This is an optimization exercise on Yosys and OpenROAD, whose aim is small area, not a production implementation. Where RTL was checked, it was by simulation tests only, not by an equivalence proof against the original. The series may have gaps, and a smaller design here may also do less where the tests do not look. No functional check of the RTL was part of runs 5 to 9.

<file path="flow/config.mk">
export PLATFORM = sky130hd
export DESIGN_NAME = ddmtd
export DESIGN_NICKNAME = ddmtd
export VERILOG_FILES = /design/flow/design.v
export SDC_FILE = /design/flow/constraint.sdc
export NUM_CORES = 4
export LEC_CHECK = 0
export CAP_MARGIN = 20
export CORE_MARGIN = 2
export CORE_UTILIZATION = 40
export SLEW_MARGIN = 20
</file>
<file path="flow/design.v">
module sampler
(
  input  wire       clk_in_i,            
  input  wire       rst_n_ddmtdclk_i,    
  input  wire       clk_ddmtd_i,         
  output reg       clk_sampled_o         
);
  reg  clk_i_d0;
  reg  clk_i_d1;
  reg  clk_i_d2;
  always @(posedge clk_ddmtd_i) begin
    if (!rst_n_ddmtdclk_i) begin
    clk_i_d0 <= 1'b0;
    clk_i_d1 <= 1'b1;
    clk_i_d2 <= 1'b1;
    clk_sampled_o <= 1'b1;
    end
    else begin
    clk_i_d0      <= clk_in_i;
    clk_i_d1      <= ~clk_i_d0;  
    clk_i_d2      <= clk_i_d1;
    clk_sampled_o <= clk_i_d2;
    end
  end
endmodule
module deglitcher
#(
  parameter integer COUNTER_BIT_WIDTH = 16
)
(
  input  wire                         rst_n_ddmtdclk_i,
  input  wire                         clk_in_i,
  input  wire                         clk_ddmtd_i,
  input  wire [15:0]                  deglitch_threshold_i,
  output reg  [COUNTER_BIT_WIDTH-1:0] tag_o,
  output reg                          tag_p_o
);
  localparam [1:0] WAIT_STABLE_0 = 2'd0;           
  localparam [1:0] WAIT_EDGE     = 2'd1;           
  localparam [1:0] GOT_EDGE      = 2'd2;           
  reg [1:0] state;
  reg [15:0] stab_cntr;                            
  reg [COUNTER_BIT_WIDTH-1:0] free_cntr;              
  reg [COUNTER_BIT_WIDTH-1:0] tag_int;               
  wire clk_sampled;                                
  sampler sampler_inst (
    .clk_in_i                   (clk_in_i),
    .rst_n_ddmtdclk_i           (rst_n_ddmtdclk_i),
    .clk_ddmtd_i                (clk_ddmtd_i),
    .clk_sampled_o              (clk_sampled)
  );
  always @(posedge clk_ddmtd_i) begin
    if (!rst_n_ddmtdclk_i) begin
      free_cntr <= {COUNTER_BIT_WIDTH{1'b0}};
    end else begin
      free_cntr <= free_cntr + {{(COUNTER_BIT_WIDTH-1){1'b0}},1'b1};
    end
  end
  always @(posedge clk_ddmtd_i) begin
    if (!rst_n_ddmtdclk_i) begin
      stab_cntr         <= 16'd0;
      state             <= WAIT_STABLE_0;
      tag_p_o           <= 1'b0;
      tag_int           <= {COUNTER_BIT_WIDTH{1'b0}};
      tag_o             <= {COUNTER_BIT_WIDTH{1'b0}};
    end
    else begin
      case (state)
        WAIT_STABLE_0: begin
          tag_p_o <= 1'b0;
          if (clk_sampled != 1'b0)
            stab_cntr   <= 16'd0;
          else
            stab_cntr   <= stab_cntr + 16'd1;
          if (stab_cntr == deglitch_threshold_i)
            state       <= WAIT_EDGE;
        end
        WAIT_EDGE: begin
          tag_p_o <= 1'b0;
          if (clk_sampled != 1'b0) begin
            state       <= GOT_EDGE;
            tag_int     <= free_cntr;
            stab_cntr   <= 16'd0;
          end
        end
        GOT_EDGE: begin
          if (clk_sampled == 1'b0)
            tag_int     <= tag_int + {{(COUNTER_BIT_WIDTH-1){1'b0}},1'b1};
          if (stab_cntr == deglitch_threshold_i) begin
            state       <= WAIT_STABLE_0;
            tag_p_o     <= 1'b1;      
            tag_o       <= tag_int;   
            stab_cntr   <= 16'd0;
          end else if (clk_sampled == 1'b0) begin
            stab_cntr   <= 16'd0;
          end else begin
            stab_cntr   <= stab_cntr + 16'd1;
          end
        end
        default: begin
          state <= WAIT_STABLE_0;
        end
      endcase
    end
  end
endmodule
module ddmtd
#(
  parameter integer COUNTER_BIT_WIDTH = 16                 
)
(
  input  wire rst_n_ddmtdclk_i,
  input  wire clk_a_i,                                     
  input  wire clk_b_i,                                     
  input  wire clk_ddmtd_i,                                 
  input  wire [15:0]  deglitch_threshold_i,                
  output reg signed [COUNTER_BIT_WIDTH-1:0] phase_diff_o,
  output reg                                phase_diff_p_o   
);
  localparam [1:0] PD_WAIT_TAG = 2'd0;
  localparam [1:0] PD_WAIT_A   = 2'd1;
  localparam [1:0] PD_WAIT_B   = 2'd2;
  reg [1:0] pd_state;
  wire [COUNTER_BIT_WIDTH-1:0] tag_a;
  wire [COUNTER_BIT_WIDTH-1:0] tag_b;
  wire tag_a_p;
  wire tag_b_p;
  reg  [COUNTER_BIT_WIDTH-1:0] temp;
  deglitcher #(
    .COUNTER_BIT_WIDTH(COUNTER_BIT_WIDTH)
  ) deglitcher_inst_a (
    .rst_n_ddmtdclk_i        (rst_n_ddmtdclk_i),
    .clk_in_i                (clk_a_i),
    .clk_ddmtd_i             (clk_ddmtd_i),
    .deglitch_threshold_i    (deglitch_threshold_i),
    .tag_o                   (tag_a),
    .tag_p_o                 (tag_a_p)
  );
  deglitcher #(
    .COUNTER_BIT_WIDTH(COUNTER_BIT_WIDTH)
  ) deglitcher_inst_b (
    .rst_n_ddmtdclk_i        (rst_n_ddmtdclk_i),
    .clk_in_i                (clk_b_i),
    .clk_ddmtd_i             (clk_ddmtd_i),
    .deglitch_threshold_i    (deglitch_threshold_i),
    .tag_o                   (tag_b),
    .tag_p_o                 (tag_b_p)
  );
always @(posedge clk_ddmtd_i) begin
    if (!rst_n_ddmtdclk_i) begin
      phase_diff_o    <= {COUNTER_BIT_WIDTH{1'b0}};
      temp            <= {COUNTER_BIT_WIDTH{1'b0}};
      phase_diff_p_o  <= 1'b0;
      pd_state        <= PD_WAIT_TAG;
    end else begin
      case (pd_state)
        PD_WAIT_TAG: begin
          if (tag_a_p && tag_b_p) begin
            phase_diff_o    <= (tag_a - tag_b);
            phase_diff_p_o  <= 1'b1;
          end else if (tag_a_p) begin
            temp            <= tag_a;
            phase_diff_p_o  <= 1'b0;
            pd_state        <= PD_WAIT_B;
          end else if (tag_b_p) begin
            temp            <= (~tag_b) + {{(COUNTER_BIT_WIDTH-1){1'b0}},1'b1};
            phase_diff_p_o  <= 1'b0;
            pd_state        <= PD_WAIT_A;
          end else begin
            phase_diff_p_o  <= 1'b0;
          end
        end
        PD_WAIT_A: begin
          if (tag_a_p) begin
            phase_diff_o    <= temp + tag_a;
            phase_diff_p_o  <= 1'b1;
            pd_state        <= PD_WAIT_TAG;
          end else begin
            phase_diff_p_o  <= 1'b0;
          end
        end
        PD_WAIT_B: begin
          if (tag_b_p) begin
            phase_diff_o    <= temp - tag_b;
            phase_diff_p_o  <= 1'b1;
            pd_state        <= PD_WAIT_TAG;
          end else begin
            phase_diff_p_o  <= 1'b0;
          end
        end
        default: begin
          pd_state          <= PD_WAIT_TAG;
          phase_diff_p_o    <= 1'b0;
        end
      endcase
    end
  end
endmodule
</file>
<file path="flow/run.sh">
#!/bin/bash
# synth_recipe.tcl (not shown) runs the flow's synth.tcl, then flattens the netlist and writes it again
# the make line also repeats each setting of config.mk as NAME=value (left out here)
make -C /OpenROAD-flow-scripts/flow DESIGN_CONFIG=/design/flow/config.mk WORK_HOME=/design/flow/orfs CLKGATE_MAP_FILE= SYNTH_SCRIPT=/design/flow/synth_recipe.tcl finish
</file>
<file path="flow/constraint.sdc">
create_clock -name core_clock -period 4.0 [get_ports {clk_ddmtd_i}]
set_input_delay 0.8000 -clock core_clock [delete_from_list [all_inputs] [get_ports {clk_ddmtd_i}]]
set_output_delay 0.8000 -clock core_clock [all_outputs]
set_load 0.01 [all_outputs]
</file>
run_1/detail.png
Scale bar: 10 um. Window x 68 to 98, y 35 to 65 um. Cells in grey, sequential cells in the stronger grey; small squares are vias.
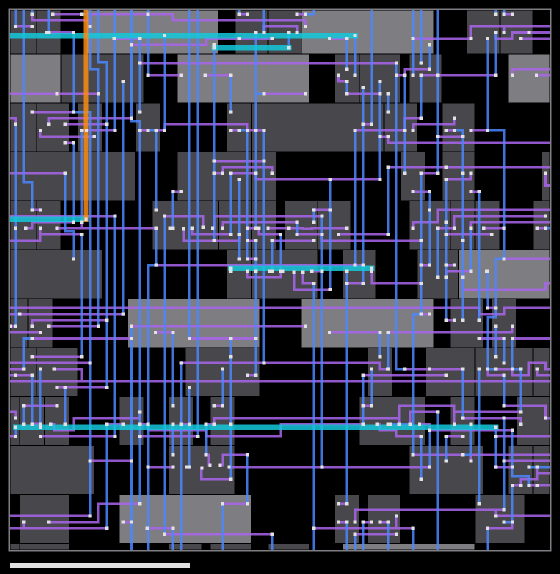
legend:
  purple:
    layer: metal 1
  cyan:
    layer: metal 3
  blue:
    layer: metal 2
  orange:
    layer: metal 4
cells with their middle in the window: 71
sequential cells in the window: 7
most frequent: nor2_1 (13), nand3_1 (11)
netlist names of flops here include: deglitcher_inst_a.tag_int (6), deglitcher_inst_a.free_cntr (1)

run_1/io_fan.png
Scale bar: 50 um.
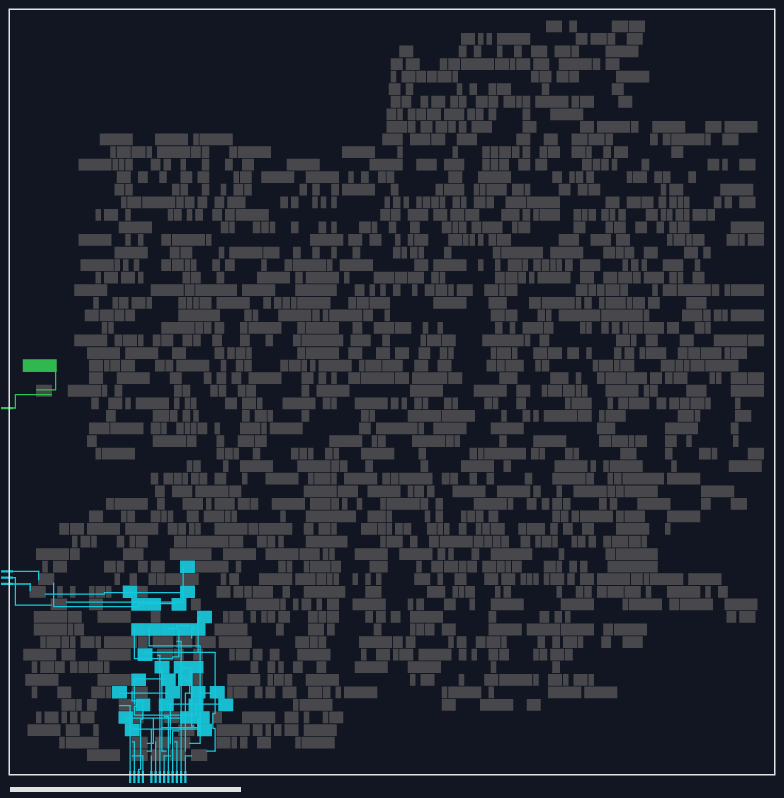
legend:
  cyan:
    port: deglitch_threshold_i
    bits: 16
    direction: input
    edge: 13 bottom, 3 left
    end_cells: 32
    buffers: 16
    wire: 566 um
  green:
    port: phase_diff_p_o
    bits: 1
    direction: output
    edge: left
    end_cells: 1
    buffers: 1
    wire: 20.0 um

==> run notes, run 1 <==
postcts setup bufs=0; number of global-route vias before repair=8637; DR iter-0 viols=719; Max Cap Violations=0; final count of negative-setup-slack endpoints=0; final HPWL from detailed placement=18930 um; endpoint of the lowest-slack register-to-register path=phase_diff_o[15]$_SDFFE_PN0P_; async set or reset register ratio after synthesis=0; leading register cell type out of synthesis=dfxtp_1; first-pass GRT wire length=43780 um; post-route clock period utilization=0.8611; share of synthesized area occupied by flip-flops and latches=0.3401; most common library cell in the layout ignoring fill and taps=dfxtp_1; maximum number of pins on one net before global-route repair=62; CTS H-tree lvls=4; library cell with the highest instance count after synthesis=dfxtp_1; via count normalized by instance count=5.495; Layout Nets=1404; number of pins exceeding their max-slew limit in the final report=0; # rows=59; Post-Route M1 WL=12730 um; starting utilization of the core area=0.4032; data arrival time at the worst-slack endpoint=3.76 ns; global-route usage over all layers=0.1994; flop2flop setup slack=0.56 ns; post-synthesis instance area=10420 sq um; clock period minus final worst setup slack=3.444 ns; result of the run=no timing/DRC/antenna violations; CTS tree=built; Worst R2R Start=deglitcher_inst_a.tag_o[1]$_SDFFE_PN0P_; ports placed on the boundary=37; total iterations of the first detailed-routing run=5; number of clock sinks=177; count of different cell masters after synthesis=67; Worst Max-Slew Pin Slew=0.9038 ns
run_1/layer_met4.png
Supply wires on this layer in grey.
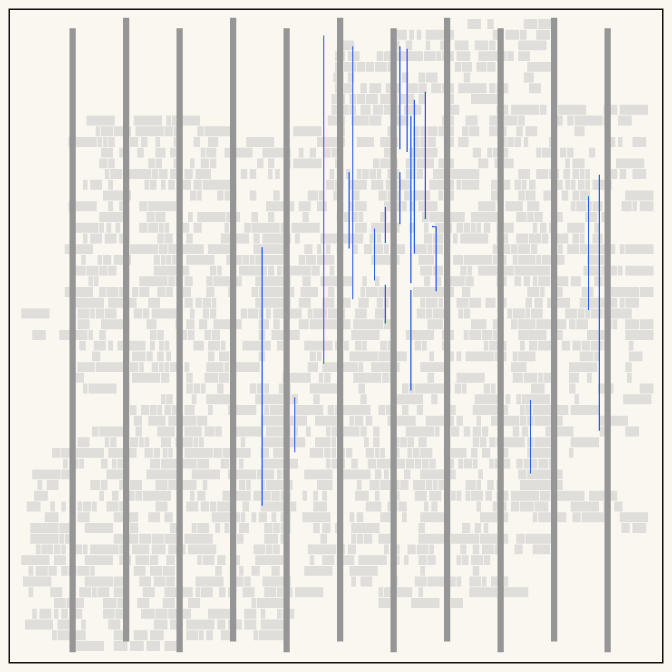
wire length on this layer: 608 um
share of all routed wire: 2.3%
sum of routed wire length over all layers: 26340 um
total number of vias: 9221

run_1/sizes.png
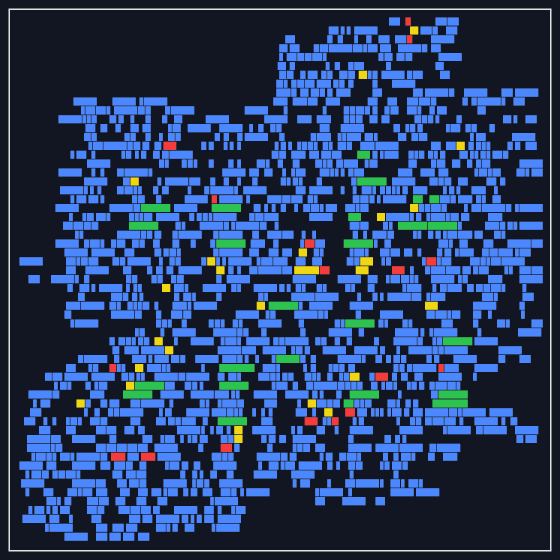
legend:
  yellow:
    size: _3 and _4 cells
    cells: 25
  blue:
    size: _0 and _1 cells
    cells: 1276
  green:
    size: _6 and larger
    cells: 25
  red:
    size: _2 cells
    cells: 17

run 1: cell families after synthesis:
kind of cell	Yosys count	share of synthesized area
AO/OA/AOI/OAI	318	0.1822
XOR/XNOR	131	0.1101
adder cells (fa/ha/maj)	54	0.06630
buffers and inverters	114	0.04468
flip-flops	177	0.3401
multiplexers	20	0.01982
AND/OR/NAND/NOR	512	0.2367
run 1: flip-flops by register name, summed over array words and instances (netlist names), 2 cells and up:
register	cells
deglitcher_inst_b.state	2
deglitcher_inst_b.stab_cntr	16
deglitcher_inst_a.tag_o	16
deglitcher_inst_a.tag_int	16
deglitcher_inst_a.free_cntr	16
deglitcher_inst_b.tag_o	16
deglitcher_inst_a.stab_cntr	16
pd_state	2
deglitcher_inst_a.state	2
phase_diff_o	16
temp	16
deglitcher_inst_b.free_cntr	16
deglitcher_inst_b.tag_int	16
run 1: through the flow:
stage / cells / hold WS (ns) / util / worst slack (ns) / area (sq um)
CTS: 1678 / 0.3816 / 0.4505 / 0.6097 / 11640
finish: 1678 / 0.3781 / 0.4507 / 0.5557 / 11640
global route: 1678 / 0.3919 / 0.4507 / 0.1444 / 11640
global placement: 1646 / 0.3573 / 0.4279 / 0.5792 / 11060
floorplan: 1326 / 0.3434 / - / 0.8922 / 10420
detailed placement: 1646 / 0.3546 / 0.4279 / 0.6532 / 11060
run 1: worst max-delay path, cell delays in order, from the launching register on:
cell and delay, ns:
dfxtp_1 0.36, inv_1 0.12, ha_1 0.21, nand3b_1 0.17, or3_1 0.48, nor4_1 0.25, xor2_1 0.18, nor2_1 0.05
a21oi_1 0.13, ha_1 0.34, a21o_1 0.21, a21oi_1 0.13, o21ai_0 0.09, a21oi_1 0.17, o31ai_1 0.11, xnor2_1 0.22
o21ai_1 0.08
run 1: metal layers:
layer,global-route usage,vias up
met4,0.06466,0
met3,0.03097,43
met2,0.3242,193
li1,-,4673
met5,0,-
met1,0.2708,4312
run 1: area by class of cell:
cell class,count,area [sq um],share of cell area
Clock buffer,19,432.9,0.03718
Clock inverter,13,150.1,0.01289
Inverter,45,170.2,0.01461
Multi-Input combinational cell,1035,6425,0.5518
Sequential cell,177,3543,0.3043
Tap cell,335,419.2,0.03600
Timing Repair Buffer,54,503.0,0.04320
run_1/layout.png
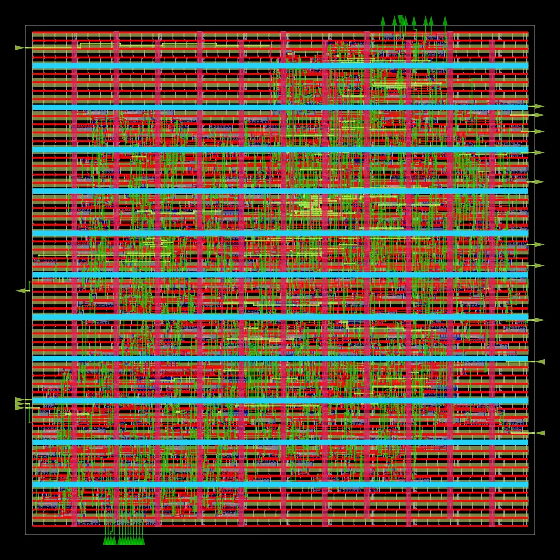

==> inputs of run 2 (changes only) <==
==> flow/design.v (replaced) <==
module sampler
(
  input  wire       clk_in_i,            
  input  wire       rst_n_ddmtdclk_i,    
  input  wire       clk_ddmtd_i,         
  output reg       clk_sampled_o         
);
  reg  clk_i_d0;
  reg  clk_i_d1;
  reg  clk_i_d2;
  always @(posedge clk_ddmtd_i) begin
    if (!rst_n_ddmtdclk_i) begin
    clk_i_d0 <= 1'b0;
    clk_i_d1 <= 1'b1;
    clk_i_d2 <= 1'b1;
    clk_sampled_o <= 1'b1;
    end
    else begin
    clk_i_d0      <= clk_in_i;
    clk_i_d1      <= ~clk_i_d0;  
    clk_i_d2      <= clk_i_d1;
    clk_sampled_o <= clk_i_d2;
    end
  end
endmodule
module deglitcher
(
  input  wire        rst_n_ddmtdclk_i,
  input  wire        clk_in_i,
  input  wire        clk_ddmtd_i,
  input  wire [15:0] deglitch_threshold_i,
  input  wire [15:0] free_cntr_i,            
  output reg  [15:0] tag_o,                  
  output wire        tag_p_o
);
  reg  [1:0]  state;
  reg  [15:0] stab_cntr;
  wire clk_sampled;
  sampler sampler_inst (
    .clk_in_i         (clk_in_i),
    .rst_n_ddmtdclk_i (rst_n_ddmtdclk_i),
    .clk_ddmtd_i      (clk_ddmtd_i),
    .clk_sampled_o    (clk_sampled)
  );
  wire got_edge  = state[1] &  state[0];
  wire wait_edge = state[1] & ~state[0];
  wire eq        = (stab_cntr == deglitch_threshold_i);
  wire clr       = got_edge ? (eq | ~clk_sampled) : clk_sampled;
  assign tag_p_o = ~state[1] & state[0];
  always @(posedge clk_ddmtd_i) begin
    if (!rst_n_ddmtdclk_i) begin
      state     <= 2'b00;
      stab_cntr <= 16'd0;
    end else begin
      state[1]  <= state[1] ? ~(got_edge & eq) : eq;
      state[0]  <= state[1] & (state[0] | clk_sampled);
      stab_cntr <= clr ? 16'd0 : stab_cntr + 16'd1;
    end
  end
  always @(posedge clk_ddmtd_i) begin
    if (wait_edge & clk_sampled)
      tag_o <= free_cntr_i;
    else if (got_edge & ~clk_sampled & ~eq)
      tag_o <= tag_o + 16'd1;
  end
endmodule
module ddmtd
#(
  parameter integer COUNTER_BIT_WIDTH = 16
)
(
  input  wire rst_n_ddmtdclk_i,
  input  wire clk_a_i,
  input  wire clk_b_i,
  input  wire clk_ddmtd_i,
  input  wire [15:0]  deglitch_threshold_i,
  output wire signed [COUNTER_BIT_WIDTH-1:0] phase_diff_o,
  output reg                                 phase_diff_p_o
);
  reg  [15:0] free_cntr;
  always @(posedge clk_ddmtd_i)
    free_cntr <= free_cntr + 16'd1;
  wire [15:0] tag_a, tag_b;
  wire        tag_a_p, tag_b_p;
  deglitcher deglitcher_inst_a (
    .rst_n_ddmtdclk_i     (rst_n_ddmtdclk_i),
    .clk_in_i             (clk_a_i),
    .clk_ddmtd_i          (clk_ddmtd_i),
    .deglitch_threshold_i (deglitch_threshold_i),
    .free_cntr_i          (free_cntr),
    .tag_o                (tag_a),
    .tag_p_o              (tag_a_p)
  );
  deglitcher deglitcher_inst_b (
    .rst_n_ddmtdclk_i     (rst_n_ddmtdclk_i),
    .clk_in_i             (clk_b_i),
    .clk_ddmtd_i          (clk_ddmtd_i),
    .deglitch_threshold_i (deglitch_threshold_i),
    .free_cntr_i          (free_cntr),
    .tag_o                (tag_b),
    .tag_p_o              (tag_b_p)
  );
  reg         wait_a, wait_b;
  reg  [15:0] temp;
  wire        wait_tag = phase_diff_p_o | ~(wait_a | wait_b);
  always @(posedge clk_ddmtd_i) begin
    if (!rst_n_ddmtdclk_i) begin
      phase_diff_p_o <= 1'b0;
      wait_a         <= 1'b0;
      wait_b         <= 1'b0;
    end else if (wait_tag) begin
      phase_diff_p_o <= tag_a_p & tag_b_p;
      wait_a         <= tag_b_p & ~tag_a_p;
      wait_b         <= tag_a_p & ~tag_b_p;
    end else begin
      phase_diff_p_o <= wait_a ? tag_a_p : tag_b_p;
    end
  end
  always @(posedge clk_ddmtd_i)
    if (wait_tag & (tag_a_p ^ tag_b_p))
      temp <= tag_a_p ? tag_a : tag_b;
  assign phase_diff_o = (wait_b ? temp : tag_a) - (wait_a ? temp : tag_b);
endmodule
run_2/layout.png
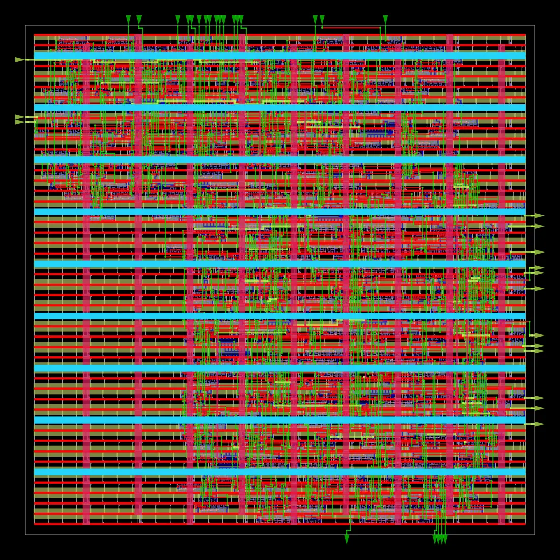
Final Instance Area: 7622 sq um
width of the chip: 133 um
ports placed on the boundary: 37
Core Util, Final: 0.4646

run_2/io_fan.png
Scale bar: 50 um.
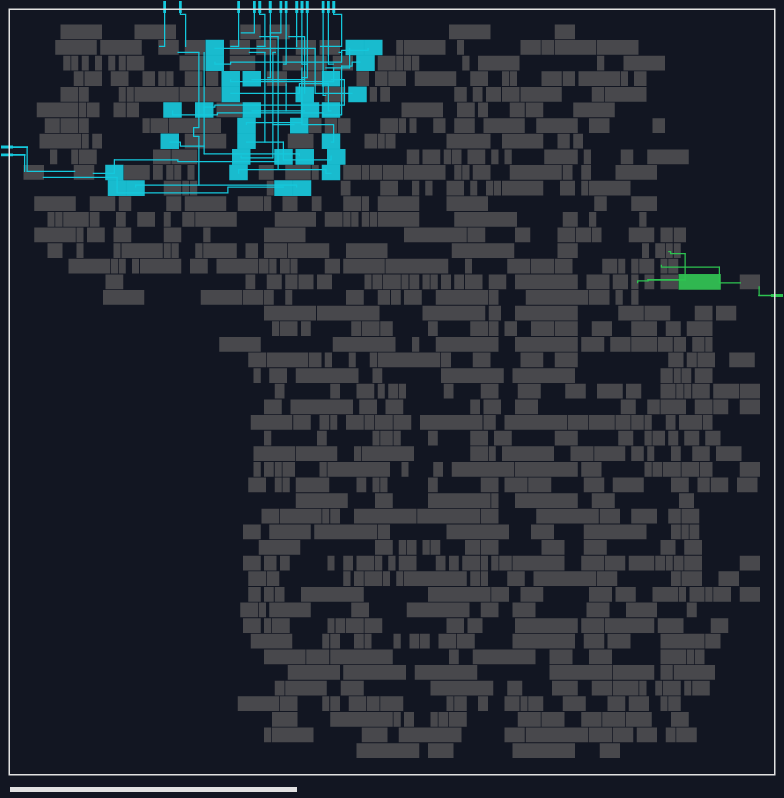
legend:
  green:
    port: phase_diff_p_o
    bits: 1
    direction: output
    edge: right
    end_cells: 1
    buffers: 1
    wire: 37.2 um
  cyan:
    port: deglitch_threshold_i
    bits: 16
    direction: input
    edge: 14 top, 2 left
    end_cells: 32
    buffers: 16
    wire: 691 um
Port-buffer cells: 36

==> run 2 against run 1 <==
Net effect: setup slack worse by 0.42 ns; critical path depth is 8 lower; non-clock buffer count decreased by 4; clock skew up 0.0060 ns; still clean on timing, DRC and antenna; final cell count is 44% lower.
==> run notes, run 2 <==
slowest stage cell, crit path=clkdlybuf4s50_1; DR iter-0 viols=277 (-61%); number of clock sinks=111 (-37%); post-synthesis instance area=6656 sq um (-36%); most common library cell in the layout ignoring fill and taps=nor2_1; Layout Nets=765 (-46%); main combinational cell family by area after synthesis=simple AND/OR/NAND/NOR gates; post-synthesis compound-gate area fraction=0.08271 (-0.09949); postcts setup bufs=0 (unchanged); post-synthesis simple-gate area fraction=0.2006 (-0.03616); library cell with the highest instance count after synthesis=nor2_1; final count of negative-setup-slack endpoints=0 (unchanged); clock period minus final worst setup slack=3.860 ns (+0.4154 ns); mux share of post-synthesis cell area=0.07989 (+0.06007); async set or reset register ratio after synthesis=0 (unchanged); leading register cell type out of synthesis=dfxtp_1; CTS tree=built; result of the run=no timing/DRC/antenna violations; first-pass GRT wire length=22850 um (-48%); Post-Synth Adder-Cell Area=0.04624 (-0.02006); area occupied by multi-input gates=3794 sq um (-41%); Worst R2R Start=deglitcher_inst_a.state[1]$_SDFF_PN0_; data arrival time at the worst-slack endpoint=3.06 ns (-0.70 ns); maximum number of pins on one net before global-route repair=32 (-48%); xor and xnor area share after synthesis=0.1539 (+0.04381); total iterations of the first detailed-routing run=5 (unchanged); number of global-route vias before repair=4691 (-46%); pre-CTS setup slack=0.2265 ns (-0.4267 ns); flop2flop setup slack=1.83 ns (+1.27 ns); hold_ws=0.3765 ns (-0.001566 ns); final HPWL from detailed placement=10410 um (-45%); count of different cell masters after synthesis=53 (-21%); number of pins exceeding their max-slew limit in the final report=0 (unchanged); # rows=47 (-20%); total number of cells along the worst setup path=8 (-8); critical path cell sequence=mux2_2, ha_1, nand2_1, a211oi_4, o211ai_1, a31oi_1, xnor2_1, clkdlybuf4s50_1; Max Cap Violations=0 (unchanged); starting utilization of the core area=0.4057 (+0.002508); post-route clock period utilization=0.9649 (+0.1039); placed instance area=7227 sq um (-35%); number of non-filler instances in the completed layout=946 (-44%); sum of routed wire length over all layers=13730 um (-48%); via count normalized by instance count=5.158 (-6.1%); area occupied by registers=2708 sq um (-24%); Worst Max-Slew Pin Slew=0.9982 ns (+0.09441 ns)
[run 2: changes by cell type after synthesis, sizes merged, moves of 15 or more]
cell and change:
inv -27, nand3 -54, a21oi -71, o21ai -77, nand2 -63, clkbuf -38
edfxtp +48, dfxtp -114, a211oi -15, xnor2 -22, nor2 -75, mux2 +28
a21o -15, ha -29
[run 2: worst min path at each step]
stage	end	slack (ns)	cells past startpoint	startpoint
after CTS	deglitcher_inst_a.sampler_inst.clk_i_d1$_SDFF_PN1_	0.38	1	deglitcher_inst_a.sampler_inst.clk_i_d0$_SDFF_PN0_
after global placement	deglitcher_inst_b.sampler_inst.clk_i_d1$_SDFF_PN1_	0.36	1	deglitcher_inst_b.sampler_inst.clk_i_d0$_SDFF_PN0_
final	deglitcher_inst_a.sampler_inst.clk_i_d1$_SDFF_PN1_	0.38	1	deglitcher_inst_a.sampler_inst.clk_i_d0$_SDFF_PN0_
after global routing	deglitcher_inst_a.sampler_inst.clk_i_d1$_SDFF_PN1_	0.38	1	deglitcher_inst_a.sampler_inst.clk_i_d0$_SDFF_PN0_
after floorplan	deglitcher_inst_a.sampler_inst.clk_i_d1$_SDFF_PN1_	0.35	1	deglitcher_inst_a.sampler_inst.clk_i_d0$_SDFF_PN0_
after detailed placement	deglitcher_inst_a.sampler_inst.clk_i_d1$_SDFF_PN1_	0.36	1	deglitcher_inst_a.sampler_inst.clk_i_d0$_SDFF_PN0_
[run 2: final cells by class]
type | count | area share
clock buffers | 9 | 0.02955
inverters | 17 | 0.008372
flip-flops and latches | 111 | 0.3552
repair buffers | 50 | 0.06353
clock inverters | 7 | 0.009521
well taps | 220 | 0.03611
multi-input cells | 532 | 0.4977
[run 2: per-layer routing]
metal | up-vias | global-route usage
met5 | - | 0
met3 | 16 | 0.02989
met1 | 2293 | 0.2253
li1 | 2495 | -
met4 | 0 | 0.06033
met2 | 75 | 0.2401
[run 2: cells by family after synthesis]
group,Yosys count
XOR/XNOR,117
AO/OA/AOI/OAI,88
adder cells (fa/ha/maj),24
flip-flops,111
multiplexers,49
AND/OR/NAND/NOR,254
buffers and inverters,44
run_2/detail.png
Scale bar: 10 um. Window x 52 to 82, y 25 to 55 um. Cells in grey, sequential cells in the stronger grey; small squares are vias.
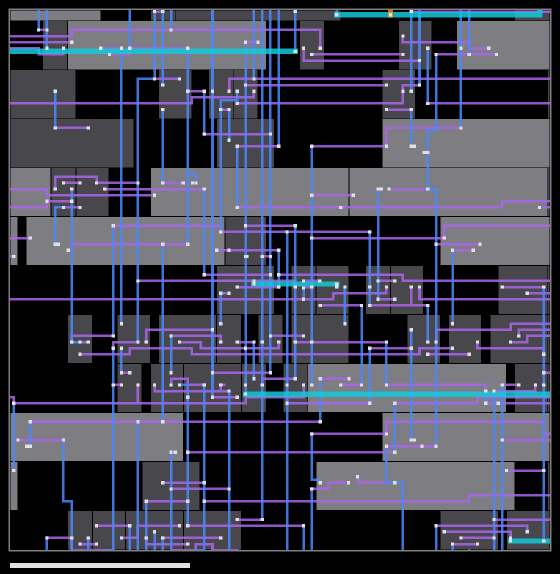

==> inputs of run 3 (changes only) <==
--- a/flow/design.v
+++ b/flow/design.v
@@ -30,6 +30,5 @@
   input  wire        clk_ddmtd_i,
   input  wire [15:0] deglitch_threshold_i,
-  input  wire [15:0] free_cntr_i,            
-  output reg  [15:0] tag_o,                  
+  output reg  [15:0] tag_o,
   output wire        tag_p_o
 );
@@ -60,6 +59,6 @@
   always @(posedge clk_ddmtd_i) begin
     if (wait_edge & clk_sampled)
-      tag_o <= free_cntr_i;
-    else if (got_edge & ~clk_sampled & ~eq)
+      tag_o <= 16'd0;
+    else if (~(got_edge & ~clk_sampled & ~eq))
       tag_o <= tag_o + 16'd1;
   end
@@ -78,8 +77,5 @@
   output reg                                 phase_diff_p_o
 );
-  reg  [15:0] free_cntr;
-  always @(posedge clk_ddmtd_i)
-    free_cntr <= free_cntr + 16'd1;
-  wire [15:0] tag_a, tag_b;
+  wire [15:0] rel_a, rel_b;
   wire        tag_a_p, tag_b_p;
   deglitcher deglitcher_inst_a (
@@ -88,6 +84,5 @@
     .clk_ddmtd_i          (clk_ddmtd_i),
     .deglitch_threshold_i (deglitch_threshold_i),
-    .free_cntr_i          (free_cntr),
-    .tag_o                (tag_a),
+    .tag_o                (rel_a),
     .tag_p_o              (tag_a_p)
   );
@@ -97,11 +92,11 @@
     .clk_ddmtd_i          (clk_ddmtd_i),
     .deglitch_threshold_i (deglitch_threshold_i),
-    .free_cntr_i          (free_cntr),
-    .tag_o                (tag_b),
+    .tag_o                (rel_b),
     .tag_p_o              (tag_b_p)
   );
   reg         wait_a, wait_b;
-  reg  [15:0] temp;
+  reg  [15:0] temp;             
   wire        wait_tag = phase_diff_p_o | ~(wait_a | wait_b);
+  wire        load     = wait_tag & (tag_a_p ^ tag_b_p);
   always @(posedge clk_ddmtd_i) begin
     if (!rst_n_ddmtdclk_i) begin
@@ -118,6 +113,5 @@
   end
   always @(posedge clk_ddmtd_i)
-    if (wait_tag & (tag_a_p ^ tag_b_p))
-      temp <= tag_a_p ? tag_a : tag_b;
-  assign phase_diff_o = (wait_b ? temp : tag_a) - (wait_a ? temp : tag_b);
+    temp <= (load ? (tag_a_p ? rel_a : rel_b) : temp) + 16'd1;
+  assign phase_diff_o = (wait_a ? temp : rel_b) - (wait_b ? temp : rel_a);
 endmodule
--- a/flow/config.mk
+++ b/flow/config.mk
@@ -6,4 +6,5 @@
 export NUM_CORES = 4
 export LEC_CHECK = 0
+export ABC_AREA = 1
 export CAP_MARGIN = 20
 export CORE_MARGIN = 2
run_3/detail.png
Scale bar: 10 um. Window x 52 to 82, y 25 to 55 um. Cells in grey, sequential cells in the stronger grey; small squares are vias.
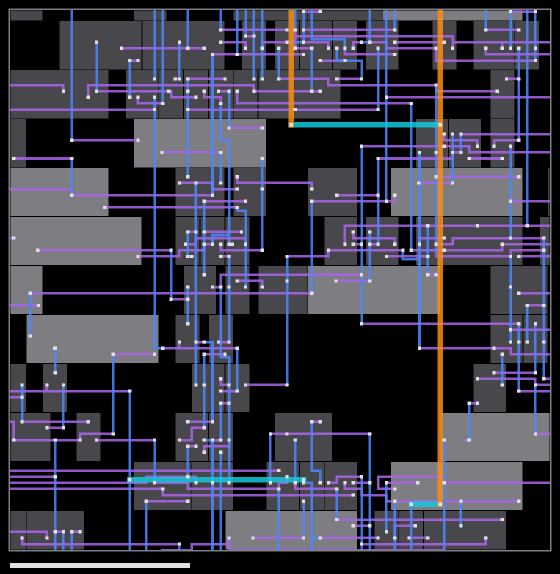
legend:
  blue:
    layer: metal 2
  cyan:
    layer: metal 3
  purple:
    layer: metal 1
  orange:
    layer: metal 4
netlist names of flops here include: deglitcher_inst_a.stab_cntr (3), deglitcher_inst_b.tag_o (3), deglitcher_inst_b.state (2)
sequential cells in the window: 9
cells with their middle in the window: 69
most frequent: nand2_1 (12), nor2_1 (9), dfxtp_1 (9)

==> run 3 against run 2 <==
Net effect: sequential share of layout area down 10 points; via count rose by 25%; register-to-register slack lost 0.53 ns; still clean; clock skew shrank 0.010 ns; highest routed layer unchanged; setup slack better by 0.15 ns; utilization fell by 0.98 points; count of clock-buffer cells in the layout grew 2.
==> run notes, run 3 <==
ports placed on the boundary=37 (unchanged); CTS tree=built; async set or reset register ratio after synthesis=0 (unchanged); Core Util, Final=0.4547 (-0.009837); met2 Resource Use GR=0.3063 (+0.06621); mux share of post-synthesis cell area=0.001691 (-0.07820); Max Cap Violations=0 (unchanged); slowest stage cell, crit path=clkdlybuf4s50_1; data arrival time at the worst-slack endpoint=2.91 ns (-0.15 ns); via count normalized by instance count=4.932 (-4.4%); most common library cell in the layout ignoring fill and taps=nand2_1; postcts setup bufs=0 (unchanged); total iterations of the first detailed-routing run=5 (unchanged); clock period minus final worst setup slack=3.714 ns (-0.1462 ns); leading register cell type out of synthesis=dfxtp_1; post-synthesis simple-gate area fraction=0.3579 (+0.1573); number of pins exceeding their max-slew limit in the final report=0 (unchanged); result of the run=no timing/DRC/antenna violations; hold_ws=0.3725 ns (-0.004038 ns); main combinational cell family by area after synthesis=simple AND/OR/NAND/NOR gates; post-synthesis instance area=6660 sq um (about the same); width of the chip=133.0 um (about the same); maximum number of pins on one net before global-route repair=34 (+6.3%); final HPWL from detailed placement=13070 um (+26%); # rows=47 (unchanged)
run_3/layer_met4.png
Supply wires on this layer in grey.
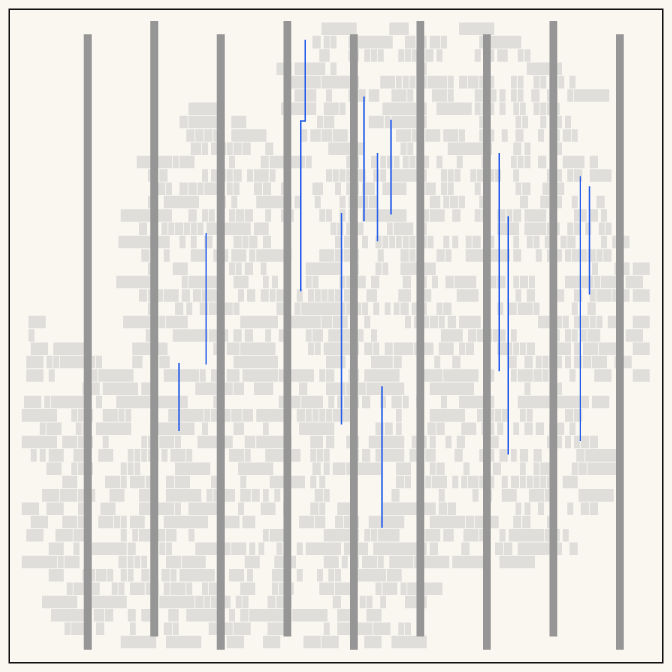
wire length on this layer: 393 um
share of all routed wire: 2.3%
nets with wire on the layer: 8
total number of vias: 6116
sum of routed wire length over all layers: 16850 um

[run 3: cell count changes in the layout (fill, tap and decap cells not counted), sizes merged, moves of 27 or more]
cell	delta
nand2	+235
nand3	+51
o21ai	+41
xnor2	-27
edfxtp	-48
mux2	-32
nor2	+42
dfxtp	+32
inv	+66
[run 3: critical path, delay by kind of cell, from the launching register on]
| family | cells | cell delay (ns) |
|---|---|---|
| buffers and inverters | 3 | 0.80 |
| adder cells (fa/ha/maj) | 2 | 0.57 |
| AND/OR/NAND/NOR | 5 | 0.45 |
| flip-flops | 1 | 0.36 |
| AO/OA/AOI/OAI | 2 | 0.24 |
| XOR/XNOR | 1 | 0.14 |
[run 3: logic make-up (layout without fill, tap and decap cells)]
group | after synthesis | after routing
compound gates | 116 | 116
xor+xnor | 103 | 103
fa+ha+maj | 24 | 24
buf+inv | 114 | 145
flops | 95 | 95
mux | 1 | 1
simple gates | 536 | 536
[run 3: path summary, 6_finish.rpt]
check / start / to / slack (ns) / cells past startpoint
setup reg to reg: deglitcher_inst_a.state[0]$_SDFF_PN0_ / temp[14]$_DFF_P_ / 1.30 / 11
hold / removal: deglitcher_inst_a.sampler_inst.clk_i_d0$_SDFF_PN0_ / deglitcher_inst_a.sampler_inst.clk_i_d1$_SDFF_PN1_ / 0.37 / 1
hold reg to reg: deglitcher_inst_a.sampler_inst.clk_i_d0$_SDFF_PN0_ / deglitcher_inst_a.sampler_inst.clk_i_d1$_SDFF_PN1_ / 0.37 / 1
setup / recovery: wait_b$_SDFFE_PN0N_ / phase_diff_o[10] / 0.29 / 13
[run 3: per-stage QoR]
| step | cell area (sq um) | worst slack, ns |
|---|---|---|
| 3_5_place_dp | 7143 | 0.5149 |
| 4_1_cts | 7442 | 0.1320 |
| 3_3_place_gp | 7143 | 0.5562 |
| 6_report | 7461 | 0.2864 |
| 2_1_floorplan | 6660 | 1.131 |
| 5_1_grt | 7461 | 0.006777 |
[run 3: cell type report]
class | instances | area share
well taps | 220 | 0.03689
flip-flops and latches | 95 | 0.2552
multi-input cells | 780 | 0.5663
clock buffers | 11 | 0.03388
repair buffers | 43 | 0.05752
clock inverters | 5 | 0.006205
inverters | 86 | 0.04394
run_3/io_fan.png
Scale bar: 50 um.
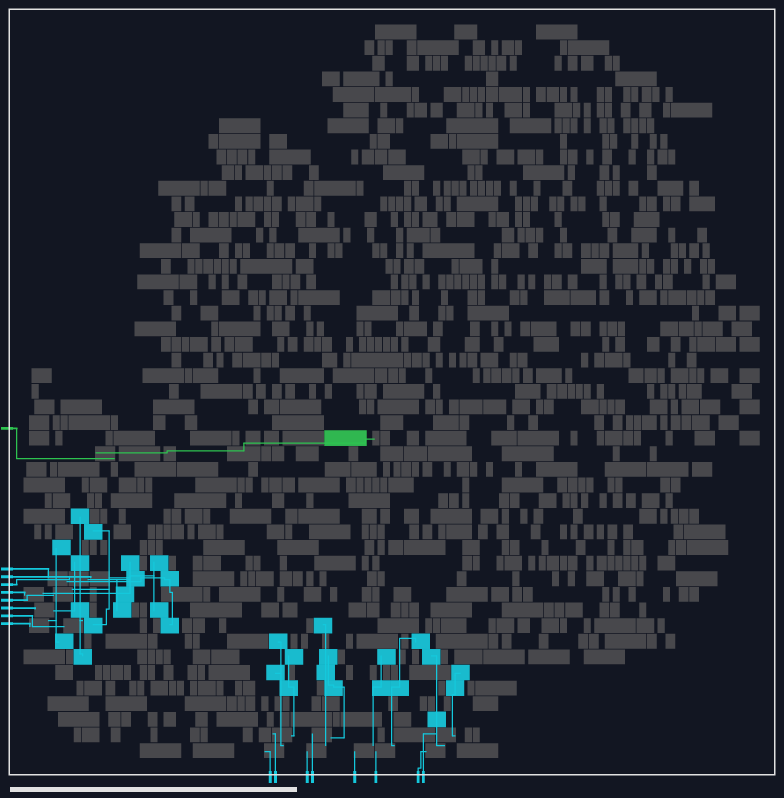

==> inputs of run 4 (changes only) <==
--- a/flow/config.mk
+++ b/flow/config.mk
@@ -6,5 +6,4 @@
 export NUM_CORES = 4
 export LEC_CHECK = 0
-export ABC_AREA = 1
 export CAP_MARGIN = 20
 export CORE_MARGIN = 2
run_4/io_fan.png
Scale bar: 50 um.
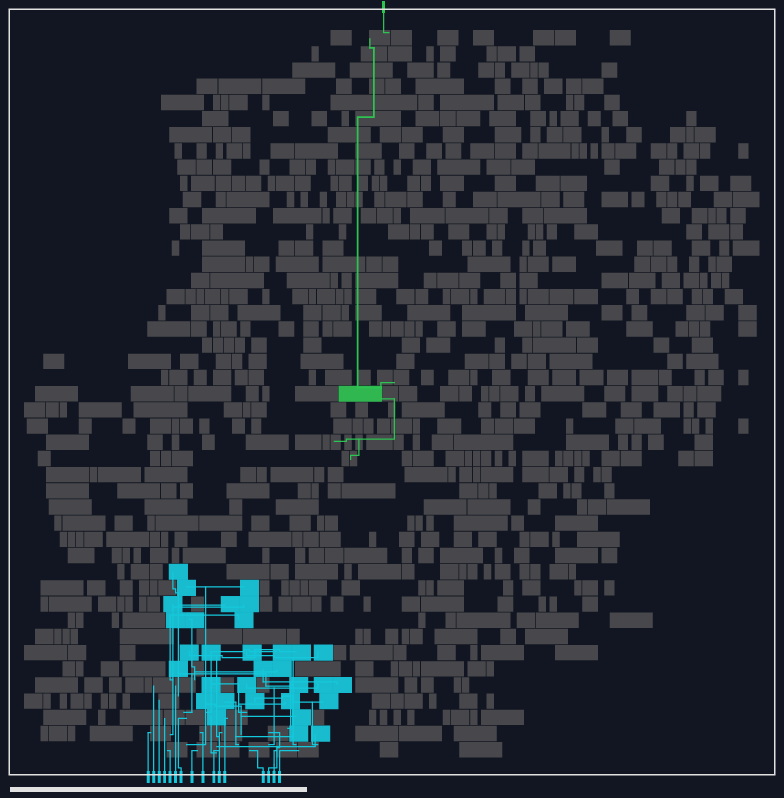
legend:
  green:
    port: phase_diff_p_o
    bits: 1
    direction: output
    edge: top
    end_cells: 1
    buffers: 1
    wire: 98.2 um
  cyan:
    port: deglitch_threshold_i
    bits: 16
    direction: input
    edge: bottom
    end_cells: 32
    buffers: 16
    wire: 554 um

==> run 4 against run 3 <==
Net effect: routed wire length is 5.6% lower; utilization is 2.9 points higher; global-route usage is 0.29 points higher; via count is 11% lower; count of clock-buffer cells in the layout is 2 lower; non-clock buffer count is 40 higher; register-to-register slack worse by 0.39 ns; first-iteration DRC count is 44% lower; maximum frequency is 3.7% lower.
==> run notes, run 4 <==
CTS tree=built; number of signal-net buffers in the layout=83 (+93%); cells on worst reg2reg path=14 (+3); final HPWL from detailed placement=12430 um (-4.9%); number of sequential cells in the layout=95 (unchanged); number of well taps=188 (-15%); hold_ws=0.3731 ns (+0.0005580 ns); Core Util, Final=0.4839 (+0.02919); Clock buf/inv share=0.03943 (-0.0006472); share of cell area taken by multi-input logic gates=0.5630 (-0.003334); placed instance area=6999 sq um (-2.0%); clock period minus final worst setup slack=3.856 ns (+0.1426 ns); Max Cap Violations=0 (unchanged); clock buffer count in the final layout=9 (-2); Core Area=15150 sq um; total iterations of the first detailed-routing run=5 (unchanged); width of the chip=128.4 um (-3.5%); number of pins exceeding their max-slew limit in the final report=0 (unchanged); hold bufs inserted after CTS=0; fin worst setup slack=0.1438 ns (-0.1426 ns); Non-clock buffer share=0.09662 (+0.03910); worst endpoint required time=3.20 ns; register share of the cell area=0.2596 (+0.004405); maximum number of pins on one net before global-route repair=25 (-26%); async set or reset register ratio after synthesis=0 (unchanged); hold path cells=1 (unchanged); leading register cell type out of synthesis=dfxtp_1; inverters=18 (-79%); data arrival time at the worst-slack endpoint=3.06 ns (+0.15 ns); endpoints failing hold=0; via count normalized by instance count=5.521 (+12%); final count of negative-setup-slack endpoints=0; pre-CTS setup slack=-0.08367 ns (-0.5985 ns); most common library cell in the layout ignoring fill and taps=nor2_1; # rows=45 (-4.3%); total number of vias=5460 (-11%); top cell class by occupied area=multi-input gates; result of the run=no timing/DRC/antenna violations; comb_multi_in=589 (-24%); ports placed on the boundary=37 (unchanged)
run_4/layout.png
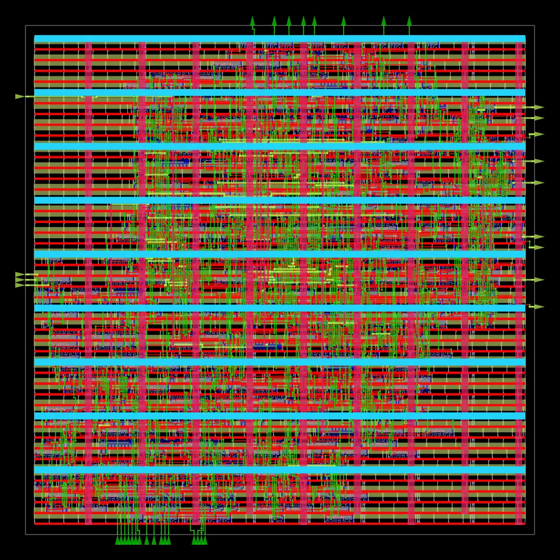
sum of routed wire length over all layers: 15910 um
die area: 16490 sq um
Final Instance Area: 7330 sq um
number of non-filler instances in the completed layout: 989
overall die height: 128.4 um

## run 4: cell count changes in the layout (fill, tap and decap cells not counted), moves of 17 or more
cell     before  now
nand3_1      74   26
o21ai_0      41   22
a21oi_1      59   28
nand2_1     272   53
mux2_2        1   18
inv_1        81   17
nand2_2      18    1
mux2i_1       0   31
xnor2_1      18   64
xor2_1       85   46
buf_4         5   45
## run 4: routing by layer
| metal | global-route usage | routed length [um] |
|---|---|---|
| met5 | 0 | 0 |
| met1 | 0.2665 | 7612 |
| met4 | 0.09438 | 486 |
| met3 | 0.02412 | 534 |
| met2 | 0.3217 | 7276 |
## run 4: logic make-up (layout without fill, tap and decap cells)
logic type / after synthesis / count (layout) / share of synthesized area
and+or+nand+nor: 276 / 276 / 0.2227
buffers and inverters: 50 / 117 / 0.03273
xor gates and xnor gates: 110 / 110 / 0.1556
adders and majority gates: 24 / 24 / 0.04971
AOI/OAI and AO/OA: 128 / 128 / 0.1433
DFF: 95 / 95 / 0.3071
muxes: 51 / 51 / 0.08891
## run 4: what timing repair did
item,CTS,global route
gates resized for setup,13,17
setup buffers,0,1
setup endpoints to repair,7,8
pin swaps,0,6
## run 4: worst max-delay path: stages (launching register included)
cell	delay, ns
dfxtp_2	0.35
buf_4	0.14
mux2_2	0.33
ha_1	0.32
buf_4	0.16
o21a_1	0.16
o31a_1	0.12
buf_4	0.16
o21a_1	0.16
nor2_1	0.11
xnor2_1	0.15
clkdlybuf4s50_1	0.56
## run 4: worst paths after layout
| path | startpoint | to | slack (ns) |
|---|---|---|---|
| setup / recovery | wait_a$_SDFFE_PN0N_ | phase_diff_o[5] | 0.14 |
| hold / removal | deglitcher_inst_a.sampler_inst.clk_i_d0$_SDFF_PN0_ | deglitcher_inst_a.sampler_inst.clk_i_d1$_SDFF_PN1_ | 0.37 |
| hold reg to reg | deglitcher_inst_a.sampler_inst.clk_i_d0$_SDFF_PN0_ | deglitcher_inst_a.sampler_inst.clk_i_d1$_SDFF_PN1_ | 0.37 |
| setup reg to reg | deglitcher_inst_a.state[1]$_SDFF_PN0_ | temp[6]$_DFF_P_ | 0.91 |
run_4/detail.png
Scale bar: 10 um. Window x 49 to 79, y 24 to 54 um. Cells in grey, sequential cells in the stronger grey; small squares are vias.
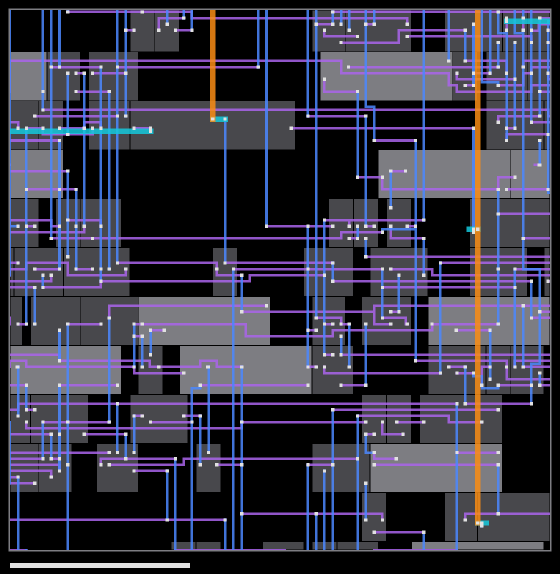

==> inputs of run 5 (changes only) <==
--- a/flow/design.v
+++ b/flow/design.v
@@ -47,4 +47,7 @@
   wire clr       = got_edge ? (eq | ~clk_sampled) : clk_sampled;
   assign tag_p_o = ~state[1] & state[0];
+  wire [16:0] stab_c, tag_c;
+  assign stab_c[0] = 1'b1;
+  assign stab_c[16:1] = stab_c[15:0] & stab_cntr;
   always @(posedge clk_ddmtd_i) begin
     if (!rst_n_ddmtdclk_i) begin
@@ -54,13 +57,12 @@
       state[1]  <= state[1] ? ~(got_edge & eq) : eq;
       state[0]  <= state[1] & (state[0] | clk_sampled);
-      stab_cntr <= clr ? 16'd0 : stab_cntr + 16'd1;
+      stab_cntr <= clr ? 16'd0 : stab_cntr ^ stab_c[15:0];
     end
   end
-  always @(posedge clk_ddmtd_i) begin
-    if (wait_edge & clk_sampled)
-      tag_o <= 16'd0;
-    else if (~(got_edge & ~clk_sampled & ~eq))
-      tag_o <= tag_o + 16'd1;
-  end
+  wire tag_inc = ~(got_edge & ~clk_sampled & ~eq);
+  always @(posedge clk_ddmtd_i)
+    tag_o <= (wait_edge & clk_sampled) ? 16'd0 : tag_o ^ tag_c[15:0];
+  assign tag_c[0] = tag_inc;
+  assign tag_c[16:1] = tag_c[15:0] & tag_o;
 endmodule
 module ddmtd
@@ -112,6 +114,15 @@
     end
   end
+  wire [15:0] temp_base = load ? (tag_a_p ? rel_a : rel_b) : temp;
+  wire [16:0] temp_c;
+  assign temp_c[0] = 1'b1;
+  assign temp_c[16:1] = temp_c[15:0] & temp_base;
   always @(posedge clk_ddmtd_i)
-    temp <= (load ? (tag_a_p ? rel_a : rel_b) : temp) + 16'd1;
-  assign phase_diff_o = (wait_a ? temp : rel_b) - (wait_b ? temp : rel_a);
+    temp <= temp_base ^ temp_c[15:0];
+  wire [15:0] x  = wait_a ? temp : rel_b;
+  wire [15:0] yn = ~(wait_b ? temp : rel_a);
+  wire [16:0] c;
+  assign c[0] = 1'b1;
+  assign c[16:1] = (x & yn) | (c[15:0] & (x ^ yn));
+  assign phase_diff_o = x ^ yn ^ c[15:0];
 endmodule
--- a/flow/config.mk
+++ b/flow/config.mk
@@ -8,4 +8,6 @@
 export CAP_MARGIN = 20
 export CORE_MARGIN = 2
-export CORE_UTILIZATION = 40
+export CORE_UTILIZATION = 60
+export CTS_BUF_LIST = sky130_fd_sc_hd__clkbuf_4 sky130_fd_sc_hd__clkbuf_8
+export GPL_TIMING_DRIVEN = 0
 export SLEW_MARGIN = 20
run_5/detail.png
Scale bar: 10 um. Window x 34 to 64, y 14 to 44 um. Cells in grey, sequential cells in the stronger grey; small squares are vias.
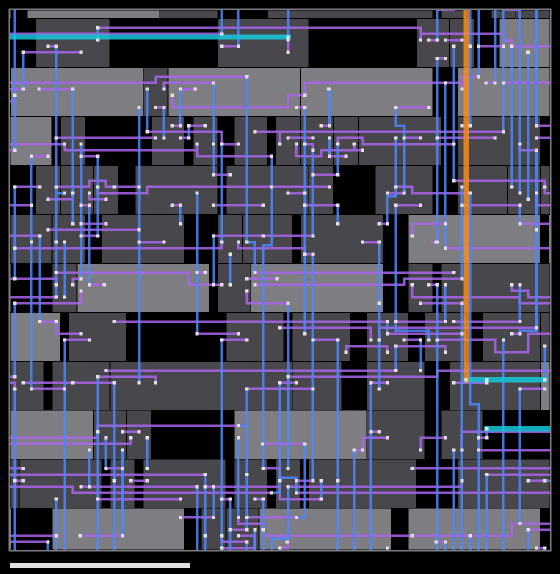
legend:
  orange:
    layer: metal 4
  blue:
    layer: metal 2
  cyan:
    layer: metal 3
  purple:
    layer: metal 1
most frequent: nand2_1 (15), dfxtp_1 (12), ha_1 (9)
netlist names of flops here include: deglitcher_inst_b.stab_cntr (6), deglitcher_inst_a.stab_cntr (5)
sequential cells in the window: 12
cells with their middle in the window: 69

run_5/layout.png
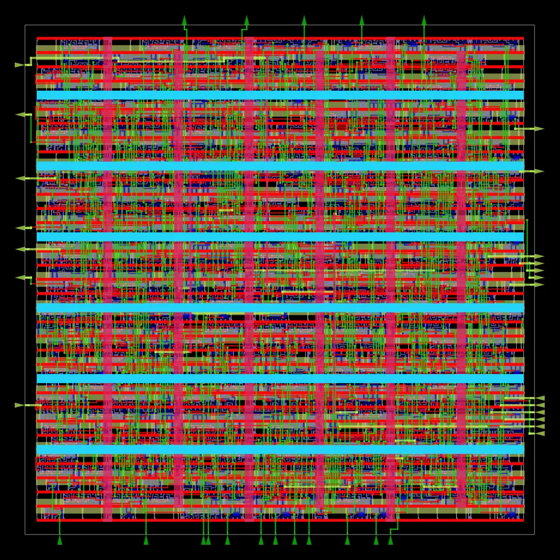
width of the chip: 97.78 um
# rows: 34
sum of routed wire length over all layers: 10880 um

==> run 5 against run 4 <==
Net effect: critical path type unchanged; sequential share of layout area increased by 1.9 points; routed wire length decreased by 32%; hold slack improved by 0.0083 ns; non-clock buffer count decreased by 16; the layout now fails its checks (setup timing); register-to-register slack got worse by 0.80 ns; synthesized cell count decreased by 28%; maximum frequency decreased by 50%; setup slack got worse by 3.8 ns; flip-flop and latch count unchanged; die area decreased by 42%.
==> run notes, run 5 <==
fin worst setup slack=-3.655 ns (-3.799 ns); comb_multi_in=394 (-33%); number of well taps=108 (-43%); total number of vias=3733 (-32%); Worst R2R Start=deglitcher_inst_a.state[1]$_SDFF_PN0_; maximum number of pins on one net before global-route repair=19 (-24%); Max Cap Violations=0 (unchanged); clock buffer count in the final layout=9 (unchanged); clock period minus final worst setup slack=7.655 ns (+3.799 ns); endpoints failing hold=0 (unchanged); endpoint of the lowest-slack register-to-register path=temp[15]$_DFF_P_; share of cell area taken by multi-input logic gates=0.5686 (+0.005565); Setup crit end=phase_diff_o[14]; most common library cell in the layout ignoring fill and taps=dfxtp_1; Clock buf/inv share=0.03291 (-0.006526); ports placed on the boundary=37 (unchanged); endpoint of the worst hold-timing path=deglitcher_inst_a.sampler_inst.clk_i_d1$_SDFF_PN1_; number of sequential cells in the layout=95 (unchanged); layout violations=setup timing; final HPWL from detailed placement=7849 um (-37%); Core Util, Final=0.7925 (+0.3086); result of the run=complete, but fails checks; data arrival time at the worst-slack endpoint=6.86 ns (+3.80 ns); register share of the cell area=0.2784 (+0.01878); RePlAce Congestion=0.7779; CP Capture Type=output port; timing startpoint of the critical path=wait_b$_SDFFE_PN0N_; CTS tree=built; cells on worst reg2reg path=22 (+8); final count of negative-setup-slack endpoints=12 (+12); die area=9560 sq um (-42%); post-synthesis instance area=5276 sq um; Hold Crit Start=deglitcher_inst_a.sampler_inst.clk_i_d0$_SDFF_PN0_; worst endpoint required time=3.20 ns (about the same); area delta synth->final=29.71%; top cell class by occupied area=multi-input gates; hold path cells=1 (unchanged); total iterations of the first detailed-routing run=4 (-1); leading register cell type out of synthesis=dfxtp_1; Non-clock buffer share=0.08940 (-0.007223); async set or reset register ratio after synthesis=0 (unchanged); Core Area=8636 sq um (-43%)
## run 5: cell types whose count changed after synthesis, moves of 13 or more
cell / change
nor2_1: -88
ha_1: +53
xor2_1: -40
nand2_1: +31
xnor2_1: -30
a21oi_1: -28
and2_1: +28
nand3_1: -25
o21ai_0: +17
and3_1: -14
clkbuf_1: -13
fa_1: +13
nand4_1: -13
## run 5: worst max-delay path: stages, from the launching register on
cell,delay (ns)
dfxtp_2,0.35
buf_8,0.11
mux2_4,0.31
ha_4,0.17
fa_2,0.36
fa_2,0.38
fa_2,0.39
fa_2,0.39
fa_2,0.38
fa_2,0.38
fa_2,0.38
fa_2,0.38
fa_2,0.40
fa_2,0.38
fa_2,0.36
inv_2,0.07
fa_1,0.18
inv_2,0.05
fa_2,0.36
fa_2,0.57
inv_2,0.03
buf_2,0.13
## run 5: cell families (layout without fill, tap and decap cells)
family | Yosys count | count (layout) | synth area share
adders and majority gates | 90 | 90 | 0.2333
xor gates and xnor gates | 40 | 40 | 0.06640
and+or+nand+nor | 158 | 158 | 0.1518
DFF | 95 | 95 | 0.3604
buffers and inverters | 41 | 103 | 0.03344
muxes | 50 | 50 | 0.09865
AOI/OAI and AO/OA | 56 | 56 | 0.05597
## run 5: metrics by stage
stage | hold WS [ns] | instance area, sq um | TNS (ns) | setup WS, ns | instances
finish | 0.3813 | 6844 | -23.64 | -3.655 | 700
floorplan | 0.3517 | 5802 | -17.14 | -2.941 | 530
global placement | 0.3582 | 6297 | -31.39 | -3.782 | 674
CTS | 0.3881 | 6660 | -24.11 | -3.703 | 697
global route | 0.4062 | 6844 | -25.32 | -3.840 | 700
detailed placement | 0.3634 | 6297 | -31.85 | -3.776 | 674
## run 5: repair_timing
item                                   in CTS  in global routing
pin swaps                                  17                  2
setup endpoints to repair                  25                 16
hold buffers                                0                  0
resized for setup                         160                 22
endpoints found under the hold margin       0                  0
setup buffers                               8                  3
## run 5: metal layers
layer | share of wire | track usage | vias to the layer above
li1 | - | - | 1912
met1 | 0.46 | 0.3040 | 1767
met2 | 0.51 | 0.4170 | 44
met3 | 0.023 | 0.02720 | 10
met4 | 0.012 | 0.07692 | 0
met5 | 0 | 0 | -
run_5/placement.png
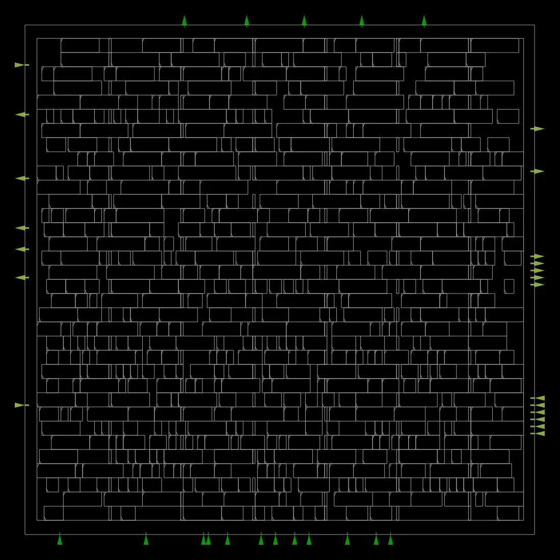

==> inputs of run 6 (changes only) <==
--- a/flow/config.mk
+++ b/flow/config.mk
@@ -8,6 +8,4 @@
 export CAP_MARGIN = 20
 export CORE_MARGIN = 2
-export CORE_UTILIZATION = 60
-export CTS_BUF_LIST = sky130_fd_sc_hd__clkbuf_4 sky130_fd_sc_hd__clkbuf_8
-export GPL_TIMING_DRIVEN = 0
+export CORE_UTILIZATION = 40
 export SLEW_MARGIN = 20
run_6/placement.png
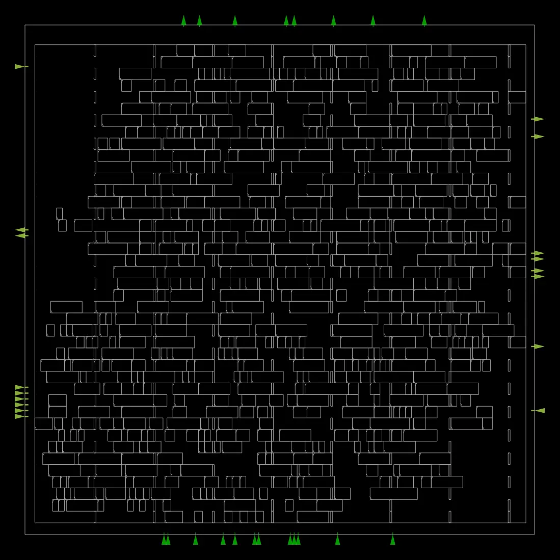
number of well taps: 172
Core Area: 12770 sq um
Core Util, Final: 0.5427

==> run 6 against run 5 <==
Net effect: the layout still fails its checks (setup timing); critical endpoint unchanged; largest cell class unchanged; critical path type unchanged; non-clock buffer count up 9; via count up 0.24%; final cell count up 10%.
==> run notes, run 6 <==
async set or reset register ratio after synthesis=0 (unchanged); total number of vias=3742 (+0.24%); RePlAce Congestion=0.7619 (-2.1%); result of the run=complete, but fails checks; overflow left after global routing=0; slowest cell delay on critical path=0.55 ns (-0.02 ns); clk_skew=0.005061 ns; final count of negative-setup-slack endpoints=13 (+1); slowest stage cell, crit path=fa_2; Hold Crit Start=deglitcher_inst_b.sampler_inst.clk_i_d0$_SDFF_PN0_; ports placed on the boundary=37 (unchanged); CP Capture Type=output port; DR iter-0 viols=156; Final Instance Area=6932 sq um (+1.3%); critical path cell sequence=mux2_4, ha_4, fa_2, fa_2, fa_2, fa_2, fa_2, fa_2, fa_2, fa_2, fa_2, fa_2, fa_2, inv_2, fa_1, inv_1, fa_2, fa_2, inv_2, clkdlybuf4s15_2; most common library cell in the layout ignoring fill and taps=dfxtp_1; hold bufs inserted after CTS=0 (unchanged); post-route setup TNS=-22.34 ns (+1.295 ns); number of CTS-inserted buffers=9; Worst R2R Start=deglitcher_inst_b.stab_cntr[12]$_SDFF_PP0_; data arrival time at the worst-slack endpoint=6.80 ns (-0.06 ns); share of synthesized area occupied by flip-flops and latches=0.3604; endpoints failing hold=0 (unchanged); area occupied by multi-input gates=3782 sq um; category of cells accounting for the largest share of critical-path delay=adder cells; Max Cap Violations=0 (unchanged); total iterations of the first detailed-routing run=4 (unchanged); area delta synth->final=31.37%; number of remaining DRC errors=0; post-synthesis instance area=5276 sq um (unchanged); layout violations=setup timing; placed instance area=6502 sq um (+3.3%); pre-CTS setup slack=-3.497 ns (+0.2795 ns); final HPWL from detailed placement=8219 um (+4.7%); setup repair after global routing missed its margin=true; timing startpoint of the critical path=wait_b$_SDFFE_PN0N_; leading register cell type out of synthesis=dfxtp_1; area occupied by registers=1909 sq um; fin worst setup slack=-3.598 ns (+0.05763 ns); worst endpoint required time=3.20 ns (about the same); Worst path most repeated cell=fa_2; cells on worst reg2reg path=21 (-4.5%); total number of cells along the worst setup path=20 (-4.8%); Setup crit end=phase_diff_o[14]; maximum number of pins on one net before global-route repair=18 (-1); endpoint of the lowest-slack register-to-register path=deglitcher_inst_b.tag_o[15]$_SDFF_PP0_; number of buffer and inverter instances along the worst setup path=4 (-1)
run_6/layout.png
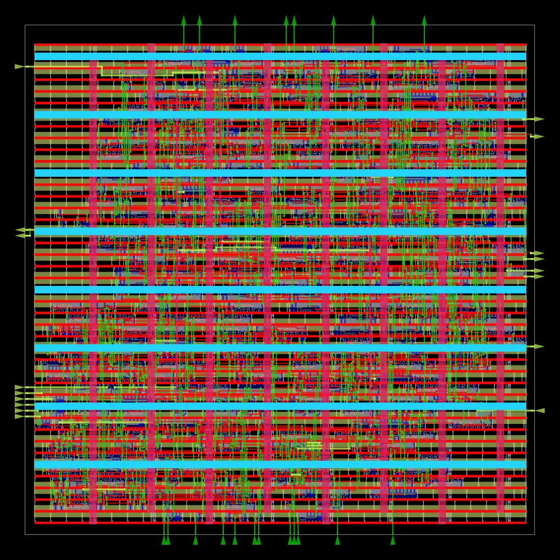
# rows: 41
number of non-filler instances in the completed layout: 773
die area: 14130 sq um
sum of routed wire length over all layers: 10770 um
width of the chip: 118.9 um

[run 6: cell counts after synthesis]
No cell type changed its count.
[run 6: per-stage QoR]
stage / cells / hold WS (ns) / util
after floorplan: 530 / 0.3517 / -
after global placement: 753 / 0.3565 / 0.5091
after detailed placement: 753 / 0.3623 / 0.5091
after CTS: 769 / 0.3770 / 0.5364
after global routing: 773 / 0.3831 / 0.5427
final: 773 / 0.3728 / 0.5427
[run 6: worst min-delay path by stage]
stage,endpoint,slack [ns],cells after the start
after global placement,deglitcher_inst_a.sampler_inst.clk_i_d1$_SDFF_PN1_,0.36,1
after CTS,deglitcher_inst_b.sampler_inst.clk_i_d1$_SDFF_PN1_,0.38,1
final,deglitcher_inst_b.sampler_inst.clk_i_d1$_SDFF_PN1_,0.37,1
after floorplan,deglitcher_inst_a.sampler_inst.clk_i_d1$_SDFF_PN1_,0.35,1
after detailed placement,deglitcher_inst_b.sampler_inst.clk_i_d1$_SDFF_PN1_,0.36,1
after global routing,deglitcher_inst_b.sampler_inst.clk_i_d1$_SDFF_PN1_,0.38,1
[run 6: timing repair]
item,CTS,global route
gates resized for setup,137,16
endpoints found under the setup margin,21,18
buffers inserted,0,4
pin swaps,26,19
[run 6: cell type report]
class | instances | area share
clock buffers | 13 | 0.03899
clock inverters | 3 | 0.005776
inverters | 20 | 0.01083
multi-input cells | 394 | 0.5457
flip-flops and latches | 95 | 0.2755
well taps | 172 | 0.03105
repair buffers | 76 | 0.09224
[run 6: logic make-up after synthesis]
kind of cell	Yosys count	synth area share
buffers and inverters	41	0.03344
AND/OR/NAND/NOR	158	0.1518
AO/OA/AOI/OAI	56	0.05597
XOR/XNOR	40	0.06640
adder cells (fa/ha/maj)	90	0.2333
flip-flops	95	0.3604
multiplexers	50	0.09865
[run 6: per-layer routing]
metal	global-route usage	part of all wire	wire, um	up-vias
li1	-	-	-	1924
met1	0.2262	0.49	5245	1761
met2	0.2705	0.47	5049	42
met3	0.02874	0.026	275	15
met4	0.06771	0.019	201	0
met5	0	0	0	-
run_6/layer_met4.png
Supply wires on this layer in grey.
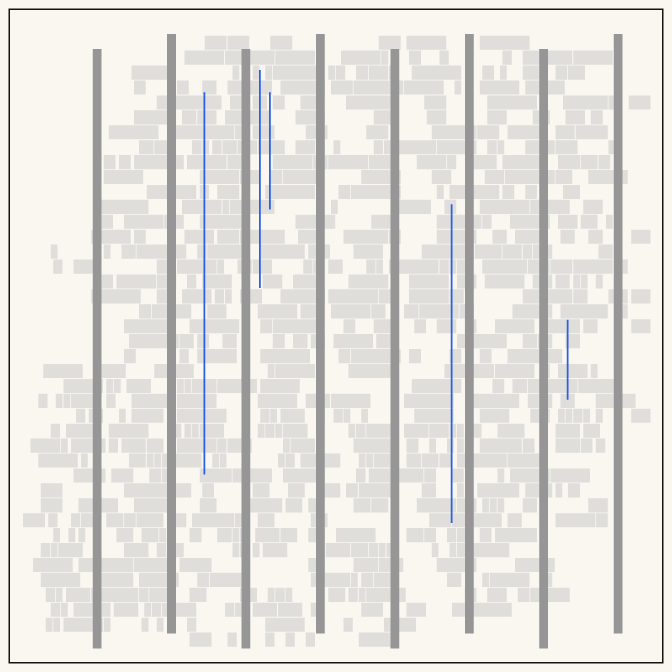

==> inputs of run 7 (changes only) <==
--- a/flow/design.v
+++ b/flow/design.v
@@ -120,9 +120,4 @@
   always @(posedge clk_ddmtd_i)
     temp <= temp_base ^ temp_c[15:0];
-  wire [15:0] x  = wait_a ? temp : rel_b;
-  wire [15:0] yn = ~(wait_b ? temp : rel_a);
-  wire [16:0] c;
-  assign c[0] = 1'b1;
-  assign c[16:1] = (x & yn) | (c[15:0] & (x ^ yn));
-  assign phase_diff_o = x ^ yn ^ c[15:0];
+  assign phase_diff_o = (wait_a ? temp : rel_b) - (wait_b ? temp : rel_a);
 endmodule
--- a/flow/config.mk
+++ b/flow/config.mk
@@ -8,4 +8,6 @@
 export CAP_MARGIN = 20
 export CORE_MARGIN = 2
-export CORE_UTILIZATION = 40
+export CORE_UTILIZATION = 60
+export CTS_BUF_LIST = sky130_fd_sc_hd__clkbuf_4 sky130_fd_sc_hd__clkbuf_8
+export GPL_TIMING_DRIVEN = 0
 export SLEW_MARGIN = 20
run_7/layer_met4.png
Supply wires on this layer in grey.
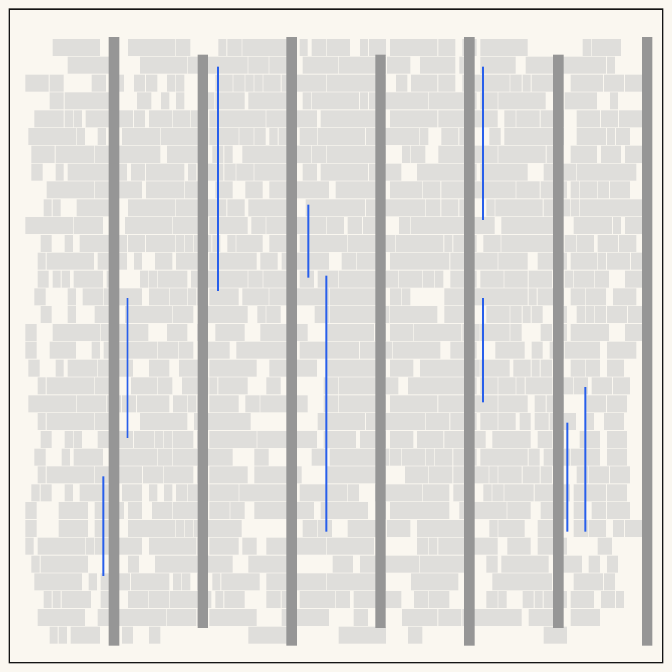
longest straight run: 38.8 um
share of all routed wire: 1.6%
wire length on this layer: 197 um
total number of vias: 4275
sum of routed wire length over all layers: 12120 um

run_7/io_fan.png
Scale bar: 20 um.
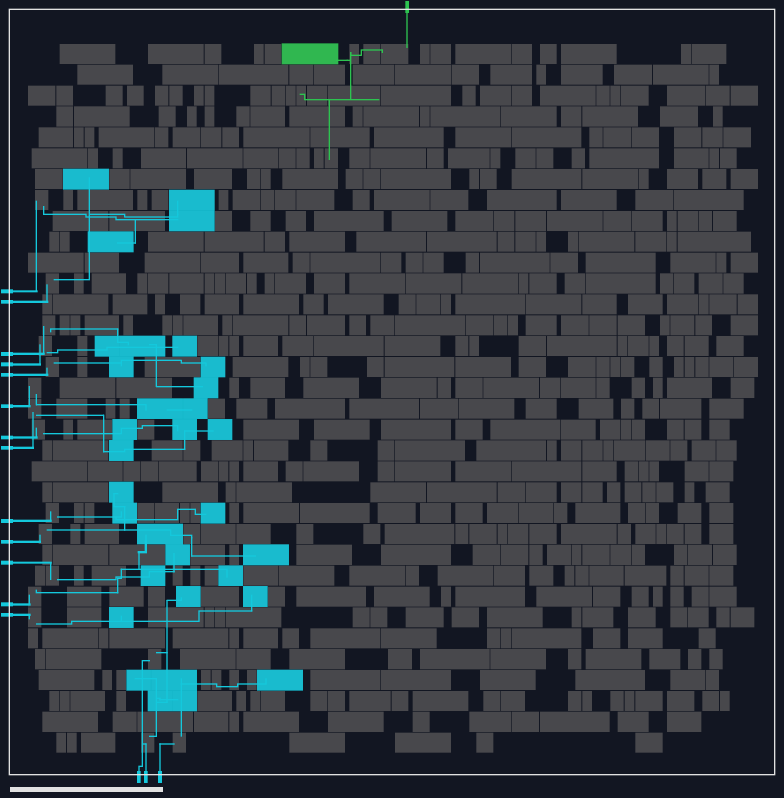
legend:
  cyan:
    port: deglitch_threshold_i
    bits: 16
    direction: input
    edge: 13 left, 3 bottom
    end_cells: 32
    buffers: 16
    wire: 492 um
  green:
    port: phase_diff_p_o
    bits: 1
    direction: output
    edge: top
    end_cells: 1
    buffers: 1
    wire: 36.8 um
Port-buffer cells: 35

==> run 7 against run 6 <==
Net effect: synthesized cell count grew 8.3%; maximum frequency grew 94%; cell area grew 2.1%; clock skew grew 0.011 ns; the run now finishes clean; final cell count shrank 1.8%; count of clock-buffer cells in the layout shrank 3.
==> run notes, run 7 <==
result of the run=no timing/DRC/antenna violations; Final Instance Area=7077 sq um (+2.1%); number of buffer and inverter instances along the worst setup path=3 (-1); hold path cells=1 (unchanged); slowest cell delay on critical path=0.40 ns (-0.15 ns); share of synthesized area occupied by flip-flops and latches=0.3471 (-0.01333); Core Util, Final=0.8036 (+0.2610); endpoint of the worst hold-timing path=deglitcher_inst_b.sampler_inst.clk_i_d1$_SDFF_PN1_; top layer reached by signal wires=met4; global-route usage over all layers=0.2460; critical path cell sequence=nor2b_4, buf_6, buf_12, ha_4, o21bai_4, buf_8, a21o_1, ha_2, ha_4, ha_4, ha_4, ha_4, ha_4, ha_4, ha_4, ha_4, ha_4, ha_4, ha_4, ha_4, ha_4, xnor2_2; met3 global-route usage=0.03654 (+0.007807); die area=9912 sq um (-30%); final count of negative-setup-slack endpoints=0 (-13); endpoint of the lowest-slack register-to-register path=temp[15]$_DFF_P_; busiest layer in global routing=met2; clk_skew=0.01637 ns (+0.01131 ns); wire length on met2=6256 um (+24%); maximum number of pins on one net before global-route repair=17 (-1); met2 Resource Use GR=0.4381 (+0.1677); area delta synth->final=29.16%; async set or reset register ratio after synthesis=0 (unchanged); placed instance area=6422 sq um (-1.2%); timing startpoint of the critical path=deglitcher_inst_a.state[1]$_SDFF_PN0_; RePlAce Congestion=0.8639 (+13%); worst endpoint required time=4.25 ns (+1.05 ns); most common library cell in the layout ignoring fill and taps=dfxtp_1; Post-Route M1 WL=5318 um (+1.4%); number of CTS-inserted buffers=9 (unchanged); Worst path most repeated cell=ha_4; flop2flop setup slack=0.08 ns; total iterations of the first detailed-routing run=4 (unchanged); met1 global-route usage=0.3058 (+0.07967); ports placed on the boundary=37 (unchanged); slowest stage cell, crit path=dfxtp_4; Max Cap Violations=0 (unchanged); endpoints failing hold=0 (unchanged); Core Area=8806 sq um (-31%); final HPWL from detailed placement=8599 um (+4.6%); Worst Max-Slew Pin Slew=0.4846 ns; # rows=34 (-17%); Met3 Wirelength=344 um (+25%); highest achievable clock rate=0.2548 GHz; hold bufs inserted after CTS=0 (unchanged); leading register cell type out of synthesis=dfxtp_1; CP Capture Type=flip-flop; number of remaining DRC errors=0 (unchanged); post-synthesis instance area=5479 sq um (+3.8%); overflow left after global routing=0 (unchanged); cells on worst reg2reg path=22 (+4.8%); Worst R2R Start=deglitcher_inst_a.state[1]$_SDFF_PN0_; DR iter-0 viols=114 (-27%); number of pins exceeding their max-slew limit in the final report=0; category of cells accounting for the largest share of critical-path delay=adder cells; data arrival time at the worst-slack endpoint=4.18 ns (-2.62 ns)
-- run 7: cell types whose count changed after synthesis, sizes merged, moves of 5 or more --
cell	delta
xnor2	-23
inv	-7
xor2	+34
nor2	+36
fa	-13
nand4	-5
a21oi	+21
nor4	+7
ha	+14
nand2	-21
nor2b	+5
o21ai	-24
-- run 7: what timing repair did --
action                     CTS  global route
setup buffers               13            15
gates resized for setup    103            30
setup endpoints to repair   26            11
pin swaps                   33            15
gates cloned                 0             0
hold endpoints to repair     0             0
-- run 7: cell families after synthesis --
family / share of synthesized area
and+or+nand+nor: 0.1628
DFF: 0.3471
adders and majority gates: 0.2092
AOI/OAI and AO/OA: 0.08313
xor gates and xnor gates: 0.08153
muxes: 0.08906
buffers and inverters: 0.02717
-- run 7: area by class of cell --
cell class / instances / area [sq um]
inverters: 13 / 48.80
well taps: 108 / 135.1
multi-input cells: 446 / 4156
clock buffers: 10 / 131.4
repair buffers: 63 / 494.2
plain buffers: 18 / 158.9
clock inverters: 6 / 43.79
fillers: 553 / 1729
flip-flops and latches: 95 / 1908
-- run 7: worst max path at each step --
stage                                              to  slack (ns)  cells past startpoint
2_1_floorplan                        temp[15]$_DFF_P_     0.00005                     22
3_3_place_gp   deglitcher_inst_a.tag_o[14]$_SDFF_PP0_       -0.83                     21
3_5_place_dp   deglitcher_inst_b.tag_o[15]$_SDFF_PP0_       -0.89                     22
4_1_cts        deglitcher_inst_b.tag_o[15]$_SDFF_PP0_     0.00008                     23
5_1_grt                               phase_diff_o[7]       -0.03                      9
6_report                             temp[15]$_DFF_P_        0.08                     22
-- run 7: metrics by stage --
| step | instances | setup slack (ns) | hold slack, ns | setup TNS (ns) |
|---|---|---|---|---|
| after floorplan | 574 | 0.00005373 | 0.3517 | 0 |
| after global placement | 717 | -0.8326 | 0.3552 | -9.781 |
| after detailed placement | 717 | -0.8928 | 0.3608 | -10.89 |
| after CTS | 744 | 0.00008393 | 0.3845 | 0 |
| after global routing | 759 | -0.02589 | 0.3898 | -0.03613 |
| final | 759 | 0.07589 | 0.3810 | 0 |
run_7/layout.png
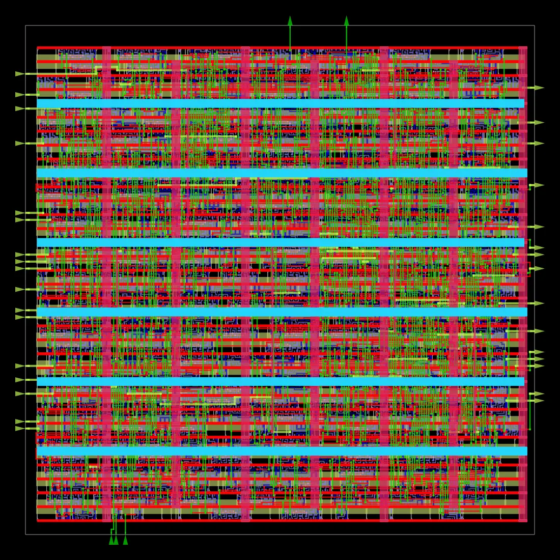

==> inputs of run 8 (changes only) <==
--- a/flow/design.v
+++ b/flow/design.v
@@ -76,6 +76,6 @@
   input  wire clk_ddmtd_i,
   input  wire [15:0]  deglitch_threshold_i,
-  output wire signed [COUNTER_BIT_WIDTH-1:0] phase_diff_o,
-  output reg                                 phase_diff_p_o
+  output reg signed [COUNTER_BIT_WIDTH-1:0] phase_diff_o,
+  output reg                                phase_diff_p_o
 );
   wire [15:0] rel_a, rel_b;
@@ -99,5 +99,5 @@
   reg         wait_a, wait_b;
   reg  [15:0] temp;             
-  wire        wait_tag = phase_diff_p_o | ~(wait_a | wait_b);
+  wire        wait_tag = ~(wait_a | wait_b);
   wire        load     = wait_tag & (tag_a_p ^ tag_b_p);
   always @(posedge clk_ddmtd_i) begin
@@ -112,4 +112,6 @@
     end else begin
       phase_diff_p_o <= wait_a ? tag_a_p : tag_b_p;
+      wait_a         <= wait_a & ~tag_a_p;
+      wait_b         <= wait_b & ~tag_b_p;
     end
   end
@@ -120,4 +122,23 @@
   always @(posedge clk_ddmtd_i)
     temp <= temp_base ^ temp_c[15:0];
-  assign phase_diff_o = (wait_a ? temp : rel_b) - (wait_b ? temp : rel_a);
+  wire [15:0] x  = wait_a ? temp : rel_b;
+  wire [15:0] yn = ~(wait_b ? temp : rel_a);
+  wire [15:0] g  = x & yn;
+  wire [15:0] p  = x ^ yn;
+  wire [16:0] c;
+  assign c[0] = 1'b1;
+  genvar k;
+  generate
+    for (k = 0; k < 16; k = k + 4) begin : cla
+      assign c[k+1] = g[k]   | (p[k]   & c[k]);
+      assign c[k+2] = g[k+1] | (p[k+1] & g[k]) | (p[k+1] & p[k] & c[k]);
+      assign c[k+3] = g[k+2] | (p[k+2] & g[k+1]) | (p[k+2] & p[k+1] & g[k])
+                    | (p[k+2] & p[k+1] & p[k] & c[k]);
+      assign c[k+4] = g[k+3] | (p[k+3] & g[k+2]) | (p[k+3] & p[k+2] & g[k+1])
+                    | (p[k+3] & p[k+2] & p[k+1] & g[k])
+                    | (p[k+3] & p[k+2] & p[k+1] & p[k] & c[k]);
+    end
+  endgenerate
+  always @(posedge clk_ddmtd_i)
+    phase_diff_o <= p ^ c[15:0];
 endmodule
run_8/layout.png
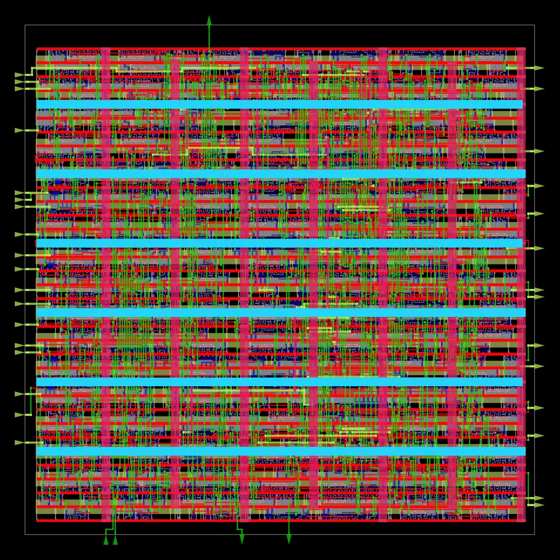
# rows: 34
number of non-filler instances in the completed layout: 691

==> run 8 against run 7 <==
Net effect: maximum frequency decreased by 1.0%; critical endpoint is now deglitcher_inst_b.tag_o[15]$_SDFF_PP0_; synthesized area increased by 0.69%; critical path type is now in -> reg; die area increased by 0.65%.
==> run notes, run 8 <==
DR iter-0 viols=88 (-23%); met2 Resource Use GR=0.4330 (-0.005198); number of remaining DRC errors=0 (unchanged); worst endpoint required time=4.29 ns (+0.04 ns); number of buffer and inverter instances along the worst setup path=1 (-2); die area=9977 sq um (+0.65%); area occupied by registers=2230 sq um (+17%); wire length on met2=5519 um (-12%); hold_ws=0.3886 ns (+0.007556 ns); data arrival time at the worst-slack endpoint=4.25 ns (+0.07 ns); total number of vias=3797 (-11%); leading register cell type out of synthesis=dfxtp_1; sum of routed wire length over all layers=10760 um (-11%); maximum number of pins on one net before global-route repair=20 (+3); Post-Route M1 WL=4675 um (-12%); overflow left after global routing=0 (unchanged); Met3 Wirelength=373 um (+8.4%); final HPWL from detailed placement=8086 um (-6.0%); total iterations of the first detailed-routing run=4 (unchanged); final count of negative-setup-slack endpoints=0 (unchanged); CP Capture Type=flip-flop; hold bufs inserted after CTS=0 (unchanged); Max Cap Violations=0 (unchanged); most common library cell in the layout ignoring fill and taps=dfxtp_1; async set or reset register ratio after synthesis=0 (unchanged); global-route usage over all layers=0.2324 (-0.01356); share of synthesized area occupied by flip-flops and latches=0.4028 (+0.05570); result of the run=no timing/DRC/antenna violations; category of cells accounting for the largest share of critical-path delay=adder cells; met1 global-route usage=0.2741 (-0.03174); number of CTS-inserted buffers=9 (unchanged); clk_skew=0.01313 ns (-0.003240 ns)
run_8/placement.png
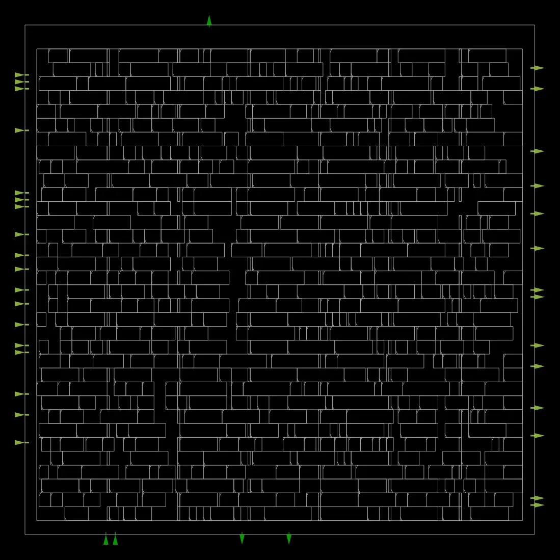
number of sequential cells in the layout: 111
number of filler cells placed in the layout: 551
Core Area: 8806 sq um
register share of the cell area: 0.3196
number of well taps: 108

run 8: cell count changes after synthesis, sizes merged, moves of 12 or more:
cell   previous run  this run
nor2             45        22
xor2             40        10
mux2i            33        21
xnor2            11        39
a31oi             1        15
and2             35        65
o21ai            23         6
dfxtp            95       111
a21oi            23         9
nand2            63        38
run 8: worst paths after layout:
path                                                                    startpoint                                                 end  slack [ns]  cells after the start
worst min register to register  deglitcher_inst_b.sampler_inst.clk_i_d0$_SDFF_PN0_  deglitcher_inst_b.sampler_inst.clk_i_d1$_SDFF_PN1_        0.39                      1
worst min-delay path            deglitcher_inst_b.sampler_inst.clk_i_d0$_SDFF_PN0_  deglitcher_inst_b.sampler_inst.clk_i_d1$_SDFF_PN1_        0.39                      1
worst max register to register               deglitcher_inst_a.state[1]$_SDFF_PN0_                                    temp[15]$_DFF_P_        0.08                     21
worst max-delay path                                       deglitch_threshold_i[2]              deglitcher_inst_b.tag_o[15]$_SDFF_PP0_        0.04                     22
run 8: logic make-up (layout without fill, tap and decap cells):
kind of cell / after synthesis / count (layout) / synth area share
AND/OR/NAND/NOR: 157 / 157 / 0.1545
flip-flops: 111 / 111 / 0.4028
adder cells (fa/ha/maj): 92 / 92 / 0.2127
AO/OA/AOI/OAI: 49 / 49 / 0.06578
XOR/XNOR: 49 / 49 / 0.07780
multiplexers: 33 / 33 / 0.06260
buffers and inverters: 32 / 92 / 0.02381
run 8: layout make-up:
cell class | count | share of cell area
tap | 108 | 0.01937
clock buffer | 9 | 0.01775
sequential | 111 | 0.3196
timing repair buffer | 48 | 0.05900
buffer | 11 | 0.01040
multi-input combinational | 380 | 0.5479
clock inverter | 7 | 0.01471
inverter | 17 | 0.01130
run 8: through the flow:
step | area, sq um | setup WS, ns | util | cells
after floorplan | 6090 | -0.09105 | - | 523
after detailed placement | 6585 | -0.8940 | 0.7478 | 667
after CTS | 6884 | 0.0008660 | 0.7818 | 688
after global routing | 6977 | -0.02235 | 0.7923 | 691
final | 6977 | 0.03634 | 0.7923 | 691
after global placement | 6585 | -0.8556 | 0.7478 | 667
run 8: what timing repair did:
item                                    CTS  global route
endpoints found under the setup margin   12             4
pin swaps                                19            11
resized for setup                        85            18
buffers inserted                          7             5
cloned                                    0             0
run_8/sizes.png
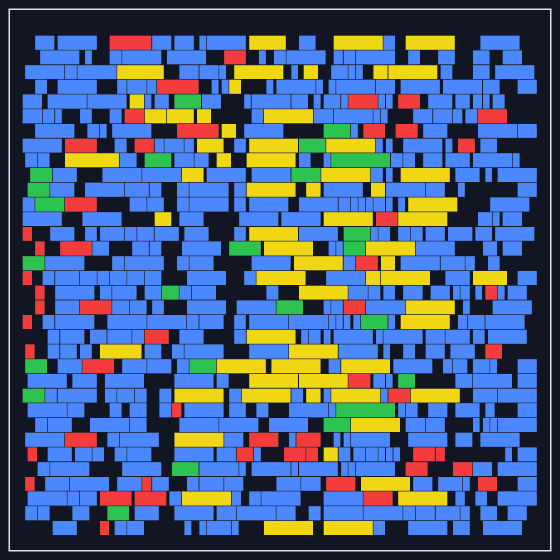

==> inputs of run 9 (changes only) <==
--- a/flow/design.v
+++ b/flow/design.v
@@ -47,7 +47,7 @@
   wire clr       = got_edge ? (eq | ~clk_sampled) : clk_sampled;
   assign tag_p_o = ~state[1] & state[0];
-  wire [16:0] stab_c, tag_c;
-  assign stab_c[0] = 1'b1;
-  assign stab_c[16:1] = stab_c[15:0] & stab_cntr;
+  wire [15:0] stab_carry, tag_carry;
+  inc_carry stab_inc (.q(stab_cntr), .c(stab_carry));
+  inc_carry tag_inc  (.q(tag_o),     .c(tag_carry));
   always @(posedge clk_ddmtd_i) begin
     if (!rst_n_ddmtdclk_i) begin
@@ -57,12 +57,27 @@
       state[1]  <= state[1] ? ~(got_edge & eq) : eq;
       state[0]  <= state[1] & (state[0] | clk_sampled);
-      stab_cntr <= clr ? 16'd0 : stab_cntr ^ stab_c[15:0];
+      stab_cntr <= clr ? 16'd0 : stab_cntr ^ stab_carry;
     end
   end
-  wire tag_inc = ~(got_edge & ~clk_sampled & ~eq);
+  wire tag_step = ~(got_edge & ~clk_sampled & ~eq);
   always @(posedge clk_ddmtd_i)
-    tag_o <= (wait_edge & clk_sampled) ? 16'd0 : tag_o ^ tag_c[15:0];
-  assign tag_c[0] = tag_inc;
-  assign tag_c[16:1] = tag_c[15:0] & tag_o;
+    tag_o <= (wait_edge & clk_sampled) ? 16'd0 : tag_o ^ (tag_carry & {16{tag_step}});
+endmodule
+module inc_carry
+(
+  input  wire [15:0] q,
+  output wire [15:0] c
+);
+  wire [3:0] blk = {&q[15:12], &q[11:8], &q[7:4], &q[3:0]};
+  wire [3:0] pre = {&blk[2:0], &blk[1:0], blk[0], 1'b1};
+  genvar k;
+  generate
+    for (k = 0; k < 4; k = k + 1) begin : b
+      assign c[4*k]   = pre[k];
+      assign c[4*k+1] = pre[k] & q[4*k];
+      assign c[4*k+2] = pre[k] & (&q[4*k+1:4*k]);
+      assign c[4*k+3] = pre[k] & (&q[4*k+2:4*k]);
+    end
+  endgenerate
 endmodule
 module ddmtd
@@ -117,9 +132,8 @@
   end
   wire [15:0] temp_base = load ? (tag_a_p ? rel_a : rel_b) : temp;
-  wire [16:0] temp_c;
-  assign temp_c[0] = 1'b1;
-  assign temp_c[16:1] = temp_c[15:0] & temp_base;
+  wire [15:0] temp_carry;
+  inc_carry temp_inc (.q(temp_base), .c(temp_carry));
   always @(posedge clk_ddmtd_i)
-    temp <= temp_base ^ temp_c[15:0];
+    temp <= temp_base ^ temp_carry;
   wire [15:0] x  = wait_a ? temp : rel_b;
   wire [15:0] yn = ~(wait_b ? temp : rel_a);
run_9/sizes.png
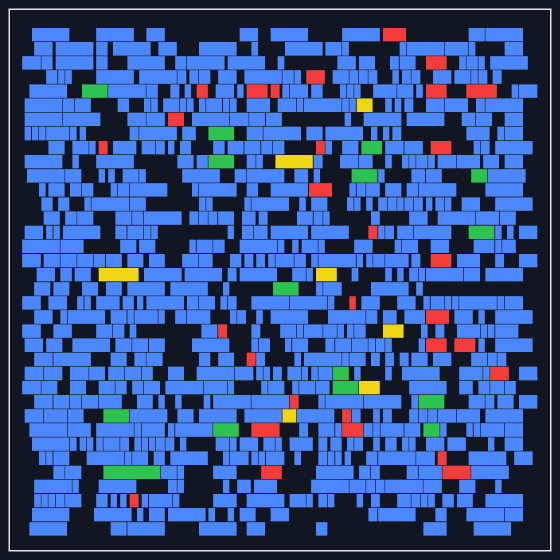
legend:
  blue:
    size: _0 and _1 cells
    cells: 681
  green:
    size: _6 and larger
    cells: 15
  yellow:
    size: _3 and _4 cells
    cells: 7
  red:
    size: _2 cells
    cells: 30

==> run 9 against run 8 <==
Net effect: hold slack got worse by 0.0044 ns; count of clock-buffer cells in the layout up 1; critical path type is now reg -> reg; clock skew about the same; flip-flop and latch count did not move; still clean; critical endpoint is now phase_diff_o[12]$_DFF_P_; sequential share of layout area grew 0.92 points; global-route usage is 2.0 points higher; synthesized area up 8.8%; critical path depth is 10 lower.
==> run notes, run 9 <==
result of the run=no timing/DRC/antenna violations; hold path cells=1 (unchanged); clk_skew=0.01288 ns (-0.0002553 ns); final count of negative-setup-slack endpoints=0 (unchanged); share of synthesized area occupied by flip-flops and latches=0.3702 (-0.03266); Hold Crit Start=deglitcher_inst_a.sampler_inst.clk_i_d0$_SDFF_PN0_; cells on worst reg2reg path=12 (-43%); worst endpoint required time=4.33 ns (+0.04 ns); flop2flop setup slack=0.25 ns (+0.17 ns); final HPWL from detailed placement=10240 um (+27%); die area=10820 sq um (+8.5%); DR iter-0 viols=253 (+190%); number of remaining DRC errors=0 (unchanged); global-route usage over all layers=0.2528 (+0.02036); endpoint of the worst hold-timing path=deglitcher_inst_a.sampler_inst.clk_i_d1$_SDFF_PN1_; number of non-filler instances in the completed layout=866 (+25%); placed cells=852 (+28%); postcts setup bufs=0 (-7); Max Cap Violations=0 (unchanged); Worst R2R Start=wait_a$_SDFF_PN0_; fin worst setup slack=0.2484 ns (+0.2120 ns); hold bufs inserted after CTS=0 (unchanged); number of flip-flops and latches in the synthesized netlist=111; # rows=36 (+5.9%); most common library cell in the layout ignoring fill and taps=dfxtp_1; total iterations of the first detailed-routing run=5 (+1); endpoint of the lowest-slack register-to-register path=phase_diff_o[12]$_DFF_P_; leading register cell type out of synthesis=dfxtp_1; sum of routed wire length over all layers=13310 um (+24%); CP Capture Type=flip-flop; async set or reset register ratio after synthesis=0 (unchanged); number of buffer and inverter instances along the worst setup path=4 (+3)
run_9/detail.png
Scale bar: 10 um. Window x 37 to 67, y 16 to 46 um. Cells in grey, sequential cells in the stronger grey; small squares are vias.
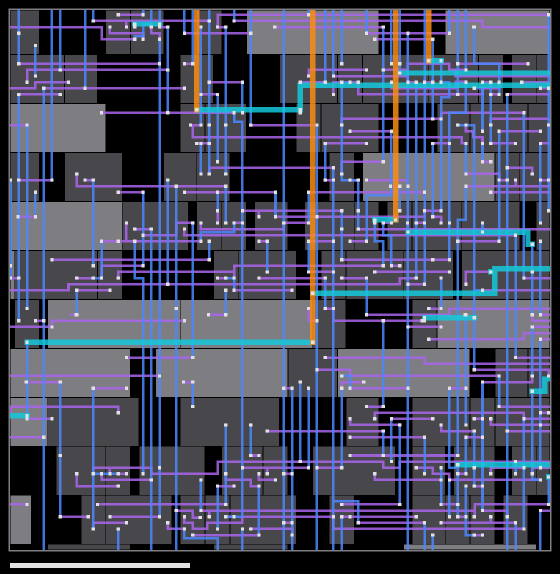
legend:
  cyan:
    layer: metal 3
  purple:
    layer: metal 1
  blue:
    layer: metal 2
  orange:
    layer: metal 4
sequential cells in the window: 11
most frequent: nor2_1 (13), dfxtp_1 (11), nand2_1 (10)
cells with their middle in the window: 85
netlist names of flops here include: deglitcher_inst_b.tag_o (6), temp (4)

==> run 9: cells by family after synthesis <==
logic type / count (synthesis) / synth area share
compound gates: 108 / 0.1259
xor+xnor: 89 / 0.1298
fa+ha+maj: 37 / 0.08087
buf+inv: 65 / 0.04189
flops: 111 / 0.3702
mux: 35 / 0.06023
simple gates: 238 / 0.1911
==> run 9: repair_timing <==
action / CTS / global route
pin swaps: 0 / 0
resized for setup: 5 / 6
setup endpoints to repair: 11 / 6
==> run 9: worst max path at each step <==
stage | end | slack, ns | start
after floorplan | temp[15]$_DFF_P_ | 0.46 | deglitcher_inst_a.state[1]$_SDFF_PN0_
after global placement | temp[15]$_DFF_P_ | -0.56 | deglitcher_inst_a.state[1]$_SDFF_PN0_
after detailed placement | temp[15]$_DFF_P_ | -0.58 | deglitcher_inst_a.state[1]$_SDFF_PN0_
after CTS | phase_diff_o[12]$_DFF_P_ | 0.09 | wait_b$_SDFF_PN0_
after global routing | phase_diff_o[12]$_DFF_P_ | 0.02 | wait_a$_SDFF_PN0_
final | phase_diff_o[12]$_DFF_P_ | 0.25 | wait_a$_SDFF_PN0_
==> run 9: per-stage QoR <==
stage	setup TNS (ns)	hold slack (ns)	area (sq um)	util
after floorplan	0	0.3517	6003	-
after global placement	-2.710	0.3554	6530	0.6712
after detailed placement	-3.170	0.3594	6530	0.6712
after CTS	0	0.3859	6744	0.6932
after global routing	0	0.3972	6758	0.6946
final	0	0.3841	6758	0.6946
==> run 9: area by class of cell <==
class | count | area (sq um)
well taps | 133 | 166.4
fillers | 826 | 2972
inverters | 39 | 146.4
multi-input cells | 507 | 3547
repair buffers | 36 | 360.3
flip-flops and latches | 111 | 2222
clock buffers | 10 | 137.6
clock inverters | 6 | 72.57
plain buffers | 24 | 105.1
==> run 9: layer usage <==
layer,track usage,vias up,part of all wire
met5,0,-,0
met4,0.07625,0,0.017
met3,0.05639,22,0.047
met2,0.4657,139,0.51
met1,0.2908,2288,0.42
li1,-,2441,-
run_9/io_fan.png
Scale bar: 20 um.
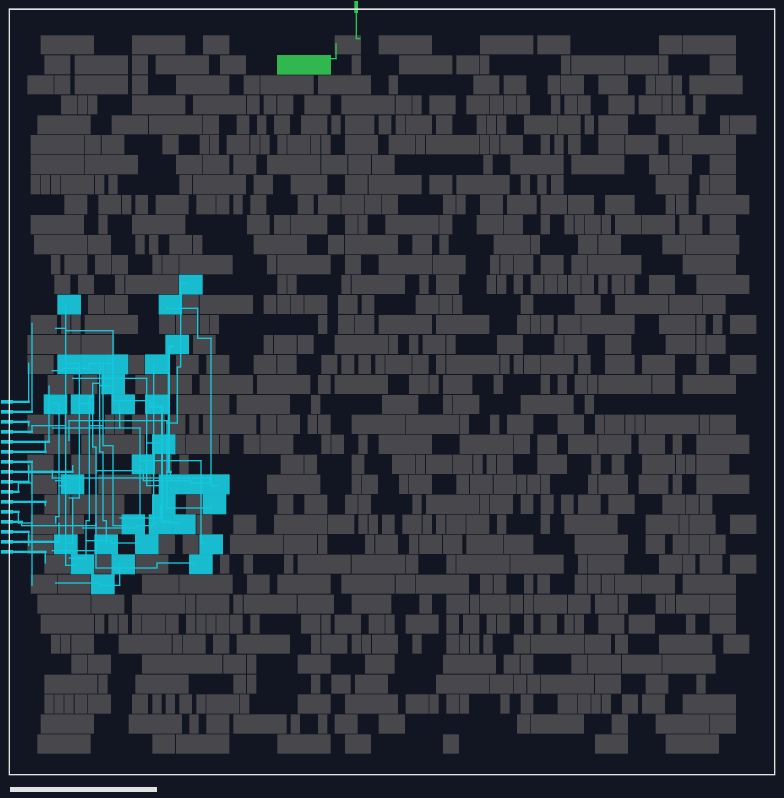

==> inputs of run 10 (changes only) <==
--- a/flow/design.v
+++ b/flow/design.v
@@ -91,6 +91,6 @@
   input  wire clk_ddmtd_i,
   input  wire [15:0]  deglitch_threshold_i,
-  output reg signed [COUNTER_BIT_WIDTH-1:0] phase_diff_o,
-  output reg                                phase_diff_p_o
+  output wire signed [COUNTER_BIT_WIDTH-1:0] phase_diff_o,
+  output reg                                 phase_diff_p_o
 );
   wire [15:0] rel_a, rel_b;
@@ -112,8 +112,11 @@
     .tag_p_o              (tag_b_p)
   );
-  reg         wait_a, wait_b;
-  reg  [15:0] temp;             
-  wire        wait_tag = ~(wait_a | wait_b);
-  wire        load     = wait_tag & (tag_a_p ^ tag_b_p);
+  reg  wait_a, wait_b;
+  wire wait_tag = ~(wait_a | wait_b);
+  wire done_a   = wait_a & tag_a_p;                  
+  wire done_b   = wait_b & tag_b_p;                  
+  wire both     = wait_tag & tag_a_p & tag_b_p;      
+  wire only_a   = wait_tag & tag_a_p & ~tag_b_p;     
+  wire only_b   = wait_tag & tag_b_p & ~tag_a_p;     
   always @(posedge clk_ddmtd_i) begin
     if (!rst_n_ddmtdclk_i) begin
@@ -121,23 +124,15 @@
       wait_a         <= 1'b0;
       wait_b         <= 1'b0;
-    end else if (wait_tag) begin
-      phase_diff_p_o <= tag_a_p & tag_b_p;
-      wait_a         <= tag_b_p & ~tag_a_p;
-      wait_b         <= tag_a_p & ~tag_b_p;
     end else begin
-      phase_diff_p_o <= wait_a ? tag_a_p : tag_b_p;
-      wait_a         <= wait_a & ~tag_a_p;
-      wait_b         <= wait_b & ~tag_b_p;
+      phase_diff_p_o <= both | done_a | done_b;
+      wait_a         <= only_b | (wait_a & ~tag_a_p);
+      wait_b         <= only_a | (wait_b & ~tag_b_p);
     end
   end
-  wire [15:0] temp_base = load ? (tag_a_p ? rel_a : rel_b) : temp;
-  wire [15:0] temp_carry;
-  inc_carry temp_inc (.q(temp_base), .c(temp_carry));
-  always @(posedge clk_ddmtd_i)
-    temp <= temp_base ^ temp_carry;
-  wire [15:0] x  = wait_a ? temp : rel_b;
-  wire [15:0] yn = ~(wait_b ? temp : rel_a);
-  wire [15:0] g  = x & yn;
-  wire [15:0] p  = x ^ yn;
+  reg  [15:0] temp;
+  wire [15:0] a = only_a ? rel_a : ((only_b | both | done_b) ? rel_b : temp);
+  wire [15:0] b = ~(({16{~(both | done_a)}} | rel_a) & ({16{~done_b}} | temp));
+  wire [15:0] g = a & b;
+  wire [15:0] p = a ^ b;
   wire [16:0] c;
   assign c[0] = 1'b1;
@@ -155,4 +150,5 @@
   endgenerate
   always @(posedge clk_ddmtd_i)
-    phase_diff_o <= p ^ c[15:0];
+    temp <= p ^ c[15:0];
+  assign phase_diff_o = temp;
 endmodule
==> flow/flow/run.sh (new file) <==
#!/bin/bash
# The standard layout, with two changes:
#  - the port buffers are the smallest buffer (buf_1) rather than the one
#    buffer_ports picks by default;
#  - clock tree synthesis adds no dummy loads.
set -e
export BUFFER_PORTS_ARGS="-buffer_cell sky130_fd_sc_hd__buf_1"
export CTS_ARGS="-sink_clustering_enable -repair_clock_nets -dont_use_dummy_load -buf_list {sky130_fd_sc_hd__clkbuf_4 sky130_fd_sc_hd__clkbuf_8}"
bash standard.sh > standard.log 2>&1
==> flow/standard.sh (new file) <==
#!/bin/bash
# synth_recipe.tcl (not shown) runs the flow's synth.tcl, then flattens the netlist and writes it again
# the make line also repeats each setting of config.mk as NAME=value (left out here)
make -C /OpenROAD-flow-scripts/flow DESIGN_CONFIG=/design/flow/config.mk WORK_HOME=/design/flow/orfs CLKGATE_MAP_FILE= SYNTH_SCRIPT=/design/flow/synth_recipe.tcl "${@:-finish}"
removed: flow/run.sh
run_10/io_fan.png
Scale bar: 20 um.
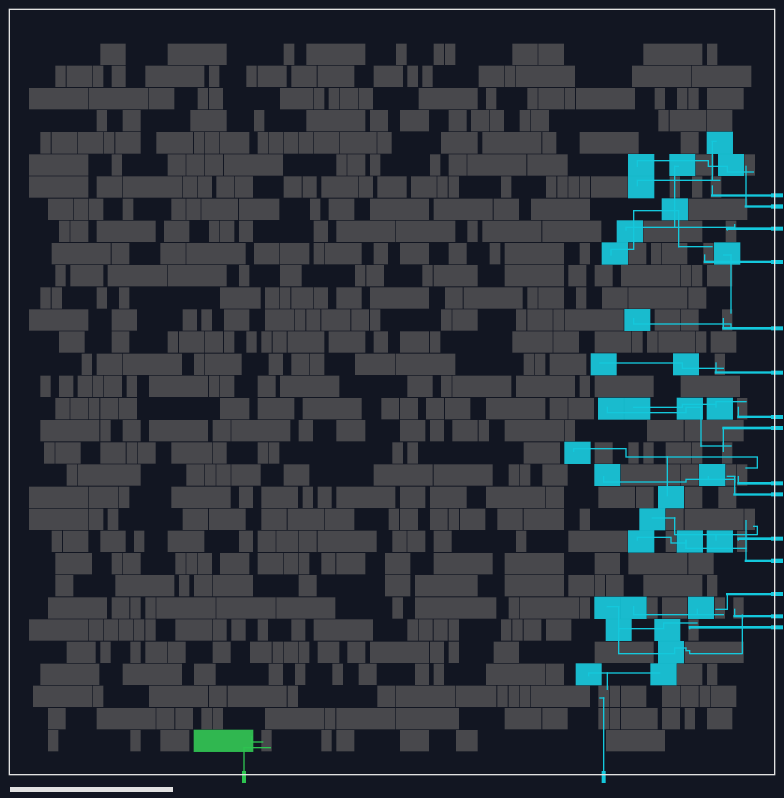
legend:
  cyan:
    port: deglitch_threshold_i
    bits: 16
    direction: input
    edge: 15 right, 1 bottom
    end_cells: 32
    buffers: 16
    wire: 411 um
  green:
    port: phase_diff_p_o
    bits: 1
    direction: output
    edge: bottom
    end_cells: 1
    buffers: 1
    wire: 8.20 um

run_10/layout.png
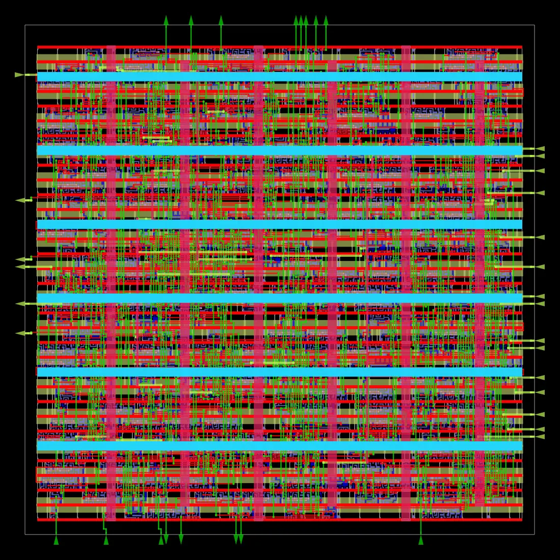
# rows: 32
overall die height: 93.84 um
die area: 8805 sq um

==> run 10 against run 9 <==
Net effect: still clean on timing, DRC and antenna; critical path depth up 2; routed wire length decreased by 26%; sequential share of layout area increased by 3.5 points; setup slack worse by 0.044 ns; utilization shrank 2.0 points; count of clock-buffer cells in the layout shrank 1; first-iteration DRC count shrank 55%; die area fell by 19%; cell area is 22% lower.
==> run notes, run 10 <==
main combinational cell family by area after synthesis=simple AND/OR/NAND/NOR gates; Clock Latency Late Sink=0.36 ns; clock buffer count in the final layout=9 (-1); leading register cell type out of synthesis=dfxtp_1; postcts setup bufs=0 (unchanged); wire length on met2=4845 um (-29%); post-synthesis simple-gate area fraction=0.2010 (+0.009912); total iterations of the first detailed-routing run=4 (-1); Final Instance Area=5241 sq um (-22%); final count of negative-setup-slack endpoints=0 (unchanged); number of instances in the synthesized netlist=537; number of remaining DRC errors=0 (unchanged); comb_multi_in=406 (-20%); Post-Route M1 WL=4624 um (-18%); number of signal-net buffers in the layout=48 (-20%); highest achievable clock rate=0.2635 GHz; most used cells in the layout excluding fill and tap cells=dfxtp_1, nor2_1, xor2_1, buf_1; Post-Synth Adder-Cell Area=0.08475 (+0.003887); global-route usage over all layers=0.2409 (-0.01187); Max Cap Violations=0 (unchanged); average size of a mapped cell=9.017 sq um; number of filler cells placed in the layout=680 (-18%); result of the run=no timing/DRC/antenna violations; top cell class by occupied area=multi-input gates; Worst Max-Slew Pin Slew=0.8847 ns; Met3 Wirelength=257 um (-59%); DR iter-0 viols=113 (-55%); data arrival time at the worst-slack endpoint=4.04 ns; inverters=23 (-41%); sum of routed wire length over all layers=9858 um (-26%); RePlAce Congestion=0.8806; CP Capture Type=flip-flop; hold bufs inserted after CTS=0 (unchanged); worst endpoint required time=4.25 ns (-0.08 ns); number of non-filler instances in the completed layout=683 (-21%); post-synthesis compound-gate area fraction=0.09406 (-0.03183); xor and xnor area share after synthesis=0.1628 (+0.03294); number of sequential cells in the layout=95 (-14%); area occupied by multi-input gates=2813 sq um (-21%); Non-clock buffer share=0.03557 (-0.03331); register share of the cell area=0.3633 (+0.03451); placed cells=675 (-21%); area delta synth->final=8.243%; most common library cell in the layout ignoring fill and taps=dfxtp_1; mux share of post-synthesis cell area=0.03643 (-0.02380); final HPWL from detailed placement=7451 um (-27%); number of flip-flops and latches in the synthesized netlist=95 (-14%); top layer reached by signal wires=met4; share of cell area taken by multi-input logic gates=0.5366 (+0.01174); clk_skew=0.02521 ns (+0.01233 ns); async set or reset register ratio after synthesis=0 (unchanged); Core Area=7767 sq um; share of synthesized area occupied by flip-flops and latches=0.3928 (+0.02261); area occupied by registers=1904 sq um (-14%); Clock buf/inv share=0.02363 (-0.007472); placed instance area=5105 sq um (-22%); number of well taps=102 (-23%); number of pins exceeding their max-slew limit in the final report=0
-- run 10: changes by cell type after synthesis, sizes merged, moves of 7 or more --
cell,change
nand2,-34
xor2,+33
xnor2,-32
dfxtp,-16
inv,-16
o22ai,+16
mux2i,-11
o21ai,-11
a211oi,-9
buf,-7
mux2,-7
-- run 10: path summary, 6_finish.rpt --
check | startpoint | end | slack (ns) | cells past startpoint
setup reg to reg | deglitcher_inst_a.state[0]$_SDFF_PN0_ | temp[13]$_DFF_P_ | 0.20 | 14
setup / recovery | deglitcher_inst_a.state[0]$_SDFF_PN0_ | temp[13]$_DFF_P_ | 0.20 | 14
hold / removal | deglitcher_inst_a.sampler_inst.clk_i_d0$_SDFF_PN0_ | deglitcher_inst_a.sampler_inst.clk_i_d1$_SDFF_PN1_ | 0.37 | 1
hold reg to reg | deglitcher_inst_a.sampler_inst.clk_i_d0$_SDFF_PN0_ | deglitcher_inst_a.sampler_inst.clk_i_d1$_SDFF_PN1_ | 0.37 | 1
-- run 10: worst max-delay path, cell delays in order (launching register included) --
cell and delay, ns:
dfxtp_1 0.44, nand2b_1 0.10, or4_1 0.46, clkbuf_1 0.17, clkbuf_2 0.23, a21oi_1 0.22
ha_1 0.28, o21ai_0 0.26, o2bb2ai_1 0.25, o311a_1 0.25, nor3_1 0.08, a21oi_1 0.26
o21bai_2 0.11, fa_1 0.43, xor2_1 0.16
-- run 10: through the flow --
step	util	hold WS, ns	setup TNS, ns	setup WS (ns)
finish	0.6748	0.3740	0	0.2047
global route	0.6748	0.3862	-0.01931	-0.01511
CTS	0.6730	0.3767	0	0.01610
detailed placement	0.6572	0.3568	-0.3396	-0.2423
floorplan	-	0.3517	0	0.3813
global placement	0.6572	0.3528	-0.1787	-0.1514
-- run 10: what timing repair did --
item / 4_1_cts / 5_1_grt
gates cloned: 0 / 0
resized for setup: 2 / 8
endpoints found under the setup margin: 2 / 2
-- run 10: metal layers --
metal / vias to the layer above / global-route usage
met5: - / 0
met4: 0 / 0.07246
met3: 12 / 0.03852
met2: 56 / 0.4262
met1: 1712 / 0.3008
li1: 1918 / -
==> inputs of run 11 (changes only) <==
==> flow/flow/run.sh (replaced) <==
#!/bin/bash
set -e
export BUFFER_PORTS_ARGS="-buffer_cell sky130_fd_sc_hd__buf_1"
export CTS_ARGS="-sink_clustering_enable -repair_clock_nets -dont_use_dummy_load -buf_list {sky130_fd_sc_hd__clkbuf_2 sky130_fd_sc_hd__clkbuf_4 sky130_fd_sc_hd__clkbuf_8}"
bash standard.sh > standard.log 2>&1
run_11/placement.png
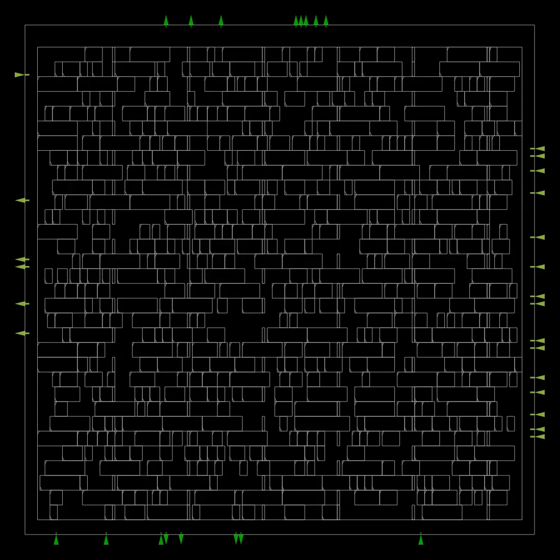
number of sequential cells in the layout: 95
register share of the cell area: 0.3633
Core Area: 7767 sq um

run_11/detail.png
Scale bar: 10 um. Window x 32 to 62, y 13 to 43 um. Cells in grey, sequential cells in the stronger grey; small squares are vias.
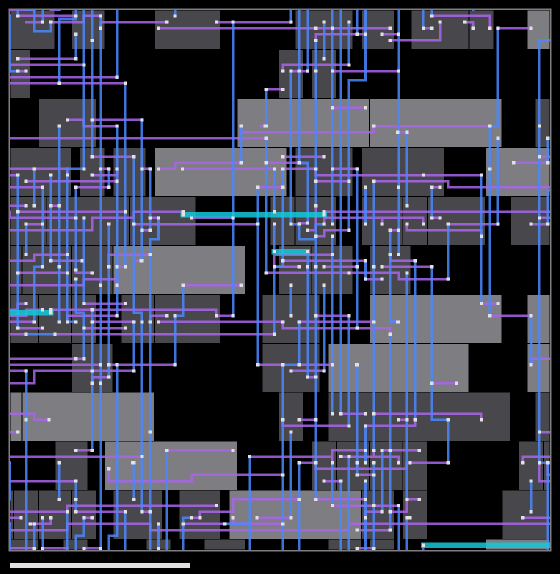
legend:
  purple:
    layer: metal 1
  cyan:
    layer: metal 3
  blue:
    layer: metal 2
cells with their middle in the window: 63
most frequent: nor2_1 (9), dfxtp_1 (8), xor2_1 (6)
netlist names of flops here include: deglitcher_inst_b.tag_o (5), temp (2)
sequential cells in the window: 9

==> run 11 against run 10 <==
Net effect: synthesized cell count did not move; clock skew is the same; flip-flop and latch count unchanged; highest routed layer unchanged; critical endpoint unchanged; critical path depth is the same; maximum frequency stayed put; setup slack unchanged; synthesized area unchanged; global-route usage unchanged.
==> run notes, run 11 <==
share of synthesized area occupied by flip-flops and latches=0.3928 (unchanged); global-route usage over all layers=0.2409 (unchanged); # rows=32 (unchanged); RePlAce Congestion=0.8806 (unchanged); slowest stage cell, crit path=or4_1; die area=8805 sq um (unchanged); leading register cell type out of synthesis=dfxtp_1; data arrival time at the worst-slack endpoint=4.04 ns (about the same); result of the run=no timing/DRC/antenna violations; hold bufs inserted after CTS=0 (unchanged); number of buffer and inverter instances along the worst setup path=2 (unchanged); Final Instance Area=5241 sq um (unchanged); total iterations of the first detailed-routing run=4 (unchanged); final HPWL from detailed placement=7451 um (unchanged); Worst Max-Slew Pin Slew=0.8847 ns (unchanged); Clock Latency Late Sink=0.36 ns (about the same); number of remaining DRC errors=0 (unchanged); average size of a mapped cell=9.017 sq um (unchanged); async set or reset register ratio after synthesis=0 (unchanged); number of instances in the synthesized netlist=537 (unchanged)
## run 11: cell counts after synthesis
Identical to the previous run, type by type.
## run 11: cell type report
cell class,count,area [sq um]
multi-input combinational,406,2813
fill,680,2526
sequential,95,1904
timing repair buffer,36,135.1
tap,102,127.6
clock buffer,9,123.9
inverter,23,86.33
buffer,12,51.30
## run 11: per-stage QoR
step	utilization	std cells	TNS (ns)	worst slack (ns)
floorplan	-	537	0	0.3813
global placement	0.6572	675	-0.1787	-0.1514
detailed placement	0.6572	675	-0.3396	-0.2423
CTS	0.6730	683	0	0.01610
global route	0.6748	683	-0.01931	-0.01511
finish	0.6748	683	0	0.2047
## run 11: worst paths after layout
| check | startpoint | to | slack [ns] | cells after the start |
|---|---|---|---|---|
| setup / recovery | deglitcher_inst_a.state[0]$_SDFF_PN0_ | temp[13]$_DFF_P_ | 0.20 | 14 |
| hold / removal | deglitcher_inst_a.sampler_inst.clk_i_d0$_SDFF_PN0_ | deglitcher_inst_a.sampler_inst.clk_i_d1$_SDFF_PN1_ | 0.37 | 1 |
| setup reg to reg | deglitcher_inst_a.state[0]$_SDFF_PN0_ | temp[13]$_DFF_P_ | 0.20 | 14 |
| hold reg to reg | deglitcher_inst_a.sampler_inst.clk_i_d0$_SDFF_PN0_ | deglitcher_inst_a.sampler_inst.clk_i_d1$_SDFF_PN1_ | 0.37 | 1 |
## run 11: per-layer routing
layer | part of all wire | global-route usage | up-vias
li1 | - | - | 1918
met1 | 0.47 | 0.3008 | 1712
met2 | 0.49 | 0.4262 | 56
met3 | 0.026 | 0.03852 | 12
met4 | 0.013 | 0.07246 | 0
met5 | 0 | 0 | -
## run 11: repair_timing
| item | 4_1_cts | 5_1_grt |
|---|---|---|
| pin swaps | 0 | 0 |
| endpoints found under the setup margin | 2 | 2 |
| resized for setup | 2 | 8 |
| setup buffers | 0 | 0 |
## run 11: cells by family (layout without fill, tap and decap cells)
family	Yosys count	after routing	synth area share
buffers and inverters	36	80	0.02816
AO/OA/AOI/OAI	69	69	0.09406
XOR/XNOR	90	90	0.1628
AND/OR/NAND/NOR	199	199	0.2010
multiplexers	17	17	0.03643
adder cells (fa/ha/maj)	31	31	0.08476
flip-flops	95	95	0.3928
run_11/sizes.png
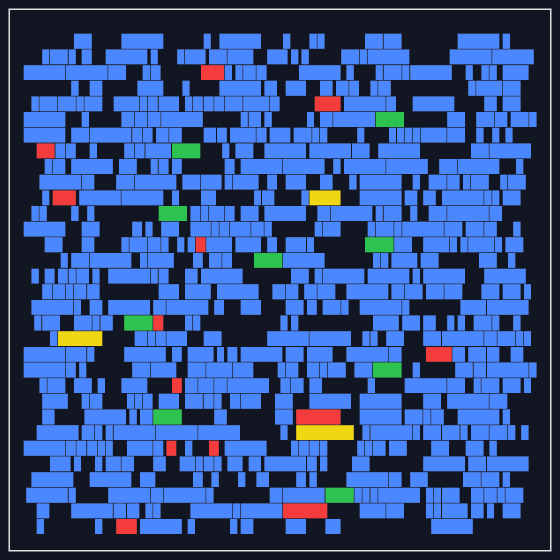

==> inputs of run 12 (changes only) <==
==> flow/run.sh (new file) <==
#!/bin/bash
# synth_recipe.tcl (not shown) runs the flow's synth.tcl, then flattens the netlist and writes it again
# the make line also repeats each setting of config.mk as NAME=value (left out here)
make -C /OpenROAD-flow-scripts/flow DESIGN_CONFIG=/design/flow/config.mk WORK_HOME=/design/flow/orfs CLKGATE_MAP_FILE= SYNTH_SCRIPT=/design/flow/synth_recipe.tcl finish
removed: flow/flow/run.sh
removed: flow/standard.sh
run_12/sizes.png
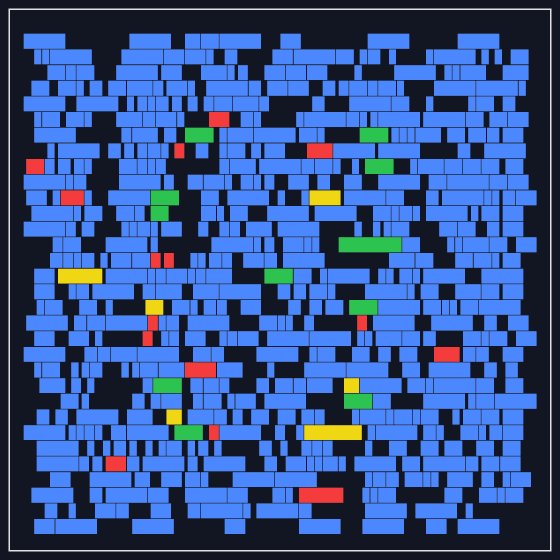
legend:
  blue:
    size: _0 and _1 cells
    cells: 556
  yellow:
    size: _3 and _4 cells
    cells: 6
  red:
    size: _2 cells
    cells: 15
  green:
    size: _6 and larger
    cells: 11
number of signal-net buffers in the layout: 48
fin worst setup slack: 0.3324 ns
Final Instance Area: 5545 sq um

==> run 12 against run 11 <==
Net effect: still clean; via count increased by 1.1%; sequential share of layout area decreased by 2.0 points; global-route usage increased by 0.35 points; synthesized cell count unchanged; critical path type unchanged; largest cell class unchanged.
==> run notes, run 12 <==
timing startpoint of the critical path=deglitcher_inst_b.state[0]$_SDFF_PN0_; Worst Max-Slew Pin Slew=0.9075 ns (+0.02279 ns); Worst R2R Start=deglitcher_inst_b.state[0]$_SDFF_PN0_; die area=8805 sq um (unchanged); placed cells=675 (unchanged); Clock Latency Late Sink=0.36 ns (about the same); global-route usage over all layers=0.2444 (+0.003497); # rows=32 (unchanged); average size of a mapped cell=9.017 sq um (unchanged); share of synthesized area occupied by flip-flops and latches=0.3928 (unchanged); data arrival time at the worst-slack endpoint=3.93 ns (-0.11 ns); endpoint of the worst hold-timing path=deglitcher_inst_a.sampler_inst.clk_i_d1$_SDFF_PN1_; Setup crit end=temp[13]$_DFF_P_; endpoint of the lowest-slack register-to-register path=temp[13]$_DFF_P_; number of instances in the synthesized netlist=537 (unchanged); hold bufs inserted after CTS=0 (unchanged); async set or reset register ratio after synthesis=0 (unchanged); post-route setup TNS=0 ns (unchanged); flop2flop setup slack=0.33 ns (+0.13 ns); Hold Crit Start=deglitcher_inst_a.sampler_inst.clk_i_d0$_SDFF_PN0_; Core Area=7767 sq um (unchanged); result of the run=no timing/DRC/antenna violations; cells on worst reg2reg path=15 (+1); number of filler cells placed in the layout=626 (-7.9%); count of flip-flops with a built-in enable after synthesis=0; leading register cell type out of synthesis=dfxtp_1; first-pass GRT wire length=16910 um; pre-CTS setup slack=-0.1459 ns (+0.09647 ns); total iterations of the first detailed-routing run=4 (unchanged); number of non-filler instances in the completed layout=690 (+1.0%)
run_12/detail.png
Scale bar: 10 um. Window x 32 to 62, y 13 to 43 um. Cells in grey, sequential cells in the stronger grey; small squares are vias.
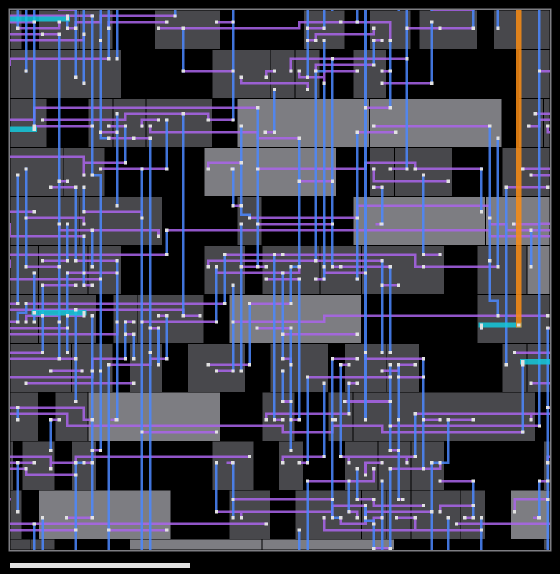
legend:
  cyan:
    layer: metal 3
  purple:
    layer: metal 1
  orange:
    layer: metal 4
  blue:
    layer: metal 2
cells with their middle in the window: 71
sequential cells in the window: 7
most frequent: nor2_1 (7), dfxtp_1 (7)
netlist names of flops here include: deglitcher_inst_b.tag_o (5), temp (2)

==> run 12: cell types whose count changed in the layout (fill, tap and decap cells not counted), moves of 2 or more <==
cell and delta:
buf_1 -36, clkbuf_4 +2, clkdlybuf4s50_1 +36, clkinv_2 +2
==> run 12: per-stage QoR <==
stage | utilization | instance area (sq um)
6_report | 0.7139 | 5545
5_1_grt | 0.7139 | 5545
4_1_cts | 0.7112 | 5524
3_5_place_dp | 0.6862 | 5330
3_3_place_gp | 0.6862 | 5330
2_1_floorplan | - | 4842
==> run 12: worst max-delay path, cell delays in order (launching register included) <==
cell and delay, ns:
dfxtp_1 0.40, nor2b_1 0.19, or4_1 0.40, clkbuf_1 0.16, clkbuf_2 0.23, nor2_1 0.12
a21oi_1 0.05, ha_1 0.33, o21a_1 0.19, o2bb2ai_2 0.22, o311a_1 0.24, nor3_2 0.06
a21oi_1 0.24, o21bai_1 0.12, fa_1 0.44, xor2_1 0.16
==> run 12: layout make-up <==
class                   instances  area (sq um)  share of cell area
repair buffers                 36         360.3             0.06498
well taps                     102         127.6             0.02301
flip-flops and latches         95          1903              0.3432
plain buffers                  12         51.30            0.009251
multi-input cells             406          2820              0.5086
clock buffers                  11         138.9             0.02505
clock inverters                 5         57.56             0.01038
inverters                      23         86.33             0.01557
==> run 12: timing repair <==
action / in CTS / in global routing
gates resized for setup: 1 / 11
gates cloned: 0 / 0
endpoints found under the setup margin: 2 / 2
setup buffers: 0 / 0
==> run 12: layer usage <==
layer | global-route usage | wire, um | vias to the layer above
li1 | - | - | 1930
met1 | 0.3013 | 4549 | 1740
met2 | 0.4369 | 4932 | 55
met3 | 0.03451 | 323 | 14
met4 | 0.07971 | 152 | 0
met5 | 0 | 0 | -
==> run 12: logic make-up after synthesis <==
group,after synthesis,share of synthesized area
compound gates,69,0.09406
xor+xnor,90,0.1628
fa+ha+maj,31,0.08476
buf+inv,36,0.02816
flops,95,0.3928
mux,17,0.03643
simple gates,199,0.2010

[static timing again, ports no longer ideal]
No port has a modelled driver above. Below, the same layouts with a new extraction and two added sets of constraints.
Step 1: set_driving_cell puts a clkbuf_16 on clk_ddmtd_i and a buf_2 on each other input, an assumption about the parent block.
Step 2 moves the port delays by t, midway between the first and last clock arrival at a register: inputs arrive t later, outputs are due t later. That takes back most of the time a late clock gives input paths.
Slacks: ideal ports / drivers / drivers and shift; pairs: ideal ports / drivers.
| run | t (ns) | setup slack, ns | worst setup path after step 2 | worst register clock-pin slew, ns | worst slew at a driven data input, ns |
|---|---|---|---|---|---|
| run 1 | 0.474 | 0.556 / 0.556 / 0.556 | register to register | 0.07 / 0.07 | 0.04 |
| run 2 | 0.407 | 0.140 / 0.094 / 0.501 | register to output | 0.09 / 0.09 | 0.04 |
| run 3 | 0.390 | 0.286 / 0.246 / 0.636 | register to output | 0.07 / 0.07 | 0.03 |
| run 4 | 0.398 | 0.144 / 0.099 / 0.497 | register to output | 0.07 / 0.07 | 0.03 |
| run 5 | 0.391 | -3.655 / -3.689 / -3.298 | register to output | 0.10 / 0.10 | 0.06 |
| run 6 | 0.379 | -3.597 / -3.636 / -3.257 | register to output | 0.06 / 0.06 | 0.06 |
| run 7 | 0.388 | 0.076 / 0.076 / -0.288 | input to register | 0.10 / 0.10 | 0.04 |
| run 8 | 0.402 | 0.036 / 0.032 / -0.371 | input to register | 0.11 / 0.11 | 0.05 |
| run 9 | 0.415 | 0.248 / 0.248 / 0.248 | register to register | 0.11 / 0.11 | 0.03 |
| run 10 | 0.384 | 0.205 / 0.205 / 0.205 | register to register | 0.10 / 0.10 | 0.03 |
| run 11 | 0.384 | 0.205 / 0.205 / 0.205 | register to register | 0.10 / 0.10 | 0.03 |
| run 12 | 0.392 | 0.332 / 0.332 / 0.332 | register to register | 0.10 / 0.10 | 0.04 |
With both steps, setup timing fails in run 7 and run 8, where it was met with ideal ports. For run 8, which loses most, drivers alone change the setup slack by -0.004 ns; drivers and shift together by -0.407 ns.
